What follows belongs to an exercise in optimizing a design on an open flow for small area and a short achievable clock period; a production flow would make more cautious choices.
RTL that was checked went through simulation tests only; none was proved equivalent to the original.
Some runs may be left out. An edit can pass the tests and still lose a function that they never use.
Only the layout flow was run in runs 4 and 10 to 13; the RTL was not checked for function there.

### Path with the least slack, run 1

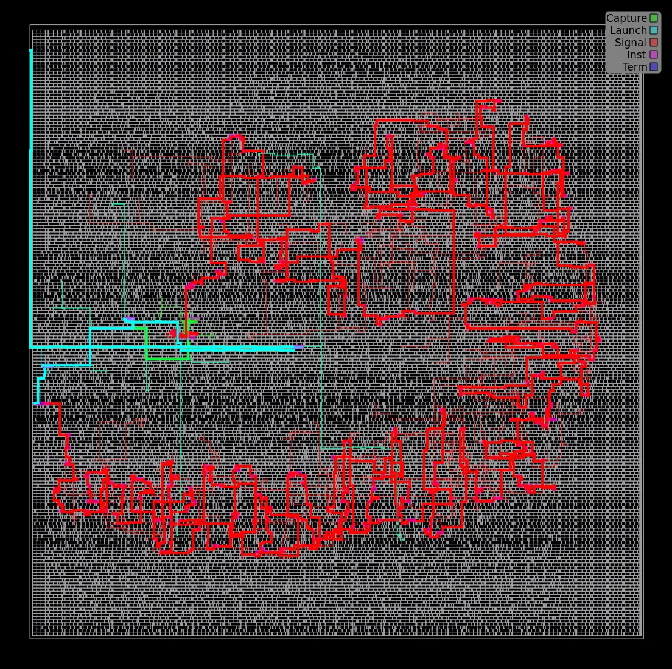
### Logic cells by family, run 1

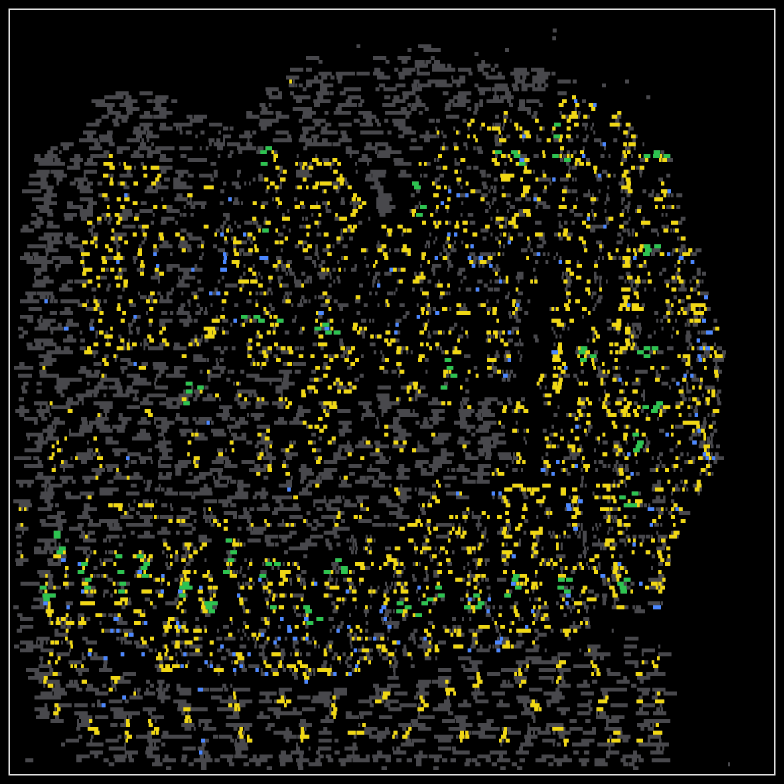
### Wiring heat map, run 1

Scale bar: 200 um. The die is cut into 26 by 26 equal tiles; black is low, pale yellow is high, scaled to the fullest tile. Values are wire area over tile area, all layers added.
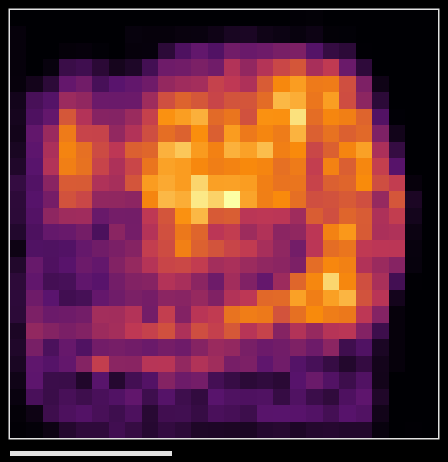
### Routed metal, one color a layer, run 1

Scale bar: 200 um.
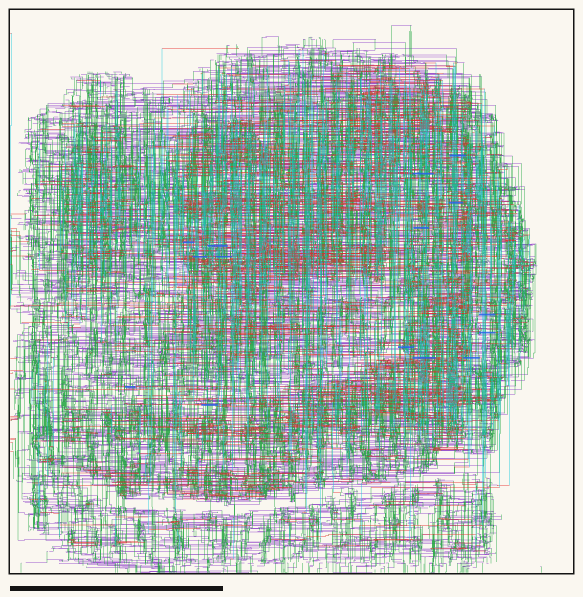
==> design/flow/design.v <==
module interrupt_controller (
    input  logic         PCLK,       
    input  logic         rstn,    
    input  logic         PSEL,       
    input  logic         PENABLE,    
    input  logic         PWRITE,     
    input  logic [4:0]   PADDR,      
    input  logic [31:0]  PWDATA,     
    output logic [31:0]  PRDATA,     
    output logic         PREADY,     
    output logic         PSLVERR,    
    input  logic [31:0]  IRQ,        
    input  logic [4:0]   index,      
    output logic [3:0]   INT,        
    output logic [4:0]   IRQ_VECTOR  
);
logic [31:0] irq_enable;     
logic [31:0] irq_disable;        
logic [4:0] irq_priority [31:0]; 
logic [31:0] irq_status;     
logic [31:0] irq_type;       
logic [3:0]  irq_map [31:0]; 
logic [31:0] irq_ack;         
logic [4:0] irq_vector_table [31:0]; 
logic [31:0] pending_irq; 
logic [4:0] highest_irq;  
logic [3:0] assigned_int; 
logic [31:0]irq_f;      
always_ff @(posedge PCLK or negedge rstn) begin
    if (!rstn) 
        irq_f <= 32'b0;
    else
          irq_f <= IRQ;
end
always_ff @(posedge PCLK or negedge rstn) begin
    if (!rstn) 
        irq_status <= 32'b0;
     else begin
        irq_status <= irq_status | (irq_f & ~irq_disable &irq_enable ) ; 
        for (int i = 0; i < 32; i++)
            if (irq_type[i] == 1'b0 && irq_ack[i])
                irq_status[i] <= 1'b0;
        if (PSEL && PENABLE && PWRITE && (PADDR == 5'h00))
            irq_status <= irq_status | PWDATA; 
    end
end
always_ff @(posedge PCLK or negedge rstn) begin
    if (!rstn) begin
        for (int i = 0; i < 32; i++) begin
            irq_priority[i] <= 0;
        end
    end
    else if(PSEL && PENABLE && PWRITE && (PADDR == 5'h0C)) begin
            irq_priority[index] <= PWDATA[4:0];
    end
end
always_ff @(posedge PCLK or negedge rstn) begin
    if (!rstn) begin
        for (int i = 0; i < 32; i++) begin
            irq_map[i] <= 0;
        end
    end
    else if(PSEL && PENABLE && PWRITE && (PADDR == 5'h1C)) begin
            irq_map[index] <= PWDATA[3:0];
    end
end
always_ff @(posedge PCLK or negedge rstn) begin
    if (!rstn) begin
        for (int i = 0; i < 32; i++) begin
            irq_vector_table[i] <= 0;
        end
    end
    else if(PSEL && PENABLE && PWRITE && (PADDR == 5'h18)) begin
            irq_vector_table[index] <= PWDATA;
    end
end
always_ff @(posedge PCLK or negedge rstn) begin
    if (!rstn) begin
        irq_enable  <= 32'b0;
        irq_disable <= 32'b0;
        irq_ack     <= 32'b0;
        irq_type    <= 32'b0;
    end else if (PSEL && PENABLE && PWRITE) begin
            case (PADDR)
                5'h04: irq_enable   <= irq_enable | PWDATA;   
                5'h08: irq_disable  <= irq_disable | PWDATA;  
                5'h10: irq_ack      <= irq_ack  | PWDATA;    
                5'h14: irq_type     <= PWDATA;              
            endcase
        end 
    end
always_ff @(posedge PCLK or negedge rstn) begin
    if (!rstn)
        PRDATA <= 32'b0;
        else if (PSEL && PENABLE && !PWRITE) begin
            case (PADDR)
                5'h00: PRDATA <= irq_status;
                5'h04: PRDATA <= irq_enable;
                5'h08: PRDATA <= irq_disable;
                5'h0C: PRDATA <= irq_priority[index];
                5'h10: PRDATA <= irq_ack;
                5'h14: PRDATA <= irq_type;
                5'h18: PRDATA <= irq_vector_table[index];
                5'h1C: PRDATA <= irq_map[index];
                default: PRDATA <= 'b0;
            endcase
        end
end
always_ff @(posedge PCLK or negedge rstn) begin
    if (!rstn) begin
        PREADY <= 1'b0;
         PSLVERR <= 1'b0;
    end
    else if (PSEL && PENABLE) begin
        PREADY <= 1'b1;
        PSLVERR <= 1'b0;
end
end
always_comb begin
    highest_irq = 5'b11111;
    assigned_int = 4'b0000;
    for (int i = 0; i < 32; i++) begin
        if (irq_status[i]) begin
            if (highest_irq == 5'b11111 || irq_priority[i] < irq_priority[highest_irq]) begin
                highest_irq = i;
                assigned_int = irq_map[i];
            end
        end
    end
end
always_ff @(posedge PCLK or negedge rstn) begin
    if (!rstn)
        INT <= 4'b0000;
    else begin
        if (assigned_int < 4'd4)
            INT[assigned_int[1:0]] <= (highest_irq != 5'b11111);
    end
end
always_ff @(posedge PCLK or negedge rstn) begin
    if (!rstn)
        IRQ_VECTOR <= 5'b11111;
    else
        IRQ_VECTOR <= irq_vector_table[highest_irq];
end
endmodule
==> design/flow/run.sh <==
#!/bin/bash
# synth_recipe.tcl (not shown) runs the flow's synth.tcl, then flattens the netlist and writes it again
# the make line also repeats each setting of config.mk as NAME=value (left out here)
make -C /OpenROAD-flow-scripts/flow DESIGN_CONFIG=/design/flow/config.mk WORK_HOME=/design/flow/orfs CLKGATE_MAP_FILE= SYNTH_SCRIPT=/design/flow/synth_recipe.tcl finish
==> design/flow/config.mk <==
export PLATFORM = sky130hd
export DESIGN_NAME = interrupt_controller
export DESIGN_NICKNAME = interrupt_controller
export VERILOG_FILES = /design/flow/design.v
export SDC_FILE = /design/flow/constraint.sdc
export NUM_CORES = 4
export LEC_CHECK = 0
export CAP_MARGIN = 20
export CORE_MARGIN = 2
export CORE_UTILIZATION = 20
export PLACE_DENSITY = 0.3
export SLEW_MARGIN = 20
==> design/flow/constraint.sdc <==
create_clock -name core_clock -period 100.0 [get_ports {PCLK}]
set_input_delay 20.0000 -clock core_clock [delete_from_list [all_inputs] [get_ports {PCLK}]]
set_output_delay 20.0000 -clock core_clock [all_outputs]
set_load 0.01 [all_outputs]
==> reports/metrics.csv, run 1 <==
metric,value,unit
outcome,"complete, no violations",
drtIter0Drc,10536,
synth.distinct_cells,135,
ff2ff_path_depth,426,
gp_routability_congestion,1.08,
biggestCellCategory,multi-input combinational cells,
syn_inst,6542,
grt_use_met3,0.0878,
cts_resized,0,
reg.largest.list,"irq_priority (160), irq_vector_table (160), irq_map (128)",
crit_buf_inv,21,
tapcell.inserted,3686,
inverters,77,
grt_util_met2,0.459,
worstReg2RegEnd,INT[2]$_DFFE_PN0N_,
clock.fmax,10.5,MHz
critPathMaxStageDelay,0.65,ns
synthArstFlopShare,1.00,
die_y,530,um
clkCellAreaFrac,0.0465,
routed-wl-met2,189000,um
startpoint,irq_priority[0][4]$_DFFE_PN0P_,
first_pass_iters,21,
synth_xor_area_frac,0,
synth_top_area_cell,dfrtp_1,
cp.arrival,95.81,ns
fin_hold_ws,0.459,ns
cp_slowest_cell,a22oi_2,
grtUsageMet1,0.416,
cp_top_family,compound AO/OA/AOI/OAI gates,
grt_overflow,0,
htreeDepth,3,
fp.coreArea,274000,sq um
finalSetupViolCount,0,
hold_violations,0,
clock-sinks,682,
synth_area_leaders,"dfrtp_1 31%, mux2_2 9.6%, a22oi_1 4.6%",
m1WireLength,190000,um
min_from,PREADY$_DFFE_PN0P_,
area_growth,19.5,%
synth_common_cells,"677 x dfrtp_1, 677 x nand2_1, 478 x nor2_1",
crit_type,reg2reg,
cts.clk_slew.worst_paths,0.06,ns
regArea,17100,sq um
synth_top_family_by_area,compound AO/OA/AOI/OAI gates,
flops_and_latches,682,
cts_made_buffers,89,
cpMostUsedCell,o21ai_0,
insertion_delay,0.76,ns
synth_edf_count,0,
rsz0062_at_grt,false,
sh_seq_area,0.259,
io_pins,122,
drive_above_1_share,0.198,
hpwl,337000,um
nets,6864,
synth-simple-area-share,0.190,
synth_seq_cells,682,
cts_tree,yes,
startpoint_type,flip-flop,
clk_path_buf_depth,3,
cts_root_buffer,clkbuf_16,
wl_met3,48800,um
antennaDiodeCount,38,
multi_input_area,36200,sq um
dr.max_layer_used,met5,
synth_adder_area_share,0.0290,
maxSlewViolCount,0,
grt_busiest_layer,met2,
skew,0.0236,ns
portBuffers,120,
num-clock-buffers,137,
cts_setup_buffers,0,
crit_required,100.69,ns
ctsHoldBuffers,0,
final_cell_area,66100,sq um
n_all_buffers,583,
grt_max_degree,82,
synth_compound_gate_area_share,0.318,
final-nonclk-buf-share,0.0713,
## Picture notes: 'Path with the least slack'
final critical-path required period: 95.12 ns
final std cells w/o fill: 10,455
post-route setup TNS: 0 ns
final core occ: 0.241
fin worst setup slack: 4.88 ns

## Picture notes: 'Logic cells by family'
Blue stands for AND and OR gates, cells 197, most used and3_1. Green stands for adder and majority cells, cells 128, most used ha_1. Yellow stands for inverting AOI/OAI gates, cells 1,904, most used a21oi_1, where all over the die.
commonest non-fill, non-tap cell in the layout: nand2_1
multi-input gate share of total cell area: 0.548

## Picture notes: 'Wiring heat map'
The densest ninth of the die: center. 28% of the tiles are over half the peak. The fullest tile reaches 0.88. 17% of the tiles are nearly empty. The mean over all tiles is 0.29.
WL/cell: 44.9 um
Global Route Usage Sum: 0.323
via count: 67,057
Routed WL: 470,000 um

## Picture notes: 'Routed metal, one color a layer'
Green stands for met2, wire length 189 mm. Cyan stands for met4, wire length 41.8 mm. Red stands for met3, wire length 48.8 mm. Blue stands for met5, wire length 207 um. Purple stands for met1, wire length 190 mm.

## Run 2: files that changed since run 1, shown whole
removed: design/flow/run.sh
==> design/flow/design.v <==
module interrupt_controller (
    input  logic         PCLK,
    input  logic         rstn,
    input  logic         PSEL,
    input  logic         PENABLE,
    input  logic         PWRITE,
    input  logic [4:0]   PADDR,
    input  logic [31:0]  PWDATA,
    output logic [31:0]  PRDATA,
    output logic         PREADY,
    output logic         PSLVERR,
    input  logic [31:0]  IRQ,
    input  logic [4:0]   index,
    output logic [3:0]   INT,
    output logic [4:0]   IRQ_VECTOR
);
logic [31:0] irq_enable;
logic [31:0] irq_disable;
logic [31:0] irq_status;
logic [31:0] irq_type;
logic [31:0] irq_ack;
logic [31:0] irq_f;
logic [4:0]  irq_priority     [31:0];
logic [3:0]  irq_map          [31:0];
logic [4:0]  irq_vector_table [31:0];
wire acc = PSEL & PENABLE;
wire wr  = acc & PWRITE;
wire rd  = acc & ~PWRITE;
wire wr_status = wr & (PADDR == 5'h00);
wire wr_enable = wr & (PADDR == 5'h04);
wire wr_disable= wr & (PADDR == 5'h08);
wire wr_prio   = wr & (PADDR == 5'h0C);
wire wr_ack    = wr & (PADDR == 5'h10);
wire wr_type   = wr & (PADDR == 5'h14);
wire wr_vec    = wr & (PADDR == 5'h18);
wire wr_map    = wr & (PADDR == 5'h1C);
logic [31:0] idx_oh;
always_comb
    for (int i = 0; i < 32; i++)
        idx_oh[i] = (index == i[4:0]);
always_ff @(posedge PCLK or negedge rstn)
    if (!rstn) irq_f <= 32'b0;
    else       irq_f <= IRQ;
always_ff @(posedge PCLK or negedge rstn)
    if (!rstn)
        irq_status <= 32'b0;
    else if (wr_status)
        irq_status <= irq_status | PWDATA;
    else
        irq_status <= (irq_status | (irq_f & ~irq_disable & irq_enable)) & ~(~irq_type & irq_ack);
always_ff @(posedge PCLK or negedge rstn)
    if (!rstn) begin
        irq_enable  <= 32'b0;
        irq_disable <= 32'b0;
        irq_ack     <= 32'b0;
        irq_type    <= 32'b0;
    end else begin
        if (wr_enable)  irq_enable  <= irq_enable  | PWDATA;
        if (wr_disable) irq_disable <= irq_disable | PWDATA;
        if (wr_ack)     irq_ack     <= irq_ack     | PWDATA;
        if (wr_type)    irq_type    <= PWDATA;
    end
always_ff @(posedge PCLK or negedge rstn)
    if (!rstn) begin
        for (int i = 0; i < 32; i++) begin
            irq_priority[i]     <= 5'b0;
            irq_map[i]          <= 4'b0;
            irq_vector_table[i] <= 5'b0;
        end
    end else begin
        for (int i = 0; i < 32; i++) begin
            if (wr_prio & idx_oh[i]) irq_priority[i]     <= PWDATA[4:0];
            if (wr_map  & idx_oh[i]) irq_map[i]          <= PWDATA[3:0];
            if (wr_vec  & idx_oh[i]) irq_vector_table[i] <= PWDATA[4:0];
        end
    end
logic [4:0] rd_prio, rd_vec;
logic [3:0] rd_map;
always_comb begin
    rd_prio = 5'b0;
    rd_vec  = 5'b0;
    rd_map  = 4'b0;
    for (int i = 0; i < 32; i++) begin
        rd_prio = rd_prio | (irq_priority[i]     & {5{idx_oh[i]}});
        rd_vec  = rd_vec  | (irq_vector_table[i] & {5{idx_oh[i]}});
        rd_map  = rd_map  | (irq_map[i]          & {4{idx_oh[i]}});
    end
end
logic [31:0] rd_data;
always_comb
    case (PADDR)
        5'h00:   rd_data = irq_status;
        5'h04:   rd_data = irq_enable;
        5'h08:   rd_data = irq_disable;
        5'h0C:   rd_data = {27'b0, rd_prio};
        5'h10:   rd_data = irq_ack;
        5'h14:   rd_data = irq_type;
        5'h18:   rd_data = {27'b0, rd_vec};
        5'h1C:   rd_data = {28'b0, rd_map};
        default: rd_data = 32'b0;
    endcase
always_ff @(posedge PCLK or negedge rstn)
    if (!rstn)   PRDATA <= 32'b0;
    else if (rd) PRDATA <= rd_data;
always_ff @(posedge PCLK or negedge rstn)
    if (!rstn)    PREADY <= 1'b0;
    else if (acc) PREADY <= 1'b1;
assign PSLVERR = 1'b0;
logic [31:0] cand [0:5];
logic [31:0] zero_b;
always_comb begin
    cand[0] = irq_status;
    for (int b = 4; b >= 0; b--) begin
        for (int i = 0; i < 32; i++)
            zero_b[i] = cand[4-b][i] & ~irq_priority[i][b];
        cand[5-b] = (|zero_b) ? zero_b : cand[4-b];
    end
end
wire [31:0] c = cand[5];
logic [31:0] first;
logic        seen;
always_comb begin
    seen = 1'b0;
    for (int i = 0; i < 32; i++) begin
        first[i] = c[i] & ~seen;
        seen = seen | c[i];
    end
end
wire valid = |c[30:0];
wire [31:0] sel_oh = {~valid, first[30:0]};
logic [4:0] vec_sel;
logic [3:0] map_sel;
always_comb begin
    vec_sel = 5'b0;
    map_sel = 4'b0;
    for (int i = 0; i < 32; i++) begin
        vec_sel = vec_sel | (irq_vector_table[i] & {5{sel_oh[i]}});
        map_sel = map_sel | (irq_map[i]          & {4{first[i]}});
    end
end
always_ff @(posedge PCLK or negedge rstn)
    if (!rstn) INT <= 4'b0000;
    else if (map_sel[3:2] == 2'b00) INT[map_sel[1:0]] <= valid;
always_ff @(posedge PCLK or negedge rstn)
    if (!rstn) IRQ_VECTOR <= 5'b11111;
    else       IRQ_VECTOR <= vec_sel;
endmodule
==> design/flow/flow/run.sh <==
#!/bin/bash
bash standard.sh > standard.log 2>&1
==> design/flow/standard.sh <==
#!/bin/bash
# synth_recipe.tcl (not shown) runs the flow's synth.tcl, then flattens the netlist and writes it again
# the make line also repeats each setting of config.mk as NAME=value (left out here)
make -C /OpenROAD-flow-scripts/flow DESIGN_CONFIG=/design/flow/config.mk WORK_HOME=/design/flow/orfs CLKGATE_MAP_FILE= SYNTH_SCRIPT=/design/flow/synth_recipe.tcl "${@:-finish}"
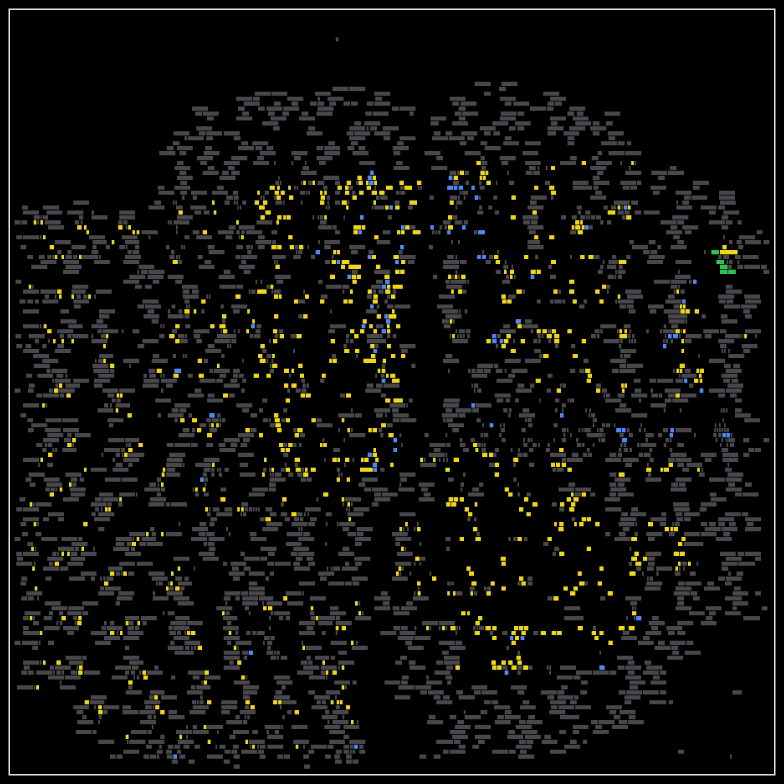
*Logic cells by family, run 2*
Green stands for adder and majority cells, cells 5, most used ha_1. Blue stands for AND and OR gates, cells 75, most used or2_2. Yellow stands for inverting AOI/OAI gates, cells 644, most used a22oi_1.
final std cells w/o fill: 5,546
multi-input gate share of total cell area: 0.397
commonest non-fill, non-tap cell in the layout: dfrtp_1

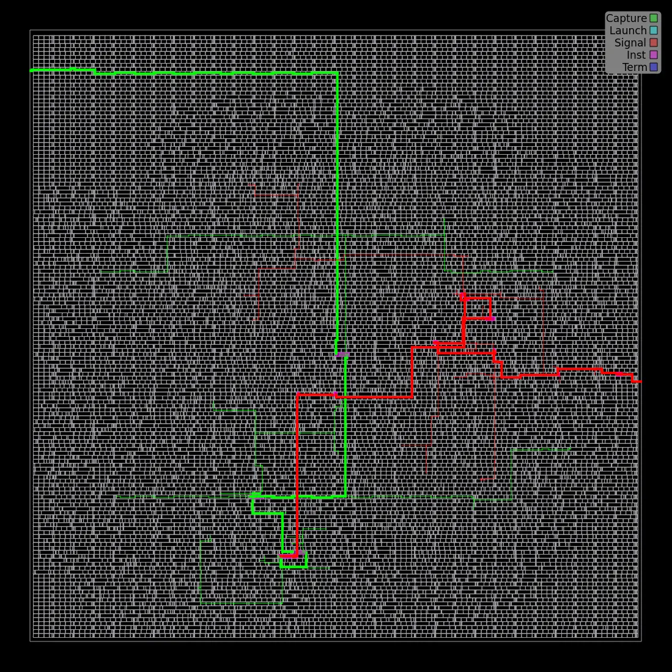
*Path with the least slack, run 2*
final critical-path required period: 23.66 ns
final core occ: 0.243

==> run 2 against run 1 <==
  * Register-to-register slack improved by 81 ns
  * Synthesized area decreased by 37%
  * Highest routed layer unchanged
  * Final cell count decreased by 47%
==> reports/metrics.csv, run 2 <==
metric,value,unit
clk_path_buf_depth,3,
fp.coreArea,172000,sq um
n_all_buffers,228,
first_pass_iters,6,
routed-wl-met2,91200,um
drtIter0Drc,2772,
skew,0.0567,ns
portBuffers,120,
synth_edf_count,0,
sh_seq_area,0.409,
num-clock-buffers,120,
track_usage,0.215,
synth_top_family_by_area,compound AO/OA/AOI/OAI gates,
grtUsageMet1,0.282,
fin_ws,76.34,ns
outcome,"complete, no violations",
synth_common_cells,"677 x dfrtp_1, 462 x mux2_2, 237 x nand2_1",
wl_met3,8860,um
ctsHoldBuffers,0,
syn_inst,3044,
m1WireLength,83800,um
antennaDiodeCount,3,
reg.largest.list,"irq_priority (160), irq_vector_table (160), irq_map (128)",
clock-sinks,682,
finalSetupViolCount,0,
cts_made_buffers,86,
maxSlewViolCount,0,
flops_and_latches,682,
tapcell.inserted,2310,
hpwl,143000,um
cp_top_family,simple AND/OR/NAND/NOR gates,
grt_use_met3,0.0309,
synth_seq_cells,682,
synth-simple-area-share,0.107,
synth_top_area_cell,dfrtp_1,
crit_required,100.60,ns
synth_compound_gate_area_share,0.194,
synthArstFlopShare,1.00,
biggestCellCategory,sequential cells,
crit_buf_inv,2,
die_y,420,um
synth.distinct_cells,98,
clkCellAreaFrac,0.0706,
cts_root_buffer,clkbuf_16,
cts.clk_slew.worst_paths,0.06,ns
synth_adder_area_share,0.00181,
cts_tree,yes,
wire_per_inst,34.5,um
synth_xor_area_frac,0,
fin_tns_setup,0,ns
io_pins,122,
inverters,70,
startpoint,index[1],
grt_util_met2,0.359,
cp_slowest_cell,nand2_1,
drive_above_1_share,0.268,
cts_setup_buffers,0,
ff2ff_path_depth,34,
final-nonclk-buf-share,0.0481,
fin_hold_ws,0.475,ns
crit_type,in2reg,
grt_busiest_layer,met2,
min_from,irq_ack[11]$_DFFE_PN0P_,
rsz0062_at_grt,false,
vias,28349,
multi_input_area,16600,sq um
cpMostUsedCell,nor2_1,
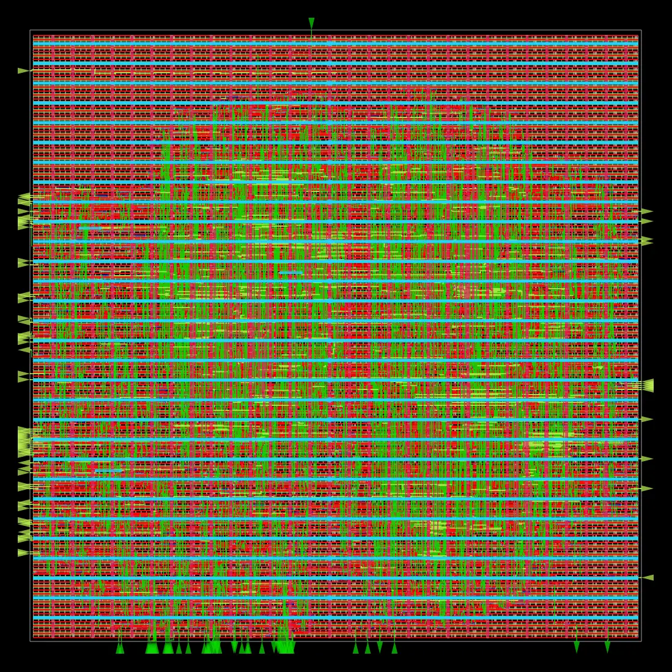
*Final layout, run 2*
Routed WL: 192,000 um
num rows: 152

==> run 3: changes to the inputs <==
==> design/flow/run.sh (new file) <==
#!/bin/bash
# synth_recipe.tcl (not shown) runs the flow's synth.tcl, then flattens the netlist and writes it again
# the make line also repeats each setting of config.mk as NAME=value (left out here)
make -C /OpenROAD-flow-scripts/flow DESIGN_CONFIG=/design/flow/config.mk WORK_HOME=/design/flow/orfs CLKGATE_MAP_FILE= SYNTH_SCRIPT=/design/flow/synth_recipe.tcl finish
removed: design/flow/flow/run.sh
removed: design/flow/standard.sh
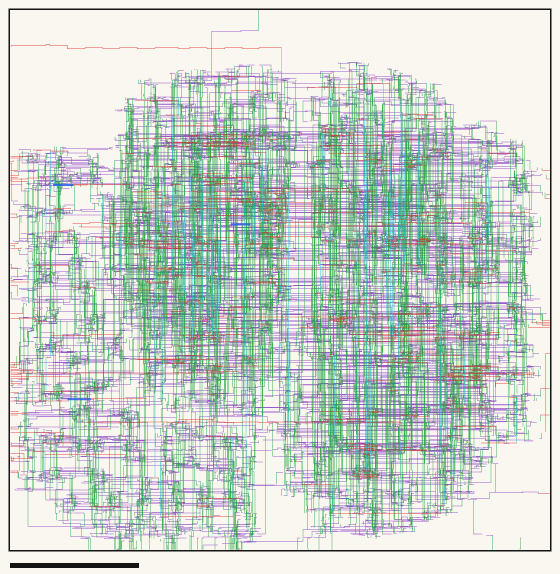
*Routed metal, one color a layer, run 3*
Scale bar: 100 um.
Red stands for met3, wire length 8,860 um. Purple stands for met1, wire length 83.8 mm. Blue stands for met5, wire length 44.2 um. Green stands for met2, wire length 91.2 mm. Cyan stands for met4, wire length 7,640 um.
Global Route Usage Sum: 0.215
WL/cell: 34.5 um
via count: 28,349

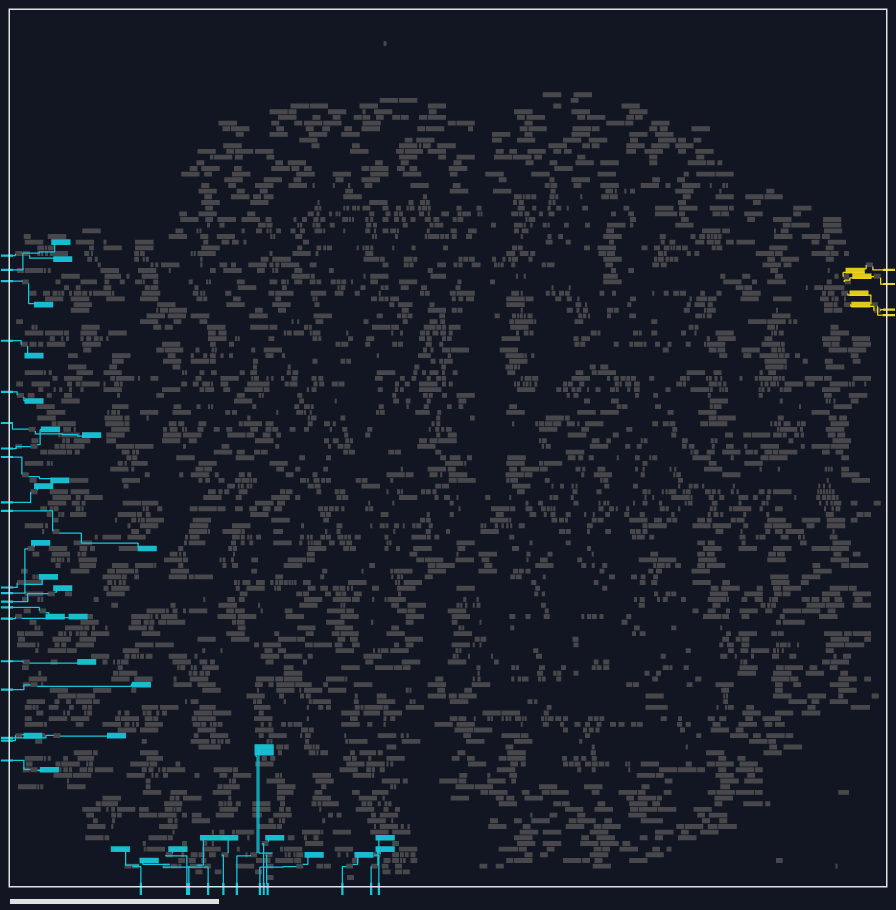
*Port wiring, run 3*
Scale bar: 100 um.
Yellow stands for INT, direction output, edge right, end cells 4, wire 85.2 um. Cyan stands for IRQ, direction input, edge 20 left, 12 bottom, end cells 32, wire 958 um.
PortBufs: 120
num ports: 122

==> run 3 against run 2 <==
  * Synthesized area stayed put
  * Via count stayed put
  * Synthesized cell count is the same
  * Register-to-register slack barely moved
  * Worst setup slack stayed put
  * Cell area did not move
  * Global-route usage unchanged
  * Worst hold slack is the same
  * Critical endpoint unchanged
==> reports/metrics.csv, run 3 <==
metric,value,unit
startpoint,index[1],
first_pass_iters,6,
cts_resized,0,
grtUsageMet1,0.282,
area_growth,20.6,%
clock-sinks,682,
cts_tree,yes,
cts_setup_buffers,0,
synth_top_area_share,0.489,
crit_buf_inv,2,
clk_path_buf_depth,3,
drive_above_1_share,0.268,
crit_type,in2reg,
fp.coreArea,172000,sq um
multi_input_area_share,0.397,
final_common_cell,dfrtp_1,
maxSlewViolCount,0,
fin_tns_setup,0,ns
ctsHoldBuffers,0,
rsz0062_at_grt,false,
cp_top_family,simple AND/OR/NAND/NOR gates,
cts_made_buffers,86,
ff2ff_path_depth,34,
maxCapViolCount,0,
outcome,"complete, no violations",
synth_top_area_cell,dfrtp_1,
tapcell.inserted,2310,
grt_busiest_layer,met2,
finalNonFillerCells,5546,
synth_xor_area_frac,0,
fin_ws,76.34,ns
sh_seq_area,0.409,
skew,0.0567,ns
num-clock-buffers,120,
final_util,0.243,
synth_edf_count,0,
flops_and_latches,682,
crit_required,100.60,ns
worstReg2RegEnd,INT[0]$_DFFE_PN0N_,
critPathMaxStageDelay,0.74,ns
m1WireLength,83800,um
regArea,17100,sq um
final-nonclk-buf-share,0.0481,
drtIter0Drc,2772,
grt_overflow,0,
cp_slowest_cell,nand2_1,
synth_compound_gate_area_share,0.194,
syn_inst,3044,
cp.arrival,24.26,ns
multi_input_area,16600,sq um
inverters,70,
gp_routability_congestion,0.916,
dr.max_layer_used,met5,
startpoint_type,input port,
synth_seq_cells,682,
grt_use_met3,0.0309,
synth_adder_area_share,0.00181,
syn_area,34600,sq um
min_period,23.66,ns
synthArstFlopShare,1.00,
grt_util_met2,0.359,
hold_violations,0,
wl,192000,um
synth.distinct_cells,98,
synth-simple-area-share,0.107,
finalSetupViolCount,0,
cts_root_buffer,clkbuf_16,
final_cell_area,41800,sq um
clock.fmax,42.3,MHz
cts.clk_slew.worst_paths,0.06,ns
routed-wl-met2,91200,um
cpMostUsedCell,nor2_1,
n_all_buffers,228,
min_from,irq_ack[11]$_DFFE_PN0P_,
insertion_delay,0.75,ns
die_y,420,um
wl_met3,8860,um
synth_common_cells,"677 x dfrtp_1, 462 x mux2_2, 237 x nand2_1",
grt_max_degree,98,
hpwl,143000,um
start_util,0.202,
rows,152,
clkCellAreaFrac,0.0706,
htreeDepth,3,
fin_hold_ws,0.475,ns
synth_area_leaders,"dfrtp_1 49%, mux2_2 15%, a22oi_1 4.2%",
biggestCellCategory,sequential cells,
synth_top_family_by_area,compound AO/OA/AOI/OAI gates,
antennaDiodeCount,3,
reg.largest.list,"irq_priority (160), irq_vector_table (160), irq_map (128)",
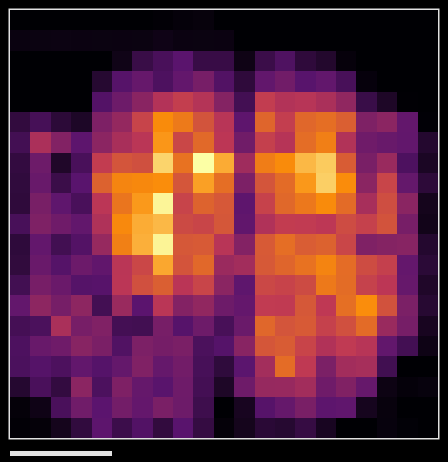
*Wiring heat map, run 3*
Scale bar: 100 um. The die is cut into 21 by 21 equal tiles; black is low, pale yellow is high, scaled to the fullest tile. Values are wire area over tile area, all layers added.
The mean over all tiles is 0.17. The emptiest ninth of the die: upper left. The fullest tile reaches 0.54. 16% of the tiles are nearly empty.

--- run 4 (changed files replaced; the others as in run 3) ---
==> design/flow/design.v <==
module ic_elim (
    input  logic [31:0] c_in,
    input  logic [31:0] p,
    input  logic        hold,
    output logic [31:0] c_out
);
    wire [31:0] z   = c_in & ~p;
    wire        any = (|z) & ~hold;
    assign c_out = any ? z : c_in;
endmodule
module ic_first (
    input  logic [31:0] c,
    output logic [31:0] first
);
    logic seen;
    always_comb begin
        seen = 1'b0;
        for (int i = 0; i < 32; i++) begin
            first[i] = c[i] & ~seen;
            seen = seen | c[i];
        end
    end
endmodule
module ic_ohmux #(parameter int W = 5) (
    input  logic [31:0]     sel,
    input  logic [32*W-1:0] d,
    output logic [W-1:0]    q
);
    always_comb begin
        q = '0;
        for (int i = 0; i < 32; i++)
            q = q | (d[W*i +: W] & {W{sel[i]}});
    end
endmodule
module interrupt_controller (
    input  logic         PCLK,
    input  logic         rstn,
    input  logic         PSEL,
    input  logic         PENABLE,
    input  logic         PWRITE,
    input  logic [4:0]   PADDR,
    input  logic [31:0]  PWDATA,
    output logic [31:0]  PRDATA,
    output logic         PREADY,
    output logic         PSLVERR,
    input  logic [31:0]  IRQ,
    input  logic [4:0]   index,
    output logic [3:0]   INT,
    output logic [4:0]   IRQ_VECTOR
);
logic [31:0] irq_enable;
logic [31:0] irq_disable;
logic [31:0] irq_status;
logic [31:0] irq_type;
logic [31:0] irq_ack;
logic [31:0] irq_f;
logic [31:0] tbl_valid;
logic [4:0]  irq_priority     [31:0];
logic [3:0]  irq_map          [31:0];
logic [4:0]  irq_vector_table [31:0];
wire acc = PSEL & PENABLE;
wire wr  = acc & PWRITE;
wire rd  = acc & ~PWRITE;
wire wr_status = wr & (PADDR == 5'h00);
wire wr_enable = wr & (PADDR == 5'h04);
wire wr_disable= wr & (PADDR == 5'h08);
wire wr_prio   = wr & (PADDR == 5'h0C);
wire wr_ack    = wr & (PADDR == 5'h10);
wire wr_type   = wr & (PADDR == 5'h14);
wire wr_vec    = wr & (PADDR == 5'h18);
wire wr_map    = wr & (PADDR == 5'h1C);
wire wr_tbl    = wr_prio | wr_vec | wr_map;
logic [31:0] idx_oh;
always_comb
    for (int i = 0; i < 32; i++)
        idx_oh[i] = (index == i[4:0]);
always_ff @(posedge PCLK)
    irq_f <= IRQ;
always_ff @(posedge PCLK or negedge rstn)
    if (!rstn)
        irq_status <= 32'b0;
    else if (wr_status)
        irq_status <= irq_status | PWDATA;
    else
        irq_status <= (irq_status | (irq_f & ~irq_disable & irq_enable)) & ~(~irq_type & irq_ack);
always_ff @(posedge PCLK or negedge rstn)
    if (!rstn) begin
        irq_enable  <= 32'b0;
        irq_disable <= 32'b0;
        irq_ack     <= 32'b0;
        irq_type    <= 32'b0;
    end else begin
        if (wr_enable)  irq_enable  <= irq_enable  | PWDATA;
        if (wr_disable) irq_disable <= irq_disable | PWDATA;
        if (wr_ack)     irq_ack     <= irq_ack     | PWDATA;
        if (wr_type)    irq_type    <= PWDATA;
    end
always_ff @(posedge PCLK or negedge rstn)
    if (!rstn)       tbl_valid <= 32'b0;
    else if (wr_tbl) tbl_valid <= tbl_valid | idx_oh;
wire [4:0] d_prio = PWDATA[4:0] & {5{wr_prio}};
wire [4:0] d_vec  = PWDATA[4:0] & {5{wr_vec}};
wire [3:0] d_map  = PWDATA[3:0] & {4{wr_map}};
always_ff @(posedge PCLK)
    for (int i = 0; i < 32; i++) begin
        if (idx_oh[i] & (wr_prio | (wr_tbl & ~tbl_valid[i]))) irq_priority[i]     <= d_prio;
        if (idx_oh[i] & (wr_map  | (wr_tbl & ~tbl_valid[i]))) irq_map[i]          <= d_map;
        if (idx_oh[i] & (wr_vec  | (wr_tbl & ~tbl_valid[i]))) irq_vector_table[i] <= d_vec;
    end
logic [159:0] prio_flat, vec_flat;
logic [127:0] map_flat;
logic [31:0]  prio_bit [0:4];
always_comb
    for (int i = 0; i < 32; i++) begin
        prio_flat[5*i +: 5] = irq_priority[i];
        vec_flat[5*i +: 5]  = irq_vector_table[i];
        map_flat[4*i +: 4]  = irq_map[i];
        for (int b = 0; b < 5; b++)
            prio_bit[b][i] = irq_priority[i][b];
    end
logic [4:0] rd_prio, rd_vec;
logic [3:0] rd_map;
logic [0:0] rd_v;
ic_ohmux #(.W(5)) u_rd_prio (.sel(idx_oh), .d(prio_flat), .q(rd_prio));
ic_ohmux #(.W(5)) u_rd_vec  (.sel(idx_oh), .d(vec_flat),  .q(rd_vec));
ic_ohmux #(.W(4)) u_rd_map  (.sel(idx_oh), .d(map_flat),  .q(rd_map));
ic_ohmux #(.W(1)) u_rd_v    (.sel(idx_oh), .d(tbl_valid), .q(rd_v));
logic [31:0] rd_data;
always_comb
    case (PADDR)
        5'h00:   rd_data = irq_status;
        5'h04:   rd_data = irq_enable;
        5'h08:   rd_data = irq_disable;
        5'h0C:   rd_data = {27'b0, rd_prio & {5{rd_v[0]}}};
        5'h10:   rd_data = irq_ack;
        5'h14:   rd_data = irq_type;
        5'h18:   rd_data = {27'b0, rd_vec & {5{rd_v[0]}}};
        5'h1C:   rd_data = {28'b0, rd_map & {4{rd_v[0]}}};
        default: rd_data = 32'b0;
    endcase
always_ff @(posedge PCLK or negedge rstn)
    if (!rstn)   PRDATA <= 32'b0;
    else if (rd) PRDATA <= rd_data;
always_ff @(posedge PCLK or negedge rstn)
    if (!rstn)    PREADY <= 1'b0;
    else if (acc) PREADY <= 1'b1;
assign PSLVERR = 1'b0;
wire [31:0] pend_inv = irq_status & ~tbl_valid;
wire        any_inv  = |pend_inv;
logic [31:0] cand [0:5];
assign cand[0] = any_inv ? pend_inv : irq_status;
ic_elim u_e4 (.c_in(cand[0]), .p(prio_bit[4]), .hold(any_inv), .c_out(cand[1]));
ic_elim u_e3 (.c_in(cand[1]), .p(prio_bit[3]), .hold(any_inv), .c_out(cand[2]));
ic_elim u_e2 (.c_in(cand[2]), .p(prio_bit[2]), .hold(any_inv), .c_out(cand[3]));
ic_elim u_e1 (.c_in(cand[3]), .p(prio_bit[1]), .hold(any_inv), .c_out(cand[4]));
ic_elim u_e0 (.c_in(cand[4]), .p(prio_bit[0]), .hold(any_inv), .c_out(cand[5]));
logic [31:0] first;
ic_first u_first (.c(cand[5]), .first(first));
wire valid = |cand[5][30:0];
wire [31:0] sel_oh = {~valid, first[30:0]};
logic [4:0] vec_raw;
logic [3:0] map_raw;
logic [0:0] vv, mv;
ic_ohmux #(.W(5)) u_sel_vec (.sel(sel_oh), .d(vec_flat),  .q(vec_raw));
ic_ohmux #(.W(4)) u_sel_map (.sel(first),  .d(map_flat),  .q(map_raw));
ic_ohmux #(.W(1)) u_sel_vv  (.sel(sel_oh), .d(tbl_valid), .q(vv));
ic_ohmux #(.W(1)) u_sel_mv  (.sel(first),  .d(tbl_valid), .q(mv));
wire [4:0] vec_sel = vec_raw & {5{vv[0]}};
wire [3:0] map_sel = map_raw & {4{mv[0]}};
always_ff @(posedge PCLK or negedge rstn)
    if (!rstn) INT <= 4'b0000;
    else if (map_sel[3:2] == 2'b00) INT[map_sel[1:0]] <= valid;
always_ff @(posedge PCLK or negedge rstn)
    if (!rstn) IRQ_VECTOR <= 5'b11111;
    else       IRQ_VECTOR <= vec_sel;
endmodule
==> design/flow/config.mk <==
export PLATFORM = sky130hd
export DESIGN_NAME = interrupt_controller
export DESIGN_NICKNAME = interrupt_controller
export VERILOG_FILES = /design/flow/design.v
export SDC_FILE = /design/flow/constraint.sdc
export NUM_CORES = 4
export LEC_CHECK = 0
export CAP_MARGIN = 20
export CORE_MARGIN = 2
export CORE_UTILIZATION = 55
export PLACE_DENSITY = 0.65
export SLEW_MARGIN = 20
export SYNTH_HIERARCHICAL = 1
export SYNTH_MINIMUM_KEEP_SIZE = 0
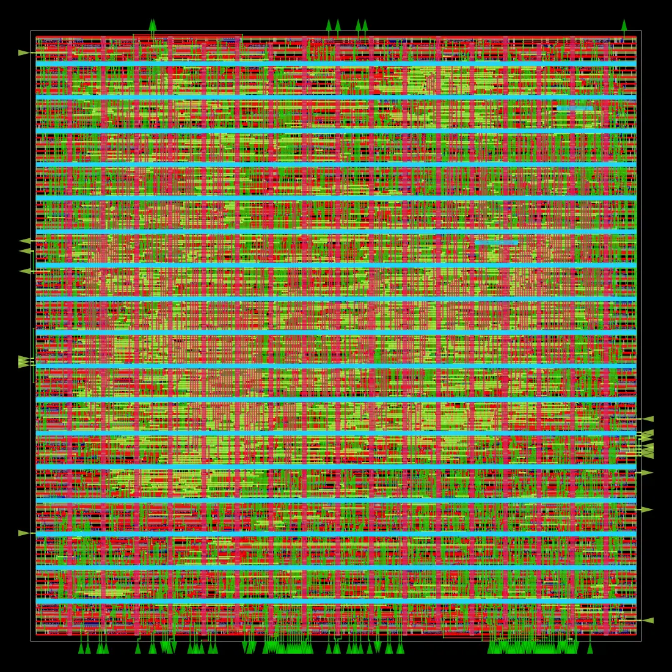
*Final layout, run 4*
die width: 247 um
die area: 61,200 sq um

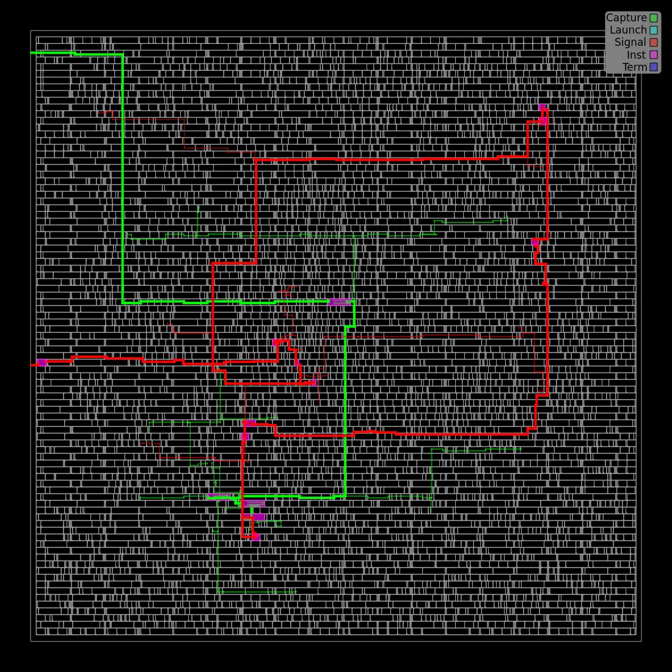
*Path with the least slack, run 4*
final core occ: 0.639
fin worst setup slack: 75.91 ns
final critical-path required period: 24.09 ns
final std cells w/o fill: 3,698

==> run 4 against run 3 <==
  * Clock skew is 0.037 ns lower
  * Register-to-register slack got worse by 2.1 ns
  * Count of clock-buffer cells in the layout shrank 14
  * Critical path depth fell by 1
  * Worst setup slack worse by 0.43 ns
  * First-iteration DRC count rose by 59%
  * Still clean on timing, DRC and antenna
  * Critical endpoint is now PRDATA[0]$_DFFE_PN0P_
  * Worst hold slack got worse by 0.0077 ns
  * Routed wire length is 30% lower
==> reports/metrics.csv, run 4 <==
metric,value,unit
clkCellAreaFrac,0.0644,
outcome,"complete, no violations",
cts_resized,0,
first_pass_iters,9,
skew,0.0196,ns
routed-wl-met2,56600,um
sh_seq_area,0.531,
synth_top_area_cell,edfxtp_1,
portBuffers,120,
grt_max_degree,103,
startpoint,index[4],
inverters,206,
synth_adder_area_share,0.00192,
crit_buf_inv,2,
synth_seq_cells,714,
fin_tns_setup,0,ns
synth_top_family_by_area,compound AO/OA/AOI/OAI gates,
wl,135000,um
clock.fmax,41.5,MHz
flops_and_latches,714,
cp_slowest_cell,clkinv_1,
wire_per_inst,36.5,um
final-nonclk-buf-share,0.0482,
grt_util_met2,0.633,
grtUsageMet1,0.575,
nets,2941,
drive_above_1_share,0.0949,
cts_made_buffers,76,
synth_top_area_share,0.413,
hold_violations,0,
synthArstFlopShare,0.328,
cts_tree,yes,
htreeDepth,3,
start_util,0.554,
synth_edf_count,448,
synth_xor_area_frac,0,
grt_busiest_layer,met2,
worstReg2RegEnd,INT[2]$_DFFE_PN0N_,
synth_compound_gate_area_share,0.231,
area_growth,15.3,%
tapcell.inserted,773,
fp.coreArea,58800,sq um
syn_inst,2678,
multi_input_area,11600,sq um
antennaDiodeCount,5,
vias,27560,
insertion_delay,0.63,ns
reg.largest.list,"irq_priority (160), irq_vector_table (160), irq_map (128)",
cts_setup_buffers,0,
min_from,PREADY$_DFFE_PN0N_,
synth.distinct_cells,62,
synth_area_leaders,"edfxtp_1 41%, dfrtp_1 18%, a22oi_1 10%",
fin_hold_ws,0.467,ns
io_pins,122,
clock-sinks,714,
cpMostUsedCell,a22oi_1,
gp_routability_congestion,1.12,
clk_path_buf_depth,3,
ff2ff_path_depth,46,
drtIter0Drc,4415,
m1WireLength,47200,um
synth-simple-area-share,0.0937,
cts_root_buffer,clkbuf_16,
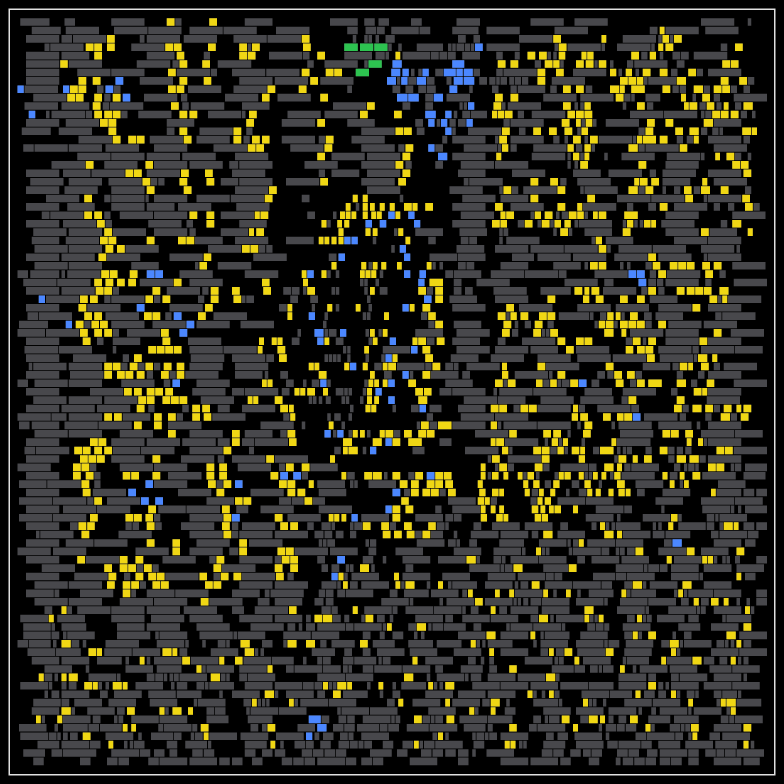
*Logic cells by family, run 4*
Yellow stands for inverting AOI/OAI gates, cells 961, most used a22oi_1, where all over the die. Blue stands for AND and OR gates, cells 99, most used or3_1. Green stands for adder and majority cells, cells 5, most used ha_1, where top center.
multi-input gate share of total cell area: 0.309

==> run 5: changes to the inputs <==
--- a/design/flow/design.v
+++ b/design/flow/design.v
@@ -2,9 +2,9 @@
     input  logic [31:0] c_in,
     input  logic [31:0] p,
-    input  logic        hold,
+    input  logic [31:0] v,
     output logic [31:0] c_out
 );
-    wire [31:0] z   = c_in & ~p;
-    wire        any = (|z) & ~hold;
+    wire [31:0] z   = c_in & ~(p & v);
+    wire        any = |z;
     assign c_out = any ? z : c_in;
 endmodule
@@ -146,13 +146,11 @@
     else if (acc) PREADY <= 1'b1;
 assign PSLVERR = 1'b0;
-wire [31:0] pend_inv = irq_status & ~tbl_valid;
-wire        any_inv  = |pend_inv;
 logic [31:0] cand [0:5];
-assign cand[0] = any_inv ? pend_inv : irq_status;
-ic_elim u_e4 (.c_in(cand[0]), .p(prio_bit[4]), .hold(any_inv), .c_out(cand[1]));
-ic_elim u_e3 (.c_in(cand[1]), .p(prio_bit[3]), .hold(any_inv), .c_out(cand[2]));
-ic_elim u_e2 (.c_in(cand[2]), .p(prio_bit[2]), .hold(any_inv), .c_out(cand[3]));
-ic_elim u_e1 (.c_in(cand[3]), .p(prio_bit[1]), .hold(any_inv), .c_out(cand[4]));
-ic_elim u_e0 (.c_in(cand[4]), .p(prio_bit[0]), .hold(any_inv), .c_out(cand[5]));
+assign cand[0] = irq_status;
+ic_elim u_e4 (.c_in(cand[0]), .p(prio_bit[4]), .v(tbl_valid), .c_out(cand[1]));
+ic_elim u_e3 (.c_in(cand[1]), .p(prio_bit[3]), .v(tbl_valid), .c_out(cand[2]));
+ic_elim u_e2 (.c_in(cand[2]), .p(prio_bit[2]), .v(tbl_valid), .c_out(cand[3]));
+ic_elim u_e1 (.c_in(cand[3]), .p(prio_bit[1]), .v(tbl_valid), .c_out(cand[4]));
+ic_elim u_e0 (.c_in(cand[4]), .p(prio_bit[0]), .v(tbl_valid), .c_out(cand[5]));
 logic [31:0] first;
 ic_first u_first (.c(cand[5]), .first(first));
--- a/design/flow/config.mk
+++ b/design/flow/config.mk
@@ -8,6 +8,7 @@
 export CAP_MARGIN = 20
 export CORE_MARGIN = 2
-export CORE_UTILIZATION = 55
-export PLACE_DENSITY = 0.65
+export CORE_UTILIZATION = 20
+export CTS_BUF_LIST = sky130_fd_sc_hd__clkbuf_4
+export PLACE_DENSITY = 0.3
 export SLEW_MARGIN = 20
 export SYNTH_HIERARCHICAL = 1
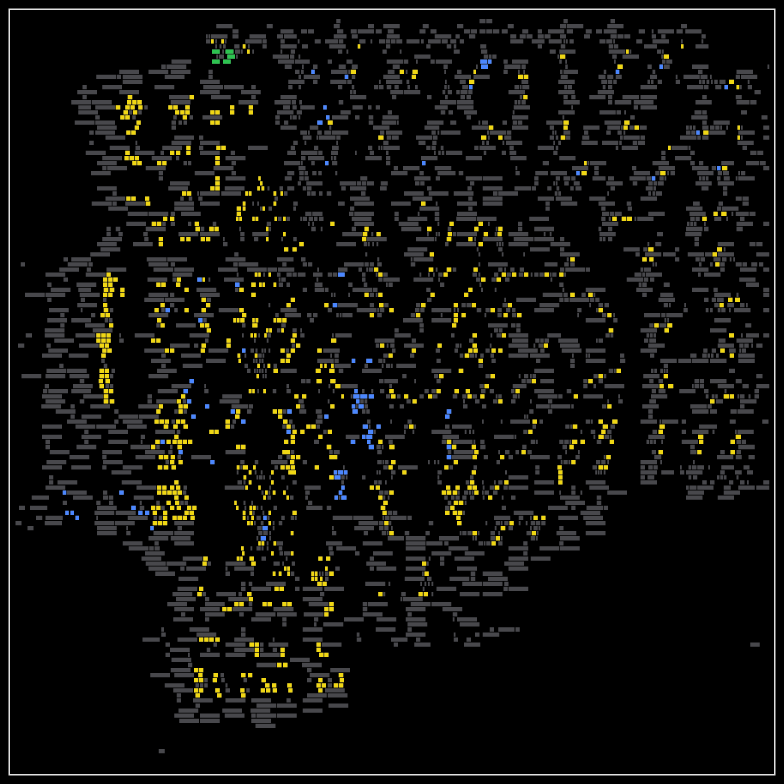
*Logic cells by family, run 5*
Yellow stands for inverting AOI/OAI gates, cells 694, most used a22oi_1. Green stands for adder and majority cells, cells 5, most used ha_1. Blue stands for AND and OR gates, cells 80, most used or4_1.
final std cells w/o fill: 5,348
multi-input gate share of total cell area: 0.311
commonest non-fill, non-tap cell in the layout: a22oi_1

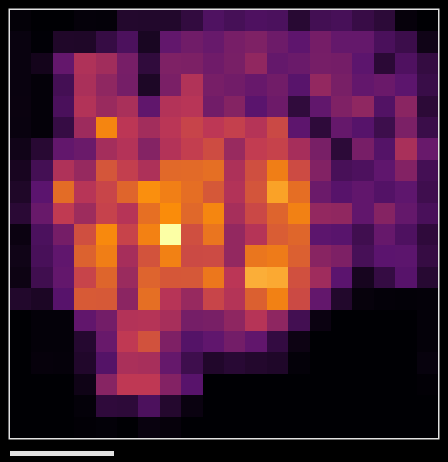
*Wiring heat map, run 5*
Scale bar: 100 um. The die is cut into 20 by 20 equal tiles; black is low, pale yellow is high, scaled to the fullest tile. Values are wire area over tile area, all layers added.
18% of the tiles are over half the peak. 22% of the tiles are nearly empty. The fullest tile reaches 0.59.
Routed WL: 168,000 um
WL/cell: 31.4 um
via count: 27,144
Global Route Usage Sum: 0.196

==> run 5 against run 4 <==
  * Still clean
  * Final cell count rose by 45%
  * Flip-flop and latch count did not move
  * First-iteration DRC count fell by 31%
  * Sequential share of layout area fell by 3.1 points
  * Utilization fell by 39 points
  * Critical path depth rose by 1
  * Non-clock buffer count rose by 1
  * Global-route usage fell by 25 points
  * Routed wire length rose by 24%
  * Highest routed layer unchanged
==> reports/metrics.csv, run 5 <==
metric,value,unit
startpoint_type,input port,
io_pins,122,
syn_area,32900,sq um
crit_buf_inv,2,
skew,0.138,ns
critPathMaxFanout,16,
synth_adder_area_share,0.00190,
rsz0062_at_grt,false,
die_y,410,um
synth_top_area_cell,edfxtp_1,
synth_top_family_by_area,compound AO/OA/AOI/OAI gates,
drive_above_1_share,0.155,
first_pass_iters,8,
nMultiInputCombCells,1828,
ctsHoldBuffers,0,
cts_root_buffer,clkbuf_4,
reg.largest.list,"irq_priority (160), irq_vector_table (160), irq_map (128)",
hold_violations,0,
synth_top_area_share,0.408,
flops_and_latches,714,
fin_ws,76.81,ns
dr.max_layer_used,met5,
cts.clk_slew.worst_paths,0.07,ns
final-nonclk-buf-share,0.0471,
synth-simple-area-share,0.124,
synth_area_leaders,"edfxtp_1 41%, dfrtp_1 17%, a22oi_1 12%",
critPathMaxStageDelay,0.94,ns
insertion_delay,1.30,ns
outcome,"complete, no violations",
synth_common_cells,"518 x a22oi_1, 448 x edfxtp_1, 273 x nand2_1",
portBuffers,120,
htreeDepth,4,
grt_busiest_layer,met2,
grtUsageMet1,0.252,
min_from,irq_ack[20]$_DFFE_PN0P_,
synth_compound_gate_area_share,0.218,
area_growth,21.0,%
cts_tree,yes,
min_period,23.19,ns
grt_max_degree,140,
startpoint,index[0],
ff2ff_path_depth,41,
crit_type,in2reg,
hpwl,124000,um
cts_setup_buffers,0,
fin_hold_ws,0.464,ns
drtIter0Drc,3057,
m1WireLength,71700,um
sh_seq_area,0.500,
synth_edf_count,448,
multi_input_area,12400,sq um
tapcell.inserted,2175,
gp_routability_congestion,0.951,
clock.fmax,43.1,MHz
num-clock-buffers,308,
start_util,0.202,
inverters,43,
synth_seq_cells,714,
maxSlewViolCount,0,
crit_required,101.15,ns
maxCapViolCount,0,
cp_slowest_cell,clkinv_1,
clock-sinks,714,
clkCellAreaFrac,0.0681,
fp.coreArea,163000,sq um
fp.dieW,410,um
grt_overflow,0,
grt_use_met3,0.0366,
synthArstFlopShare,0.328,
wl_met3,10300,um
fin_tns_setup,0,ns
final_util,0.244,
synth.distinct_cells,66,
clk_path_buf_depth,3,
routed-wl-met2,79300,um
synth_xor_area_frac,0,
regArea,20000,sq um
finalSetupViolCount,0,
cp_top_family,buffers and inverters,
syn_inst,2674,
grt_util_met2,0.323,
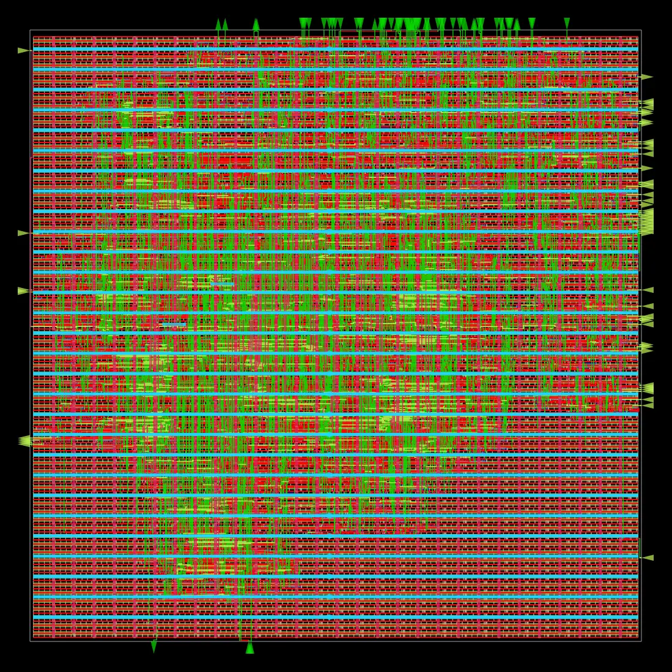
*Final layout, run 5*
fin area: 39,900 sq um
die area: 168,000 sq um
num rows: 148

==> run 6: changes to the inputs <==
--- a/design/flow/config.mk
+++ b/design/flow/config.mk
@@ -9,5 +9,4 @@
 export CORE_MARGIN = 2
 export CORE_UTILIZATION = 20
-export CTS_BUF_LIST = sky130_fd_sc_hd__clkbuf_4
 export PLACE_DENSITY = 0.3
 export SLEW_MARGIN = 20
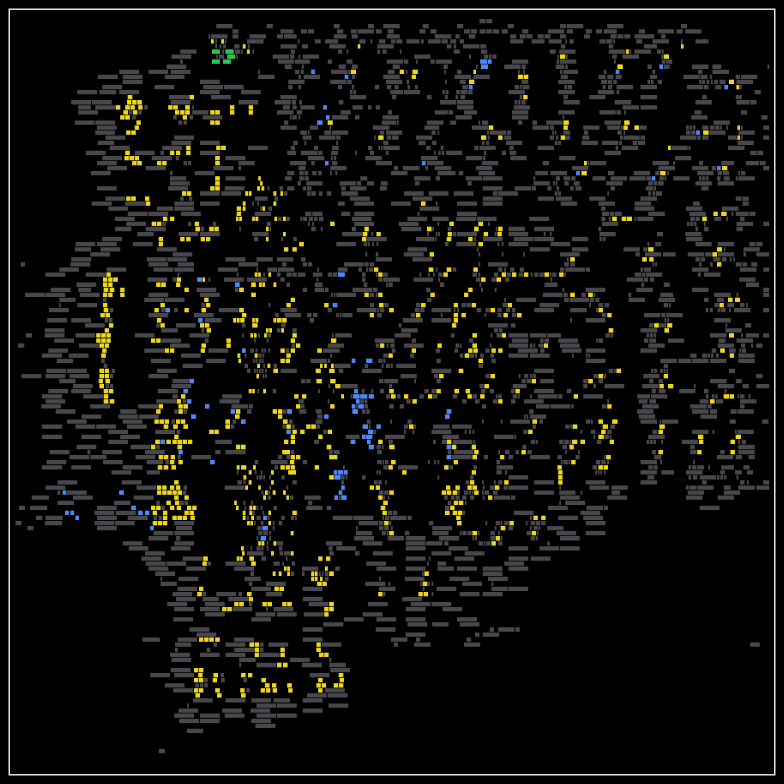
*Logic cells by family, run 6*
Blue stands for AND and OR gates, cells 80, most used or4_1. Green stands for adder and majority cells, cells 5, most used ha_1. Yellow stands for inverting AOI/OAI gates, cells 694, most used a22oi_1.
final std cells w/o fill: 5,119
multi-input gate share of total cell area: 0.309

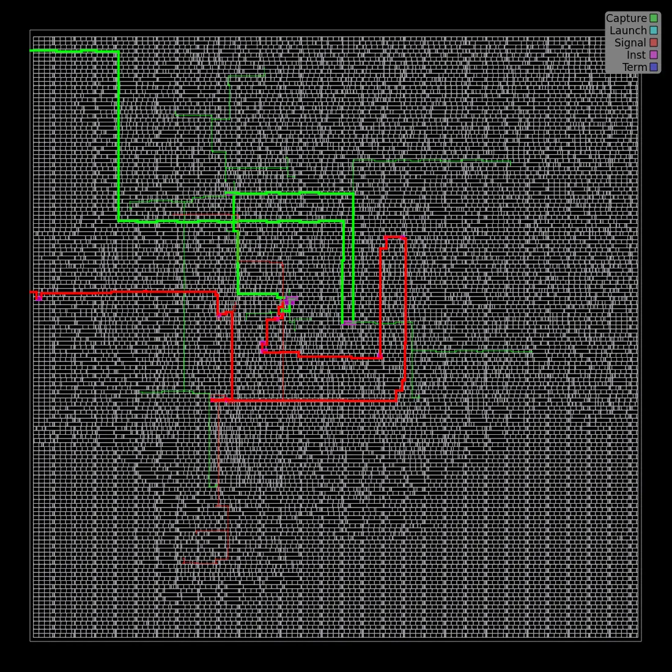
*Path with the least slack, run 6*
final core occ: 0.246
final critical-path required period: 23.80 ns
fin worst setup slack: 76.20 ns

==> run 6 against run 5 <==
  * Still clean
  * Via count shrank 2.5%
  * Maximum frequency is 2.5% lower
  * Sequential share of layout area shrank 0.29 points
  * Die area stayed put
  * Critical path depth is the same
  * First-iteration DRC count increased by 10%
  * Worst hold slack lost 0.0016 ns
  * Global-route usage shrank 0.24 points
  * Synthesized area unchanged
  * Critical path type unchanged
==> reports/metrics.csv, run 6 <==
metric,value,unit
outcome,"complete, no violations",
dr.max_layer_used,met4,
syn_area,32900,sq um
antennaDiodeCount,2,
fillCellCount,17096,
num-clock-buffers,113,
synth_compound_gate_area_share,0.218,
synth_top_family_by_area,compound AO/OA/AOI/OAI gates,
ctsHoldBuffers,0,
synth.distinct_cells,66,
final_common_cell,a22oi_1,
track_usage,0.193,
htreeDepth,3,
cp_cell_sequence,"clkdlybuf4s50_1, nor2b_1, nand2_1, clkinv_1, a22oi_1, nand4_1, or4_1, mux2_2, a22o_1, a221oi_1, o21ai_1",
multi_input_area,12400,sq um
insertion_delay,0.72,ns
final-nonclk-buf-share,0.0462,
cts_setup_buffers,0,
vias,26473,
synth_area_leaders,"edfxtp_1 41%, dfrtp_1 17%, a22oi_1 12%",
min_to,irq_ack[20]$_DFFE_PN0P_,
worstReg2RegEnd,INT[3]$_DFFE_PN0N_,
synth.mux.area_fraction,0.0273,
crit_buf_inv,2,
nMultiInputCombCells,1828,
grt_util_met2,0.320,
maxSlewViolCount,0,
hpwl,124000,um
n_all_buffers,194,
rows,148,
sh_seq_area,0.498,
cts_made_buffers,89,
fp.coreArea,163000,sq um
clock.fmax,42.0,MHz
grt_busiest_layer,met2,
regArea,20000,sq um
drive_above_1_share,0.103,
die_area,168000,sq um
first_pass_iters,6,
gp_routability_congestion,0.951,
crit_type,in2reg,
synthArstFlopShare,0.328,
clk_path_buf_depth,3,
startpoint_type,input port,
hold_violations,0,
maxCapViolCount,0,
cts_tree,yes,
m1WireLength,71300,um
cp.arrival,24.36,ns
biggestCellCategory,sequential cells,
critPathMaxFanout,16,
portBuffers,120,
clock-sinks,714,
flops_and_latches,714,
synth_seq_cells,714,
wl_met3,9350,um
inverters,43,
reg.largest.list,"irq_priority (160), irq_vector_table (160), irq_map (128)",
syn_inst,2674,
rsz0062_at_grt,false,
crit_required,100.56,ns
synth_top_area_share,0.408,
synth_xor_area_frac,0,
synth_adder_area_share,0.00190,
grtUsageMet1,0.254,
fin_hold_ws,0.462,ns
nets,2954,
io_pins,122,
wire_per_inst,32.5,um
routed-wl-met2,79000,um
finalSetupViolCount,0,
critPathMaxStageDelay,0.91,ns
synth_common_cells,"518 x a22oi_1, 448 x edfxtp_1, 273 x nand2_1",
min_from,irq_ack[20]$_DFFE_PN0P_,
ff2ff_path_depth,41,
drtIter0Drc,3370,
start_util,0.202,
cts_resized,0,
grt_overflow,0,
skew,0.0332,ns
synth_top_area_cell,edfxtp_1,
grt_max_degree,140,
cts_root_buffer,clkbuf_16,
clkCellAreaFrac,0.0751,
grt_use_met3,0.0269,
fin_tns_setup,0,ns
startpoint,index[1],
synth_edf_count,448,
cts.clk_slew.worst_paths,0.06,ns
area_growth,21.7,%
cp_top_family,buffers and inverters,
cp_slowest_cell,clkinv_1,
tapcell.inserted,2175,
synth-simple-area-share,0.124,
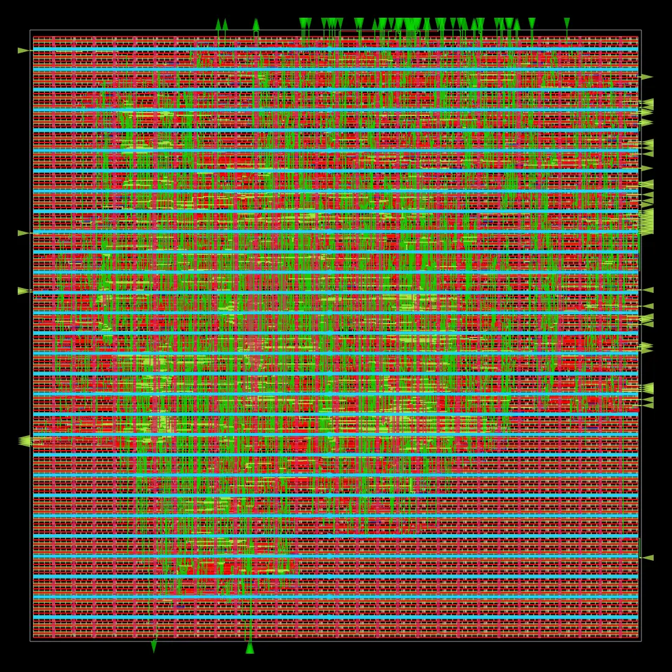
*Final layout, run 6*
fin area: 40,100 sq um
DIE HEIGHT: 410 um
die width: 410 um
Routed WL: 167,000 um

==> run 7: changes to the inputs <==
==> design/flow/flow/run.sh (new file) <==
#!/bin/bash
# Standard ORFS flow, with smaller port buffers.
export BUFFER_PORTS_ARGS="-buffer_cell sky130_fd_sc_hd__buf_2"
bash standard.sh > standard.log 2>&1
==> design/flow/standard.sh (new file) <==
#!/bin/bash
# synth_recipe.tcl (not shown) runs the flow's synth.tcl, then flattens the netlist and writes it again
# the make line also repeats each setting of config.mk as NAME=value (left out here)
make -C /OpenROAD-flow-scripts/flow DESIGN_CONFIG=/design/flow/config.mk WORK_HOME=/design/flow/orfs CLKGATE_MAP_FILE= SYNTH_SCRIPT=/design/flow/synth_recipe.tcl "${@:-finish}"
--- a/design/flow/config.mk
+++ b/design/flow/config.mk
@@ -9,4 +9,5 @@
 export CORE_MARGIN = 2
 export CORE_UTILIZATION = 20
+export CTS_BUF_LIST = sky130_fd_sc_hd__clkbuf_4
 export PLACE_DENSITY = 0.3
 export SLEW_MARGIN = 20
removed: design/flow/run.sh
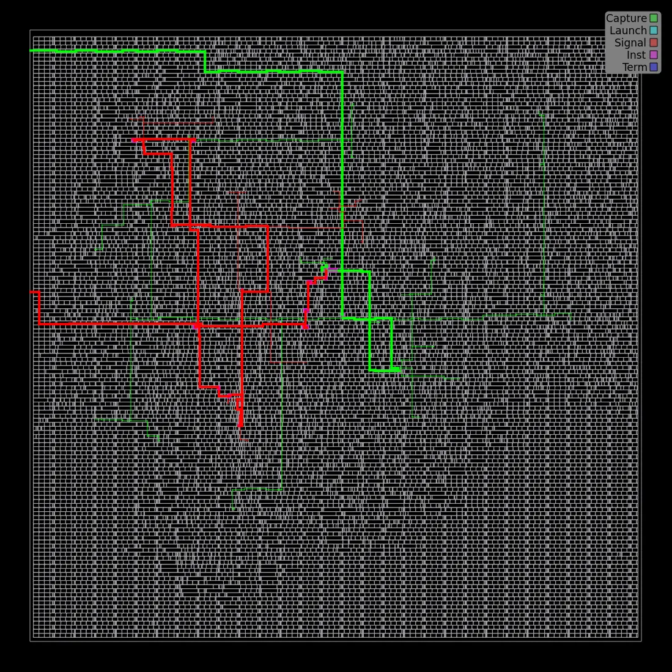
*Path with the least slack, run 7*
final core occ: 0.240
final critical-path required period: 22.58 ns
fin worst setup slack: 77.42 ns
final std cells w/o fill: 5,337

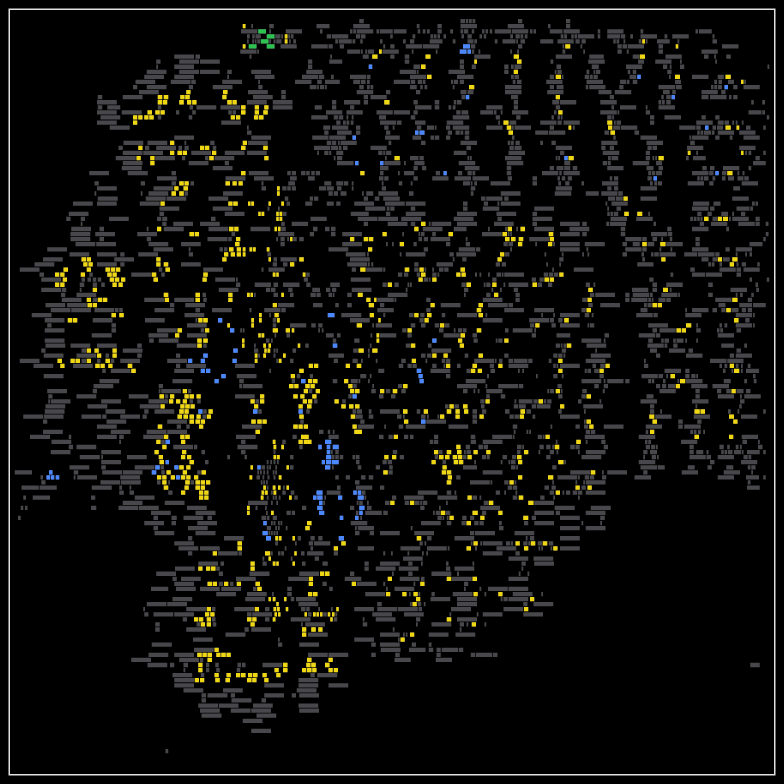
*Logic cells by family, run 7*
Blue stands for AND and OR gates, cells 80, most used or4_1. Green stands for adder and majority cells, cells 5, most used ha_1. Yellow stands for inverting AOI/OAI gates, cells 694, most used a22oi_1.
multi-input gate share of total cell area: 0.317

==> run 7 against run 6 <==
  * Count of clock-buffer cells in the layout increased by 185
  * Via count up 2.3%
  * First-iteration DRC count decreased by 3.4%
  * Synthesized area stayed put
  * Flip-flop and latch count unchanged
  * Clock skew is 0.089 ns higher
  * Sequential share of layout area grew 1.2 points
  * Worst hold slack gained 0.0016 ns
  * Critical path depth is the same
  * Highest routed layer unchanged
==> reports/metrics.csv, run 7 <==
metric,value,unit
n_all_buffers,190,
first_pass_iters,6,
clock.fmax,44.3,MHz
final_cell_area,39100,sq um
synth_top_area_share,0.408,
num-clock-buffers,298,
skew,0.122,ns
hpwl,124000,um
crit_buf_inv,2,
clock-sinks,714,
m1WireLength,71500,um
final-nonclk-buf-share,0.0303,
grtUsageMet1,0.253,
syn_inst,2674,
final_common_cell,a22oi_1,
grt_overflow,0,
synth_compound_gate_area_share,0.218,
min_to,PREADY$_DFFE_PN0N_,
nMultiInputCombCells,1828,
synth.distinct_cells,66,
multi_input_area,12400,sq um
critPathMaxStageDelay,0.71,ns
dr.max_layer_used,met4,
crit_type,in2reg,
synth_xor_area_frac,0,
antennaDiodeCount,7,
clk_path_buf_depth,3,
maxSlewViolCount,0,
ff2ff_path_depth,42,
grt_util_met2,0.317,
fp.coreArea,163000,sq um
routed-wl-met2,78200,um
finalSetupViolCount,0,
wl_met3,10200,um
critPathMaxFanout,16,
regArea,20000,sq um
cts.clk_slew.worst_paths,0.06,ns
portBuffers,120,
sh_seq_area,0.510,
clkCellAreaFrac,0.0683,
cts_tree,yes,
outcome,"complete, no violations",
ctsHoldBuffers,0,
hold_violations,0,
cp_slowest_cell,or4_1,
synth-simple-area-share,0.124,
gp_routability_congestion,0.952,
grt_use_met3,0.0361,
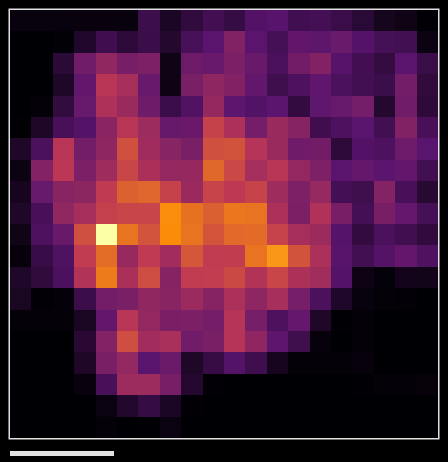
*Wiring heat map, run 7*
Scale bar: 100 um. The die is cut into 20 by 20 equal tiles; black is low, pale yellow is high, scaled to the fullest tile. Values are wire area over tile area, all layers added.
12% of the tiles are over half the peak. The emptiest ninth of the die: lower right. The fullest tile reaches 0.67.
via count: 27,083
Routed WL: 168,000 um
WL/cell: 31.4 um
Global Route Usage Sum: 0.196

==> run 8: changes to the inputs <==
==> design/flow/flow/run.sh (replaced) <==
#!/bin/bash
# Standard ORFS flow, with smaller port buffers, and timing repair asked to
# leave extra setup slack so that IO paths get optimised too.
export BUFFER_PORTS_ARGS="-buffer_cell sky130_fd_sc_hd__buf_2"
export SETUP_SLACK_MARGIN=78
bash standard.sh > standard.log 2>&1
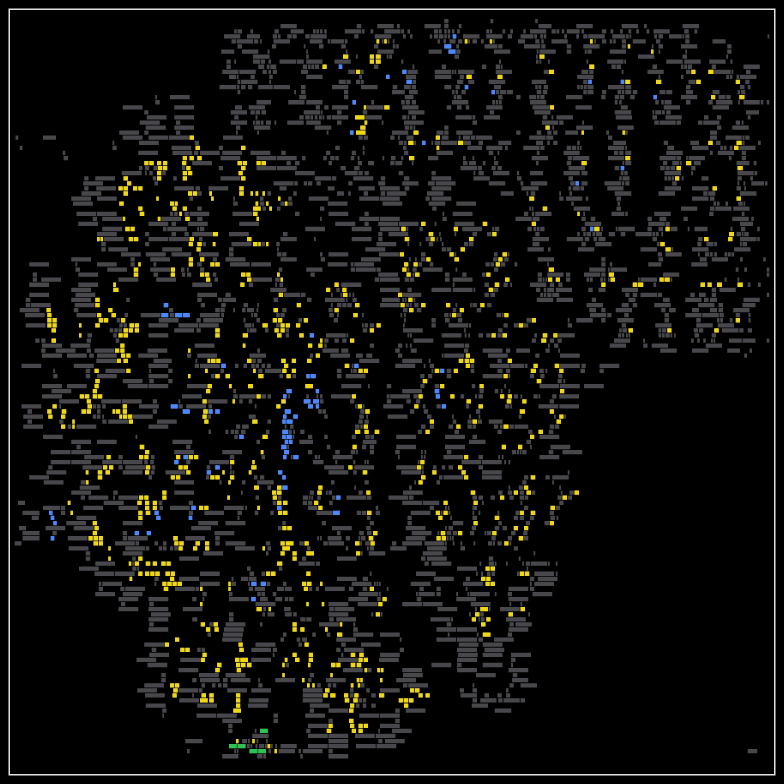
*Logic cells by family, run 8*
Blue stands for AND and OR gates, cells 80, most used or4_1. Yellow stands for inverting AOI/OAI gates, cells 694, most used a22oi_1. Green stands for adder and majority cells, cells 5, most used ha_1.
multi-input gate share of total cell area: 0.318
final std cells w/o fill: 5,376

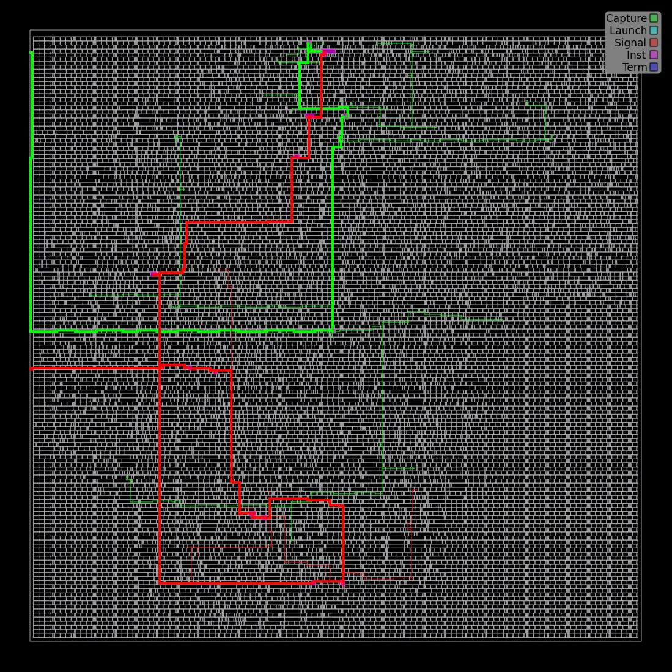
*Path with the least slack, run 8*
fin worst setup slack: 77.90 ns
final core occ: 0.244
final critical-path required period: 22.10 ns

==> run 8 against run 7 <==
  * Cell area is 1.7% higher
  * Register-to-register slack gained 1.8 ns
  * Critical path depth down 1
  * Synthesized area stayed put
  * Non-clock buffer count up 10
  * Utilization grew 0.42 points
==> reports/metrics.csv, run 8 <==
metric,value,unit
tapcell.inserted,2175,
synth_top_area_share,0.408,
htreeDepth,4,
synth_top_area_cell,edfxtp_1,
ctsHoldBuffers,0,
fin_tns_setup,0,ns
area_growth,20.8,%
crit_type,in2reg,
crit_buf_inv,2,
syn_inst,2674,
rows,148,
synth_compound_gate_area_share,0.218,
io_pins,122,
cp_top_family,simple AND/OR/NAND/NOR gates,
critPathMaxFanout,16,
reg.largest.list,"irq_priority (160), irq_vector_table (160), irq_map (128)",
cp.arrival,23.19,ns
critPathMaxStageDelay,0.82,ns
wl,168000,um
cts.clk_slew.worst_paths,0.06,ns
final_common_cell,a22oi_1,
final-nonclk-buf-share,0.0337,
syn_area,32900,sq um
num-clock-buffers,311,
start_util,0.202,
synth_adder_area_share,0.00190,
fillCellCount,17297,
sh_seq_area,0.501,
finalSetupViolCount,0,
final_cell_area,39800,sq um
cts_tree,yes,
cts_setup_buffers,8,
antennaDiodeCount,19,
grt_use_met3,0.0415,
skew,0.101,ns
inverters,43,
n_all_buffers,200,
cts_root_buffer,clkbuf_4,
nMultiInputCombCells,1828,
min_from,PREADY$_DFFE_PN0N_,
die_area,168000,sq um
wl_met3,10300,um
hpwl,123000,um
synth_area_leaders,"edfxtp_1 41%, dfrtp_1 17%, a22oi_1 12%",
synth_common_cells,"518 x a22oi_1, 448 x edfxtp_1, 273 x nand2_1",
drive_above_1_share,0.227,
synth.distinct_cells,66,
rsz0062_at_grt,true,
cts_resized,24,
hold_violations,0,
crit_required,101.09,ns
grt_max_degree,78,
wire_per_inst,31.2,um
first_pass_iters,8,
outcome,"complete, no violations",
cp_cell_sequence,"buf_2, and2_2, nand2_4, inv_6, a22oi_1, nand4_1, or4_4, a22o_1, a221oi_2, o21ai_0",
clock.fmax,45.2,MHz
cp_slowest_cell,or4_4,
clkCellAreaFrac,0.0711,
synth.mux.area_fraction,0.0273,
synth_top_family_by_area,compound AO/OA/AOI/OAI gates,
track_usage,0.196,
cts_made_buffers,211,
fp.coreArea,163000,sq um
nets,3082,
fin_hold_ws,0.461,ns
worstReg2RegEnd,INT[3]$_DFFE_PN0N_,
clock-sinks,714,
min_to,PREADY$_DFFE_PN0N_,
grt_util_met2,0.320,
ff2ff_path_depth,43,
m1WireLength,71900,um
synth_edf_count,448,
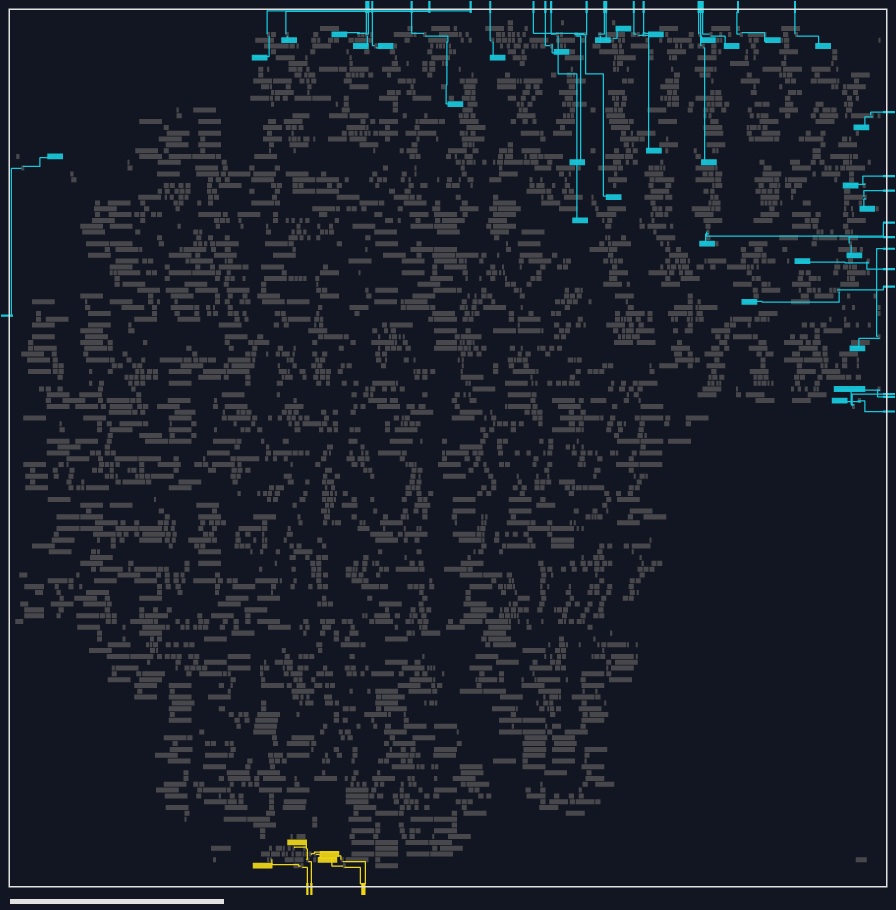
*Port wiring, run 8*
Scale bar: 100 um.
Cyan stands for IRQ, direction input, edge 20 top, 11 right, 1 left, end cells 32, wire 1,530 um. Yellow stands for INT, direction output, edge bottom, end cells 4, wire 129 um.

==> run 9: changes to the inputs <==
==> design/flow/flow/run.sh (replaced) <==
#!/bin/bash
# Standard ORFS flow, with smaller port buffers, a clock tree of larger
# sink clusters without dummy loads, and timing repair asked to leave extra
# setup slack so that IO paths get optimised too.
export BUFFER_PORTS_ARGS="-buffer_cell sky130_fd_sc_hd__buf_2"
export SETUP_SLACK_MARGIN=78
export CTS_ARGS="-sink_clustering_enable -repair_clock_nets -dont_use_dummy_load -buf_list {sky130_fd_sc_hd__clkbuf_8 sky130_fd_sc_hd__clkbuf_16} -sink_clustering_size 20 -sink_clustering_max_diameter 80"
bash standard.sh > standard.log 2>&1
--- a/design/flow/config.mk
+++ b/design/flow/config.mk
@@ -9,5 +9,4 @@
 export CORE_MARGIN = 2
 export CORE_UTILIZATION = 20
-export CTS_BUF_LIST = sky130_fd_sc_hd__clkbuf_4
 export PLACE_DENSITY = 0.3
 export SLEW_MARGIN = 20
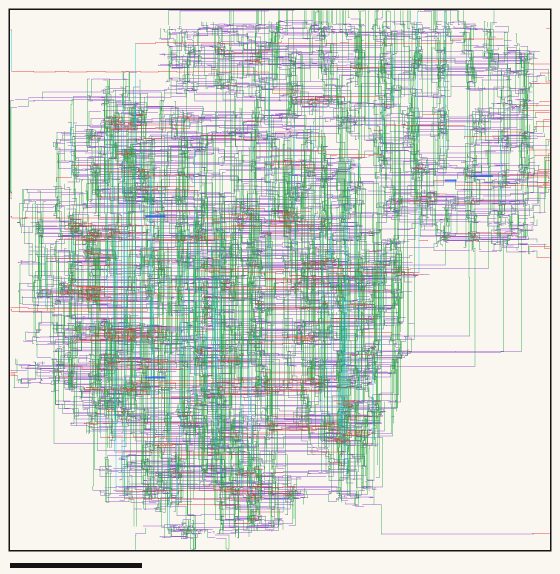
*Routed metal, one color a layer, run 9*
Scale bar: 100 um.
Cyan stands for met4, wire length 6,300 um. Green stands for met2, wire length 78.6 mm. Blue stands for met5, wire length 48.8 um. Red stands for met3, wire length 9,370 um. Purple stands for met1, wire length 72.0 mm.
Routed WL: 166,000 um
via count: 26,435
Global Route Usage Sum: 0.192
WL/cell: 32.9 um

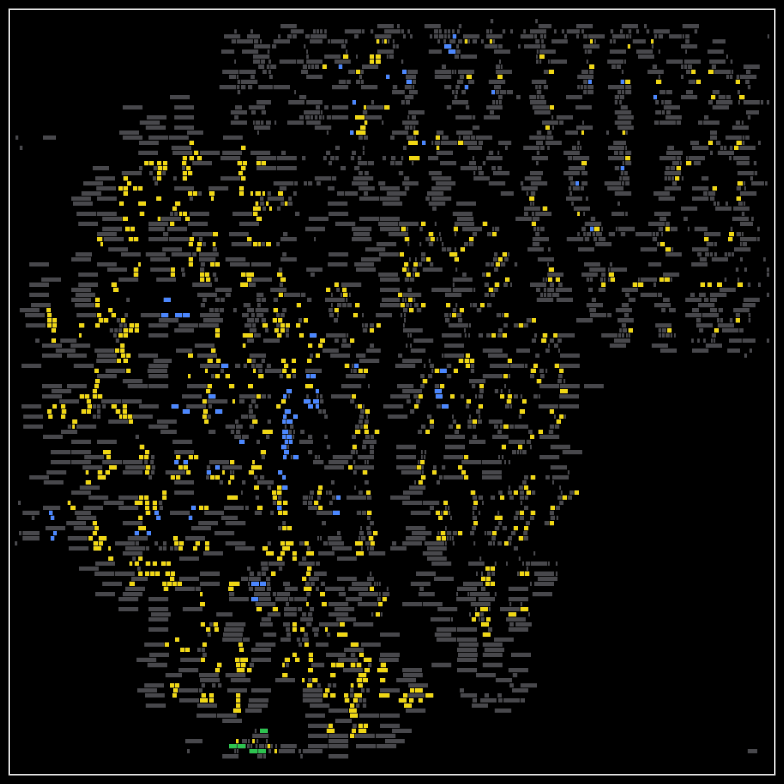
*Logic cells by family, run 9*
Yellow stands for inverting AOI/OAI gates, cells 694, most used a22oi_1. Green stands for adder and majority cells, cells 5, most used ha_1. Blue stands for AND and OR gates, cells 80, most used and3_1.
multi-input gate share of total cell area: 0.337
final std cells w/o fill: 5,057

==> run 9 against run 8 <==
  * Still clean
  * Maximum frequency down 0.73%
  * Synthesized area stayed put
  * Sequential share of layout area grew 0.34 points
  * Global-route usage decreased by 0.31 points
  * Utilization decreased by 0.17 points
  * Clock skew is 0.00093 ns higher
==> reports/metrics.csv, run 9 <==
metric,value,unit
cp.arrival,22.81,ns
syn_inst,2674,
fin_hold_ws,0.461,ns
die_area,168000,sq um
sh_seq_area,0.505,
nets,2966,
min_from,PREADY$_DFFE_PN0N_,
m1WireLength,72000,um
first_pass_iters,6,
drtIter0Drc,2952,
finalSetupViolCount,0,
final-nonclk-buf-share,0.0436,
maxCapViolCount,0,
final_common_cell,a22oi_1,
startpoint_type,input port,
clkCellAreaFrac,0.0373,
cp_slowest_cell,or4_4,
maxSlewViolCount,0,
portBuffers,120,
min_to,PREADY$_DFFE_PN0N_,
ff2ff_path_depth,42,
crit_required,100.55,ns
critPathMaxStageDelay,0.61,ns
synth_edf_count,448,
start_util,0.202,
synth.mux.area_fraction,0.0273,
syn_area,32900,sq um
fp.dieW,410,um
hpwl,123000,um
cts_resized,195,
skew,0.102,ns
rsz0062_at_grt,true,
nMultiInputCombCells,1828,
biggestCellCategory,sequential cells,
cts.clk_slew.worst_paths,0.06,ns
fin_ws,77.74,ns
fillCellCount,17151,
cp_top_family,simple AND/OR/NAND/NOR gates,
crit_buf_inv,3,
synth_seq_cells,714,
synth.distinct_cells,66,
worstReg2RegEnd,INT[2]$_DFFE_PN0N_,
fp.coreArea,163000,sq um
cts_setup_buffers,44,
cts_made_buffers,59,
synth_xor_area_frac,0,
clock.fmax,44.9,MHz
synth-simple-area-share,0.124,
inverters,44,
outcome,"complete, no violations",
n_all_buffers,235,
synth_compound_gate_area_share,0.218,
cts_tree,yes,
final_util,0.242,
area_growth,20.0,%
tapcell.inserted,2175,
fin_tns_setup,0,ns
synth_top_family_by_area,compound AO/OA/AOI/OAI gates,
htreeDepth,2,
synthArstFlopShare,0.328,
grt_max_degree,78,
grt_busiest_layer,met2,
synth_area_leaders,"edfxtp_1 41%, dfrtp_1 17%, a22oi_1 12%",
grt_util_met2,0.320,
ctsHoldBuffers,0,
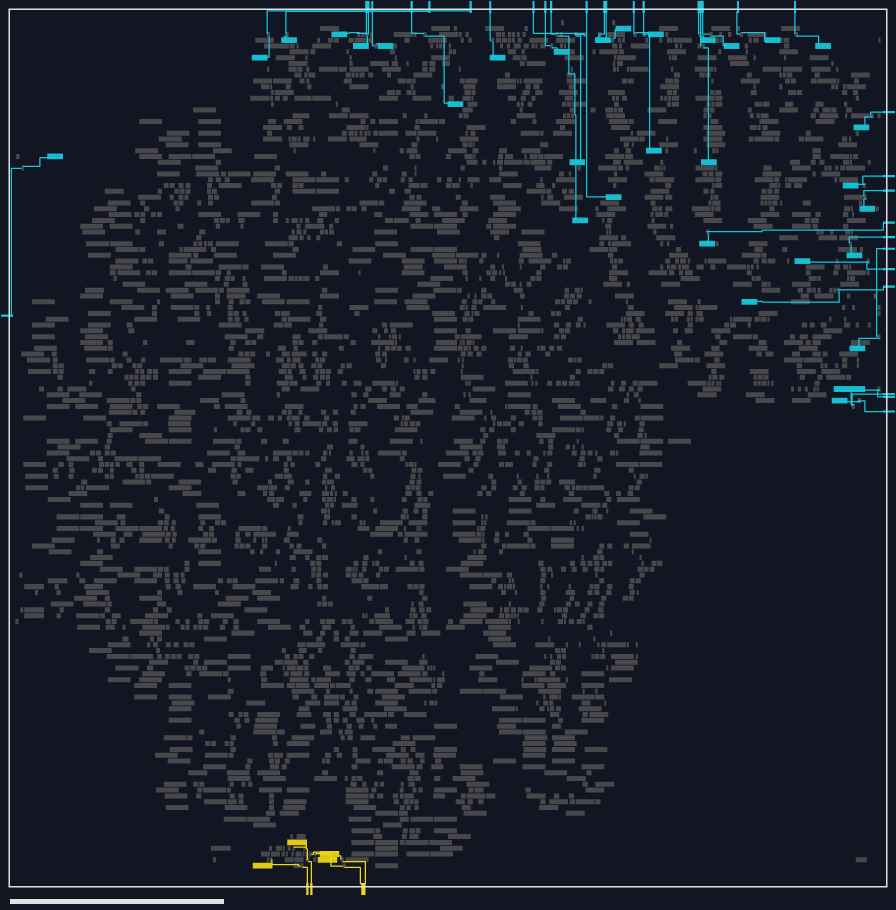
*Port wiring, run 9*
Scale bar: 100 um.
Yellow stands for INT, direction output, edge bottom, end cells 4, wire 130 um. Cyan stands for IRQ, direction input, edge 20 top, 11 right, 1 left, end cells 32, wire 1,530 um.

==> run 10: changes to the inputs <==
--- a/design/flow/design.v
+++ b/design/flow/design.v
@@ -119,11 +119,10 @@
             prio_bit[b][i] = irq_priority[i][b];
     end
+wire [31:0] rd_sel = idx_oh & tbl_valid;
 logic [4:0] rd_prio, rd_vec;
 logic [3:0] rd_map;
-logic [0:0] rd_v;
-ic_ohmux #(.W(5)) u_rd_prio (.sel(idx_oh), .d(prio_flat), .q(rd_prio));
-ic_ohmux #(.W(5)) u_rd_vec  (.sel(idx_oh), .d(vec_flat),  .q(rd_vec));
-ic_ohmux #(.W(4)) u_rd_map  (.sel(idx_oh), .d(map_flat),  .q(rd_map));
-ic_ohmux #(.W(1)) u_rd_v    (.sel(idx_oh), .d(tbl_valid), .q(rd_v));
+ic_ohmux #(.W(5)) u_rd_prio (.sel(rd_sel), .d(prio_flat), .q(rd_prio));
+ic_ohmux #(.W(5)) u_rd_vec  (.sel(rd_sel), .d(vec_flat),  .q(rd_vec));
+ic_ohmux #(.W(4)) u_rd_map  (.sel(rd_sel), .d(map_flat),  .q(rd_map));
 logic [31:0] rd_data;
 always_comb
@@ -132,9 +131,9 @@
         5'h04:   rd_data = irq_enable;
         5'h08:   rd_data = irq_disable;
-        5'h0C:   rd_data = {27'b0, rd_prio & {5{rd_v[0]}}};
+        5'h0C:   rd_data = {27'b0, rd_prio};
         5'h10:   rd_data = irq_ack;
         5'h14:   rd_data = irq_type;
-        5'h18:   rd_data = {27'b0, rd_vec & {5{rd_v[0]}}};
-        5'h1C:   rd_data = {28'b0, rd_map & {4{rd_v[0]}}};
+        5'h18:   rd_data = {27'b0, rd_vec};
+        5'h1C:   rd_data = {28'b0, rd_map};
         default: rd_data = 32'b0;
     endcase
--- a/design/flow/flow/run.sh
+++ b/design/flow/flow/run.sh
@@ -4,5 +4,5 @@
 # setup slack so that IO paths get optimised too.
 export BUFFER_PORTS_ARGS="-buffer_cell sky130_fd_sc_hd__buf_2"
-export SETUP_SLACK_MARGIN=78
+# no extra setup margin
 export CTS_ARGS="-sink_clustering_enable -repair_clock_nets -dont_use_dummy_load -buf_list {sky130_fd_sc_hd__clkbuf_8 sky130_fd_sc_hd__clkbuf_16} -sink_clustering_size 20 -sink_clustering_max_diameter 80"
 bash standard.sh > standard.log 2>&1
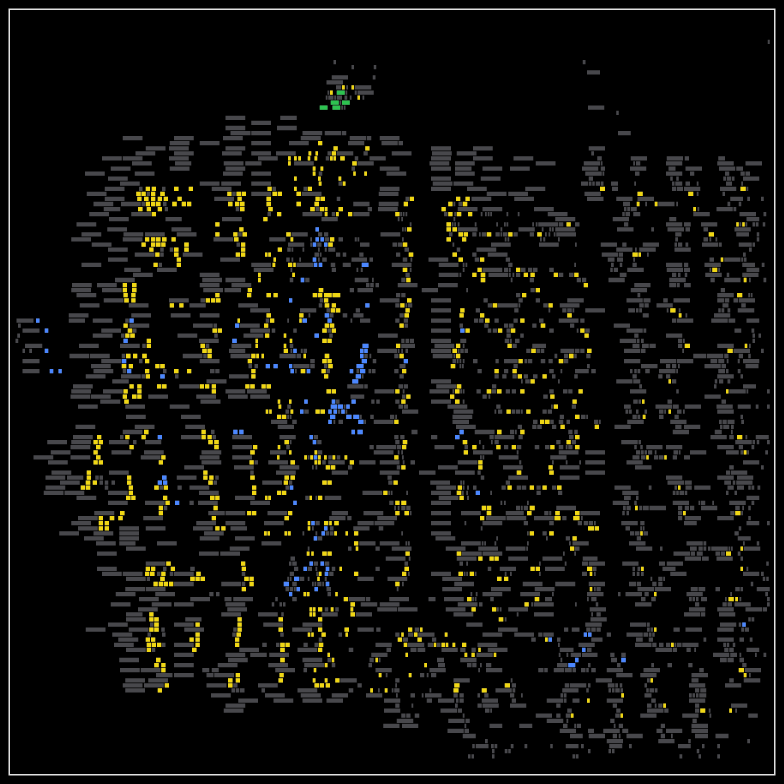
*Logic cells by family, run 10*
Blue stands for AND and OR gates, cells 101, most used and3_1. Yellow stands for inverting AOI/OAI gates, cells 709, most used a22oi_1. Green stands for adder and majority cells, cells 5, most used ha_1, where top center.
final std cells w/o fill: 5,059
multi-input gate share of total cell area: 0.330

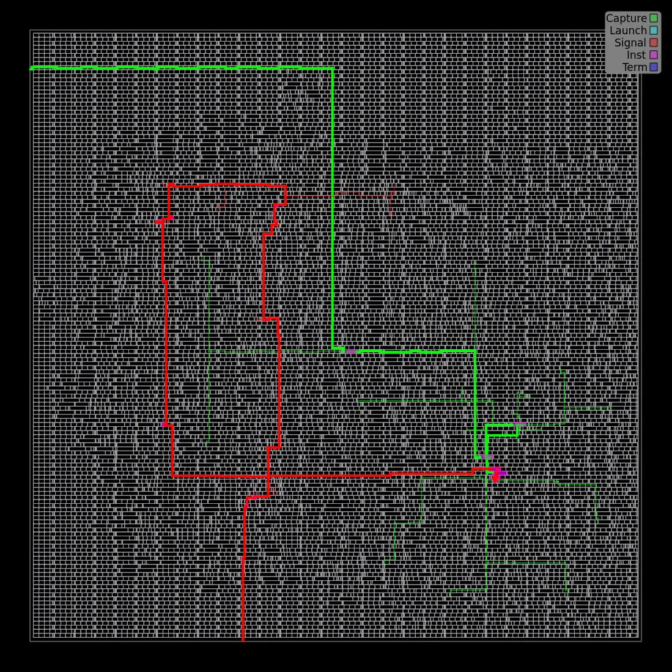
*Path with the least slack, run 10*
final critical-path required period: 23.27 ns
fin worst setup slack: 76.73 ns

==> run 10 against run 9 <==
  * Worst hold slack worse by 0.0078 ns
  * Register-to-register slack got worse by 0.22 ns
  * Count of clock-buffer cells in the layout fell by 2
  * Critical endpoint is now PRDATA[4]$_DFFE_PN0P_
==> reports/metrics.csv, run 10 <==
metric,value,unit
gp_routability_congestion,0.897,
synthArstFlopShare,0.328,
final-nonclk-buf-share,0.0350,
drtIter0Drc,3081,
cts_setup_buffers,0,
reg.largest.list,"irq_priority (160), irq_vector_table (160), irq_map (128)",
grt_use_met3,0.0228,
synth_top_area_share,0.408,
cts.clk_slew.worst_paths,0.08,ns
first_pass_iters,7,
grt_util_met2,0.298,
ctsHoldBuffers,0,
flops_and_latches,714,
cp_slowest_cell,or4_1,
synth_top_family_by_area,compound AO/OA/AOI/OAI gates,
hpwl,116000,um
wl_met3,7330,um
synth_xor_area_frac,0,
fp.coreArea,164000,sq um
sh_seq_area,0.524,
nMultiInputCombCells,1872,
antennaDiodeCount,4,
ff2ff_path_depth,45,
outcome,"complete, no violations",
startpoint,index[1],
multi_input_area,12600,sq um
synth_seq_cells,714,
grt_busiest_layer,met2,
fillCellCount,17504,
cts_tree,yes,
vias,25689,
cp_top_family,simple AND/OR/NAND/NOR gates,
rsz0062_at_grt,false,
synth_common_cells,"472 x a22oi_1, 448 x edfxtp_1, 260 x nand2_1",
m1WireLength,67400,um
insertion_delay,0.70,ns
die_area,168000,sq um
syn_area,33000,sq um
start_util,0.201,
cp_cell_sequence,"buf_2, and2_0, and3_1, a22oi_1, nand4_1, or4_1, mux4_2, nor2b_1, a311oi_1, o21ai_0",
syn_inst,2699,
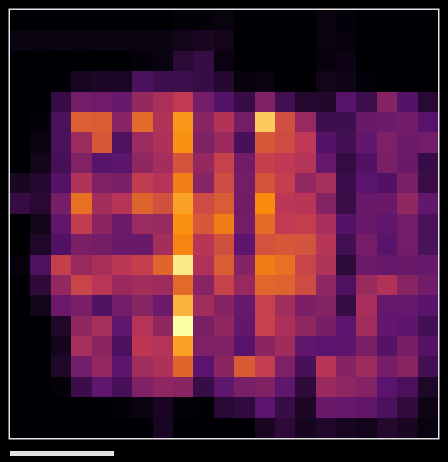
*Wiring heat map, run 10*
Scale bar: 100 um. The die is cut into 21 by 21 equal tiles; black is low, pale yellow is high, scaled to the fullest tile. Values are wire area over tile area, all layers added.
The mean over all tiles is 0.14. 20% of the tiles are nearly empty. The emptiest ninth of the die: upper right. The fullest tile reaches 0.55.
WL/cell: 30.3 um
Routed WL: 153,000 um
Global Route Usage Sum: 0.178

==> run 11: changes to the inputs <==
==> design/flow/flow/run.sh (replaced) <==
#!/bin/bash
# Standard ORFS flow, with smaller port buffers, a clock tree of larger
# sink clusters without dummy loads, and timing repair asked to leave extra
# setup slack so that IO paths get optimised too.
export BUFFER_PORTS_ARGS="-buffer_cell sky130_fd_sc_hd__buf_2"
export SETUP_SLACK_MARGIN=78
export CTS_ARGS="-sink_clustering_enable -repair_clock_nets -dont_use_dummy_load -buf_list {sky130_fd_sc_hd__clkbuf_8} -sink_clustering_size 16 -sink_clustering_max_diameter 60"
bash standard.sh > standard.log 2>&1
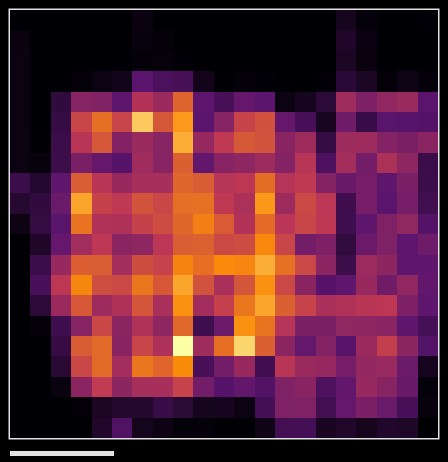
*Wiring heat map, run 11*
Scale bar: 100 um. The die is cut into 21 by 21 equal tiles; black is low, pale yellow is high, scaled to the fullest tile. Values are wire area over tile area, all layers added.
The fullest tile reaches 0.49. 21% of the tiles are over half the peak. The densest ninth of the die: center. The mean over all tiles is 0.14. 22% of the tiles are nearly empty.
Routed WL: 153,000 um
Global Route Usage Sum: 0.175
WL/cell: 30.0 um
via count: 25,907

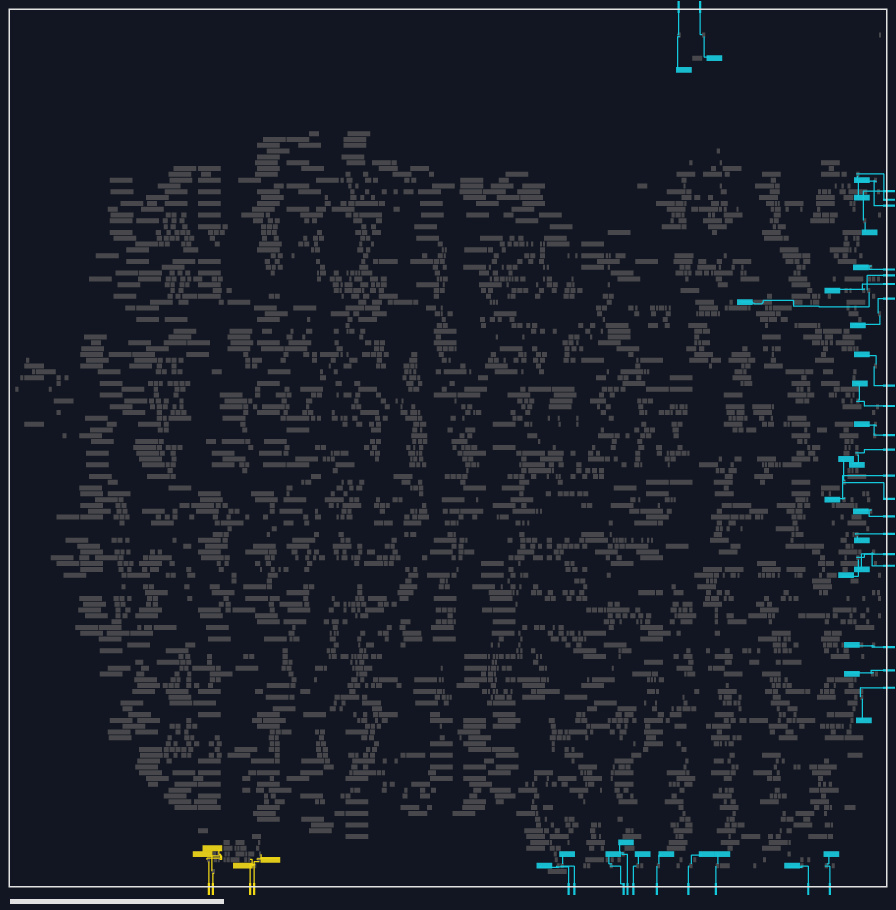
*Port wiring, run 11*
Scale bar: 100 um.
Cyan stands for IRQ, direction input, edge 20 right, 10 bottom, 2 top, end cells 32, wire 823 um. Yellow stands for INT, direction output, edge bottom, end cells 4, wire 86.7 um.

==> run 11 against run 10 <==
  * Final cell count grew 0.47%
  * Register-to-register slack better by 0.24 ns
  * Worst setup slack better by 1.0 ns
  * Cell area is 0.78% higher
==> reports/metrics.csv, run 11 <==
metric,value,unit
min_period,22.23,ns
grt_util_met2,0.297,
synth_top_family_by_area,compound AO/OA/AOI/OAI gates,
clock-sinks,714,
grt_overflow,0,
first_pass_iters,8,
gp_routability_congestion,0.895,
ys.flop_type,edfxtp_1,
synth_seq_cells,714,
ys_seq_area_frac,0.605,
hold_violations,0,
cp_slowest_cell,or4_4,
crit_required,100.68,ns
synth_xor_area_frac,0,
tapcell.inserted,2189,
io_pins,122,
antennaDiodeCount,2,
cts_tree,yes,
fillCellCount,17422,
ff2ff_path_depth,43,
rsz0062_at_grt,true,
maxSlewViolCount,0,
fp.coreArea,164000,sq um
final_common_cell,a22oi_1,
fin_tns_setup,0,ns
rows,149,
finalNonFillerCells,5083,
dr.max_layer_used,met5,
hpwl,113000,um
nets,2978,
n_all_buffers,195,
biggestCellCategory,sequential cells,
synth-simple-area-share,0.134,
insertion_delay,0.82,ns
num-clock-buffers,94,
inverters,10,
die_area,168000,sq um
synth_common_cells,"472 x a22oi_1, 448 x edfxtp_1, 260 x nand2_1",
critPathMaxStageDelay,0.66,ns
final_cell_area,38400,sq um
drive_above_1_share,0.173,
nMultiInputCombCells,1879,
m1WireLength,65800,um
synthArstFlopShare,0.328,
min_to,PREADY$_DFFE_PN0N_,
fin_hold_ws,0.462,ns
fp.dieW,410,um
skew,0.121,ns
synth.mux.area_fraction,0.0172,
portBuffers,120,
final_util,0.233,
crit_buf_inv,2,
placed_area,36500,sq um
synth_top_area_cell,edfxtp_1,
cts_root_buffer,clkbuf_8,
cts.clk_slew.worst_paths,0.07,ns
synth_edf_count,448,
rrSetupSlack,86.77,ns
cts_resized,53,
clock.fmax,45.0,MHz
crit_type,in2reg,
synth_top_area_share,0.408,
syn_inst,2699,
fin_ws,77.77,ns
grt_busiest_layer,met2,
min_from,PREADY$_DFFE_PN0N_,
endpoint_kind,flip-flop,
synth_adder_area_share,0.00190,
final-nonclk-buf-share,0.0340,
maxCapViolCount,0,
cp_cell_sequence,"buf_2, and3b_2, and3_4, buf_6, a22oi_2, nand4_1, or4_4, mux4_2, nor2b_1, a311oi_1, o21ai_0",
die_y,410,um
synth.distinct_cells,67,
ctsHoldBuffers,0,
drtIter0Drc,2769,
critPathMaxFanout,14,
htreeDepth,3,
cp.arrival,22.91,ns
cts_made_buffers,94,
multi_input_area_share,0.340,
multi_input_area,13000,sq um
start_util,0.201,
cp_top_family,simple AND/OR/NAND/NOR gates,
syn_area,33000,sq um
startpoint,index[4],
finalSetupViolCount,0,
synth_area_leaders,"edfxtp_1 41%, dfrtp_1 17%, a22oi_1 11%",
cts_setup_buffers,7,
grt_use_met3,0.0218,
startpoint_type,input port,
sh_seq_area,0.520,
routed-wl-met2,73800,um
outcome,"complete, no violations",
grtUsageMet1,0.229,
area_growth,16.3,%
reg.largest.list,"irq_priority (160), irq_vector_table (160), irq_map (128)",
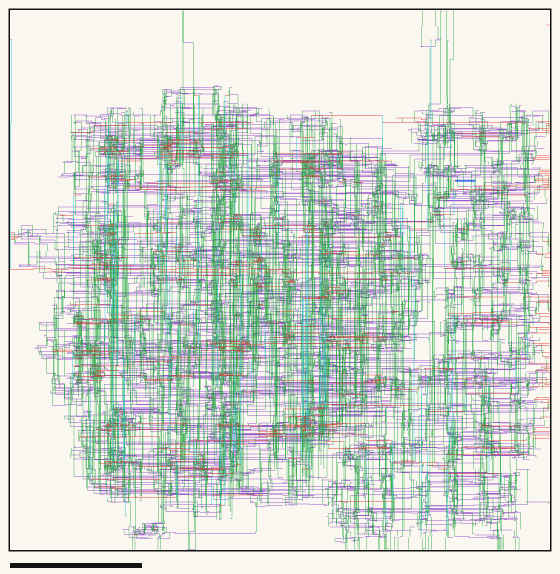
*Routed metal, one color a layer, run 11*
Scale bar: 100 um.
Purple stands for met1, wire length 65.8 mm. Blue stands for met5, wire length 13.8 um. Cyan stands for met4, wire length 5,230 um. Red stands for met3, wire length 7,730 um. Green stands for met2, wire length 73.8 mm.

==> run 12: changes to the inputs <==
--- a/design/flow/design.v
+++ b/design/flow/design.v
@@ -31,4 +31,15 @@
         for (int i = 0; i < 32; i++)
             q = q | (d[W*i +: W] & {W{sel[i]}});
+    end
+endmodule
+module ic_aomux #(parameter int N = 2, parameter int W = 32) (
+    input  logic [N-1:0]   sel,
+    input  logic [N*W-1:0] d,
+    output logic [W-1:0]   q
+);
+    always_comb begin
+        q = '0;
+        for (int k = 0; k < N; k++)
+            q = q | (d[W*k +: W] & {W{sel[k]}});
     end
 endmodule
@@ -125,20 +136,30 @@
 ic_ohmux #(.W(5)) u_rd_vec  (.sel(rd_sel), .d(vec_flat),  .q(rd_vec));
 ic_ohmux #(.W(4)) u_rd_map  (.sel(rd_sel), .d(map_flat),  .q(rd_map));
-logic [31:0] rd_data;
-always_comb
-    case (PADDR)
-        5'h00:   rd_data = irq_status;
-        5'h04:   rd_data = irq_enable;
-        5'h08:   rd_data = irq_disable;
-        5'h0C:   rd_data = {27'b0, rd_prio};
-        5'h10:   rd_data = irq_ack;
-        5'h14:   rd_data = irq_type;
-        5'h18:   rd_data = {27'b0, rd_vec};
-        5'h1C:   rd_data = {28'b0, rd_map};
-        default: rd_data = 32'b0;
-    endcase
+logic [8:0] rd_word;
+always_comb begin
+    rd_word[0] = rd & (PADDR == 5'h00);
+    rd_word[1] = rd & (PADDR == 5'h04);
+    rd_word[2] = rd & (PADDR == 5'h08);
+    rd_word[3] = rd & (PADDR == 5'h0C);
+    rd_word[4] = rd & (PADDR == 5'h10);
+    rd_word[5] = rd & (PADDR == 5'h14);
+    rd_word[6] = rd & (PADDR == 5'h18);
+    rd_word[7] = rd & (PADDR == 5'h1C);
+    rd_word[8] = ~rd;
+end
+logic [31:0] prdata_d;
+ic_aomux #(.N(9), .W(5)) u_prdata_lo (
+    .sel(rd_word),
+    .d({PRDATA[4:0], {1'b0, rd_map}, rd_vec, irq_type[4:0], irq_ack[4:0],
+        rd_prio, irq_disable[4:0], irq_enable[4:0], irq_status[4:0]}),
+    .q(prdata_d[4:0]));
+ic_aomux #(.N(6), .W(27)) u_prdata_hi (
+    .sel({rd_word[8], rd_word[5:4], rd_word[2:0]}),
+    .d({PRDATA[31:5], irq_type[31:5], irq_ack[31:5],
+        irq_disable[31:5], irq_enable[31:5], irq_status[31:5]}),
+    .q(prdata_d[31:5]));
 always_ff @(posedge PCLK or negedge rstn)
-    if (!rstn)   PRDATA <= 32'b0;
-    else if (rd) PRDATA <= rd_data;
+    if (!rstn) PRDATA <= 32'b0;
+    else       PRDATA <= prdata_d;
 always_ff @(posedge PCLK or negedge rstn)
     if (!rstn)    PREADY <= 1'b0;
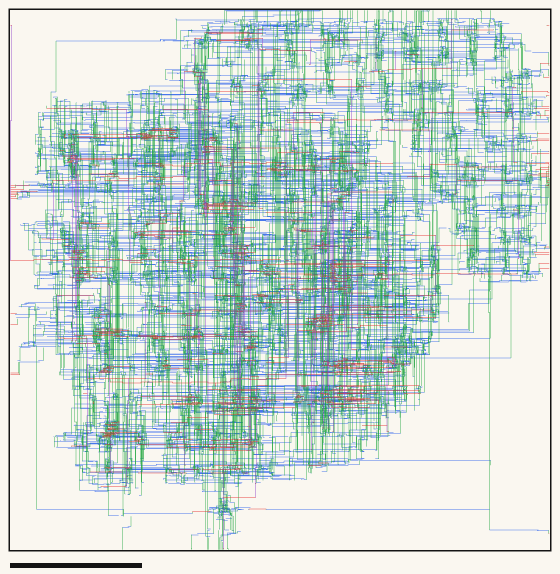
*Routed metal, one color a layer, run 12*
Scale bar: 100 um.
Red stands for met3, wire length 8,520 um. Blue stands for met1, wire length 68.7 mm. Purple stands for met4, wire length 7,080 um. Green stands for met2, wire length 72.3 mm.
WL/cell: 31.5 um
Routed WL: 157,000 um
via count: 25,640
Global Route Usage Sum: 0.184

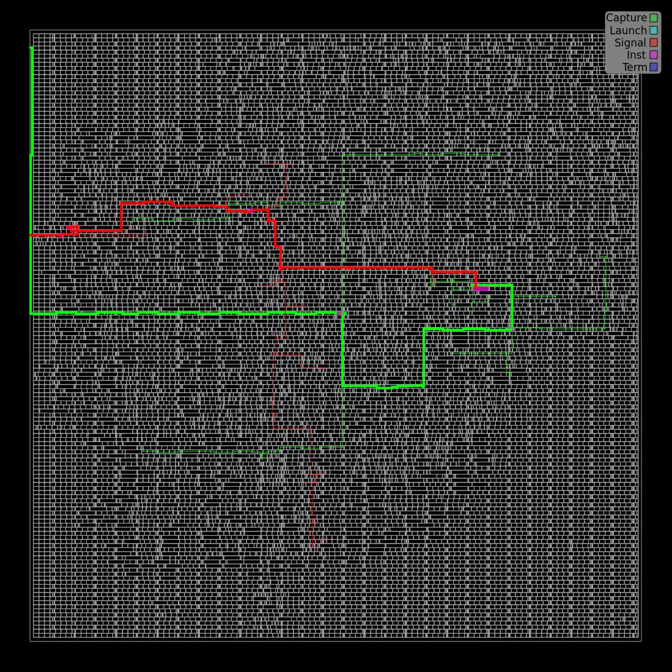
*Path with the least slack, run 12*
final std cells w/o fill: 4,964
fin worst setup slack: 77.76 ns
final critical-path required period: 22.24 ns
final core occ: 0.230

==> run 12 against run 11 <==
  * Global-route usage up 0.87 points
  * Synthesized area down 1.1%
  * Still clean on timing, DRC and antenna
  * Via count shrank 1.0%
  * Critical path type unchanged
  * Register-to-register slack got worse by 1.5 ns
  * Synthesized cell count shrank 3.8%
==> reports/metrics.csv, run 12 <==
metric,value,unit
outcome,"complete, no violations",
rows,148,
syn_area,32600,sq um
synth_edf_count,448,
hpwl,117000,um
synth_adder_area_share,0.00192,
min_to,PRDATA[26]$_DFF_PN0_,
fillCellCount,17229,
critPathMaxFanout,32,
drtIter0Drc,2878,
io_pins,122,
final-nonclk-buf-share,0.0274,
cp.arrival,22.62,ns
grtUsageMet1,0.248,
grt_max_degree,137,
maxSlewViolCount,0,
synthArstFlopShare,0.328,
die_y,408,um
min_from,irq_type[26]$_DFFE_PN0P_,
synth_top_area_share,0.412,
synth.distinct_cells,60,
critPathMaxStageDelay,0.89,ns
final_cell_area,37300,sq um
antennaDiodeCount,6,
synth_top_area_cell,edfxtp_1,
multi_input_area,12200,sq um
cts_setup_buffers,0,
hold_violations,0,
clock.fmax,45.0,MHz
m1WireLength,68700,um
cp_top_family,simple AND/OR/NAND/NOR gates,
synth_area_leaders,"edfxtp_1 41%, dfrtp_1 18%, a22oi_1 12%",
reg.largest.list,"irq_priority (160), irq_vector_table (160), irq_map (128)",
regArea,20000,sq um
crit_required,100.38,ns
synth_common_cells,"538 x a22oi_1, 448 x edfxtp_1, 240 x nand2_1",
grt_overflow,0,
n_all_buffers,173,
fp.dieW,408,um
finalSetupViolCount,0,
crit_buf_inv,1,
fp.coreArea,162000,sq um
placed_area,35900,sq um
gp_routability_congestion,0.944,
num-clock-buffers,97,
startpoint_type,input port,
worstReg2RegEnd,INT[3]$_DFFE_PN0N_,
ctsHoldBuffers,0,
dr.max_layer_used,met4,
crit_type,in2reg,
fin_hold_ws,0.447,ns
cts_root_buffer,clkbuf_8,
maxCapViolCount,0,
synth_xor_area_frac,0,
final_common_cell,a22oi_1,
cts.clk_slew.worst_paths,0.08,ns
start_util,0.201,
rsz0062_at_grt,true,
synth_compound_gate_area_share,0.222,
tapcell.inserted,2175,
synth.mux.area_fraction,0.0110,
grt_busiest_layer,met2,
drive_above_1_share,0.169,
portBuffers,120,
first_pass_iters,8,
grt_use_met3,0.0254,
flops_and_latches,714,
nets,2869,
synth-simple-area-share,0.132,
wl_met3,8520,um
ff2ff_path_depth,43,
insertion_delay,0.81,ns
grt_util_met2,0.296,
area_growth,14.4,%
clk_path_buf_depth,3,
cp_slowest_cell,a21oi_1,
clock-sinks,714,
max_slew_margin,0.319,
fin_tns_setup,0,ns
cts_resized,10,
nMultiInputCombCells,1792,
cts_made_buffers,97,
synth_seq_cells,714,
synth_top_family_by_area,compound AO/OA/AOI/OAI gates,
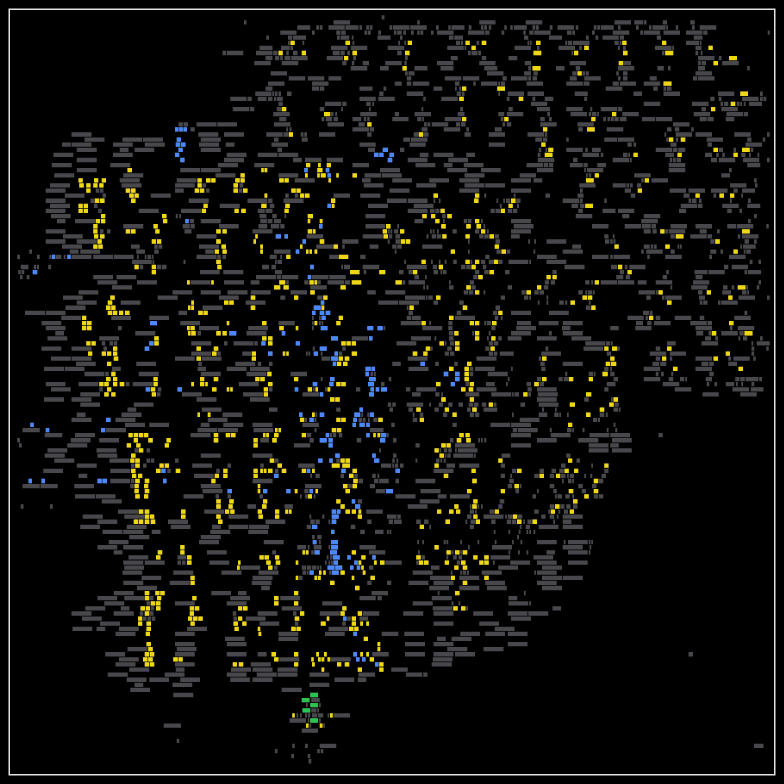
*Logic cells by family, run 12*
Green stands for adder and majority cells, cells 5, most used ha_1, where bottom center. Blue stands for AND and OR gates, cells 145, most used or2_2. Yellow stands for inverting AOI/OAI gates, cells 721, most used a22oi_1.
multi-input gate share of total cell area: 0.328

==> run 13: changes to the inputs <==
==> design/flow/flow/run.sh (replaced) <==
#!/bin/bash
# Standard ORFS flow with these changes:
#  - synthesis maps with an area-oriented ABC script (registers are mapped
#    before ABC runs, so they are the standard synthesis's);
#  - smaller port buffers;
#  - a clock tree of larger sink clusters without dummy loads;
#  - timing repair asked to leave extra setup slack so that IO paths get
#    optimised too.
set -e
cp -r "$FLOW_HOME/scripts" scripts_area
cp flow/abc_area_map.script scripts_area/abc_speed.script
SCRIPTS_DIR=$PWD/scripts_area bash standard.sh synth > synth.log 2>&1
export BUFFER_PORTS_ARGS="-buffer_cell sky130_fd_sc_hd__buf_2"
export SETUP_SLACK_MARGIN=78
export CTS_ARGS="-sink_clustering_enable -repair_clock_nets -dont_use_dummy_load -buf_list {sky130_fd_sc_hd__clkbuf_8} -sink_clustering_size 16 -sink_clustering_max_diameter 60"
bash standard.sh > standard.log 2>&1
==> design/flow/flow/abc_area_map.script (new file) <==
strash
dc2
dch
map -a
topo
dnsize -c
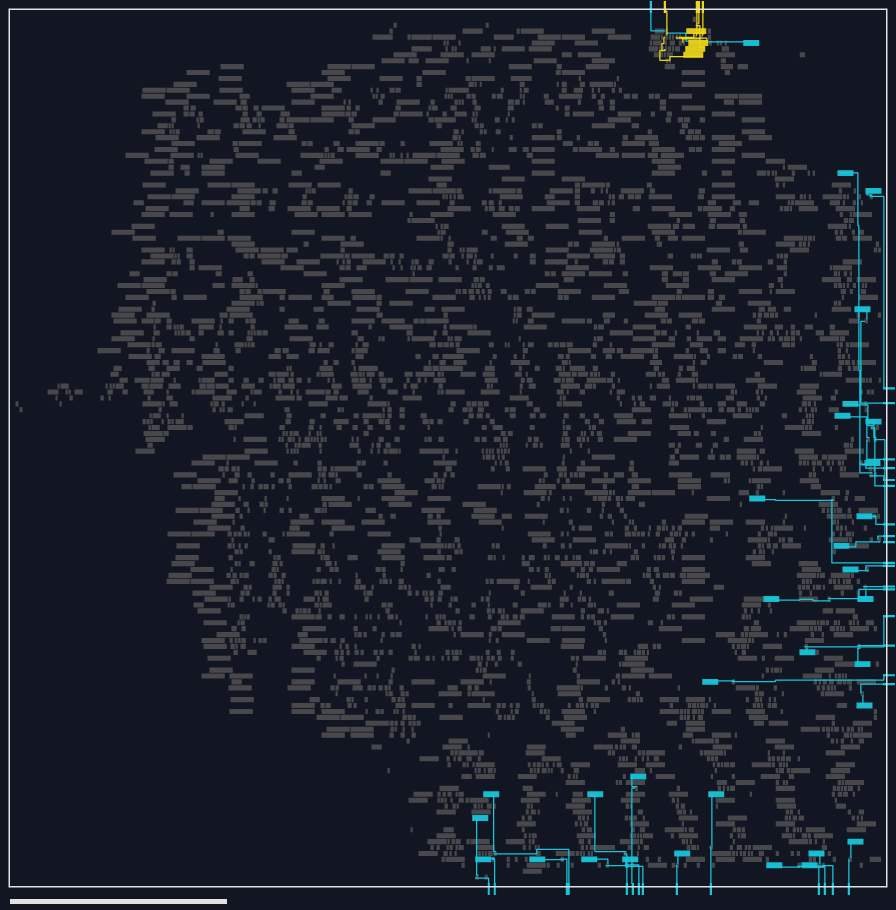
*Port wiring, run 13*
Scale bar: 100 um.
Cyan stands for IRQ, direction input, edge 17 right, 14 bottom, 1 top, end cells 32, wire 1,470 um. Yellow stands for INT, direction output, edge top, end cells 4, wire 134 um.

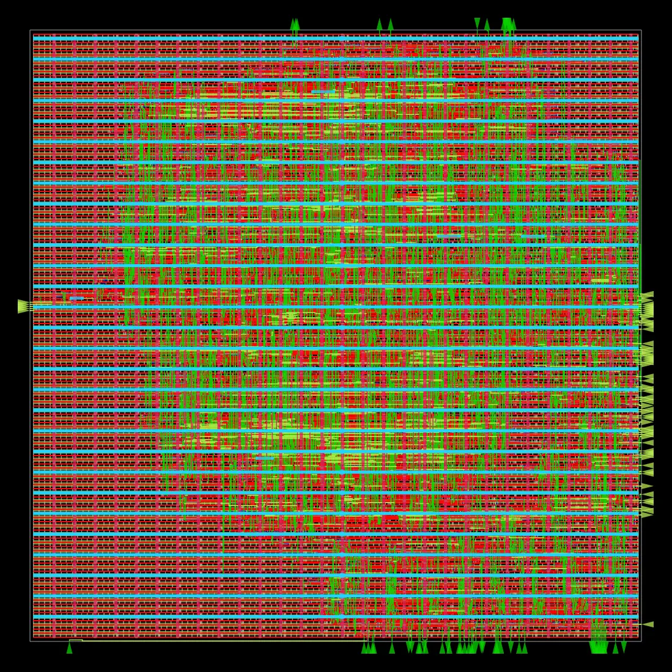
*Final layout, run 13*
final std cells w/o fill: 5,322
Routed WL: 172,000 um
die area: 162,000 sq um
fin area: 38,800 sq um

==> run 13 against run 12 <==
  * Cell area rose by 4.1%
  * Utilization grew 1.6 points
  * Routed wire length is 10% higher
  * First-iteration DRC count up 14%
  * Register-to-register slack worse by 2.3 ns
  * Largest cell class unchanged
==> reports/metrics.csv, run 13 <==
metric,value,unit
synth-simple-area-share,0.101,
sh_seq_area,0.514,
startpoint_type,input port,
fin_tns_setup,0,ns
maxCapViolCount,0,
cts.clk_slew.worst_paths,0.09,ns
nets,3331,
synth_area_leaders,"edfxtp_1 42%, dfrtp_1 18%, a22oi_1 7.6%",
multi_input_area,11900,sq um
fillCellCount,16907,
num-clock-buffers,91,
maxSlewViolCount,0,
synth.distinct_cells,30,
synth_xor_area_frac,0,
min_to,PRDATA[11]$_DFF_PN0_,
min_from,irq_type[11]$_DFFE_PN0P_,
cts_setup_buffers,6,
synth_seq_cells,714,
cpMostUsedCell,nand4_1,
synth_top_area_cell,edfxtp_1,
clock.fmax,45.3,MHz
grt_use_met3,0.0420,
grtUsageMet1,0.294,
clock-sinks,714,
synth_top_area_share,0.423,
nMultiInputCombCells,1816,
cp.arrival,22.73,ns
outcome,"complete, no violations",
final_common_cell,edfxtp_1,
rrSetupSlack,82.97,ns
crit_buf_inv,4,
synth_top_family_by_area,compound AO/OA/AOI/OAI gates,
ctsHoldBuffers,0,
gp_routability_congestion,0.959,
endpoint_kind,flip-flop,
min_period,22.09,ns
drtIter0Drc,3272,
startpoint,index[1],
cts_resized,89,
synth_adder_area_share,0.00197,
regArea,20000,sq um
portBuffers,120,
ff2ff_path_depth,63,
grt_util_met2,0.319,
flops_and_latches,714,
max_slew_margin,0.143,
die_y,403,um
synth_compound_gate_area_share,0.224,
cp_cell_sequence,"buf_2, clkinv_1, nor2_1, buf_6, nand3_4, nor2_2, buf_4, a22oi_1, nand4_1, a2111oi_4, nand3_2, a22oi_2, nand4_1",
cp_slowest_cell,a2111oi_4,
fp.coreArea,158000,sq um
ys.flop_type,edfxtp_1,
io_pins,122,
clkCellAreaFrac,0.0322,
insertion_delay,0.80,ns
routed-wl-met2,76400,um
synth_common_cells,"448 x edfxtp_1, 381 x clkinv_1, 321 x a22oi_1",
fin_ws,77.91,ns
antennaDiodeCount,5,
hold_violations,0,
skew,0.0818,ns
multi_input_area_share,0.305,
grt_busiest_layer,met2,
start_util,0.201,
tapcell.inserted,2072,
final_util,0.246,
cp_top_family,simple AND/OR/NAND/NOR gates,
m1WireLength,78900,um
fp.dieW,403,um
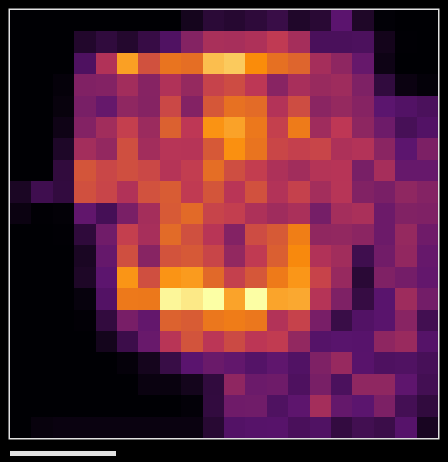
*Wiring heat map, run 13*
Scale bar: 100 um. The die is cut into 20 by 20 equal tiles; black is low, pale yellow is high, scaled to the fullest tile. Values are wire area over tile area, all layers added.
The densest ninth of the die: center. The mean over all tiles is 0.17. The emptiest ninth of the die: lower left. 19% of the tiles are nearly empty. 24% of the tiles are over half the peak.
WL/cell: 32.4 um
via count: 27,784
Global Route Usage Sum: 0.207

[port drivers added, routing unchanged]
Ports are ideal in the flow. The routed layouts listed here were re-timed in OpenROAD.
Step 1: set_driving_cell puts a clkbuf_16 on PCLK and a buf_2 on each other input, an assumption about the parent block.
Step 2 also shifts input and output timing later by t, the mid clock arrival at the registers, as if the neighbouring blocks saw the same clock.
Three values: no drivers, after step 1, after step 2; two values: the first two.
run | shift t [ns] | slack for setup (ns) | hold slack, ns
run 1 | 0.839 | 4.882 / 4.882 / 4.882 | 0.459 / 0.459 / 0.459
run 2 | 0.807 | 76.337 / 76.391 / 75.584 | 0.475 / 0.475 / 0.475
run 3 | 0.807 | 76.337 / 76.391 / 75.584 | 0.475 / 0.475 / 0.475
run 4 | 0.689 | 75.905 / 75.949 / 75.260 | 0.467 / 0.467 / 0.467
run 5 | 1.305 | 76.810 / 76.859 / 75.554 | 0.464 / 0.464 / 0.464
run 6 | 0.793 | 76.204 / 76.270 / 75.476 | 0.462 / 0.462 / 0.462
run 7 | 1.299 | 77.419 / 77.388 / 76.089 | 0.464 / 0.464 / 0.464
run 8 | 1.297 | 77.899 / 77.889 / 76.592 | 0.461 / 0.461 / 0.461
run 9 | 0.748 | 77.737 / 77.710 / 76.962 | 0.461 / 0.461 / 0.461
run 10 | 0.736 | 76.734 / 76.742 / 76.006 | 0.453 / 0.453 / 0.453
run 11 | 0.843 | 77.771 / 77.752 / 76.910 | 0.462 / 0.462 / 0.462
run 12 | 0.846 | 77.763 / 77.806 / 76.960 | 0.447 / 0.447 / 0.447
run 13 | 0.853 | 77.911 / 77.953 / 77.100 | 0.484 / 0.484 / 0.484
After both steps every run listed still meets setup and hold. The setup slack of run 7, which loses most, moves by -0.031 ns with the drivers and by -1.330 ns with both steps.
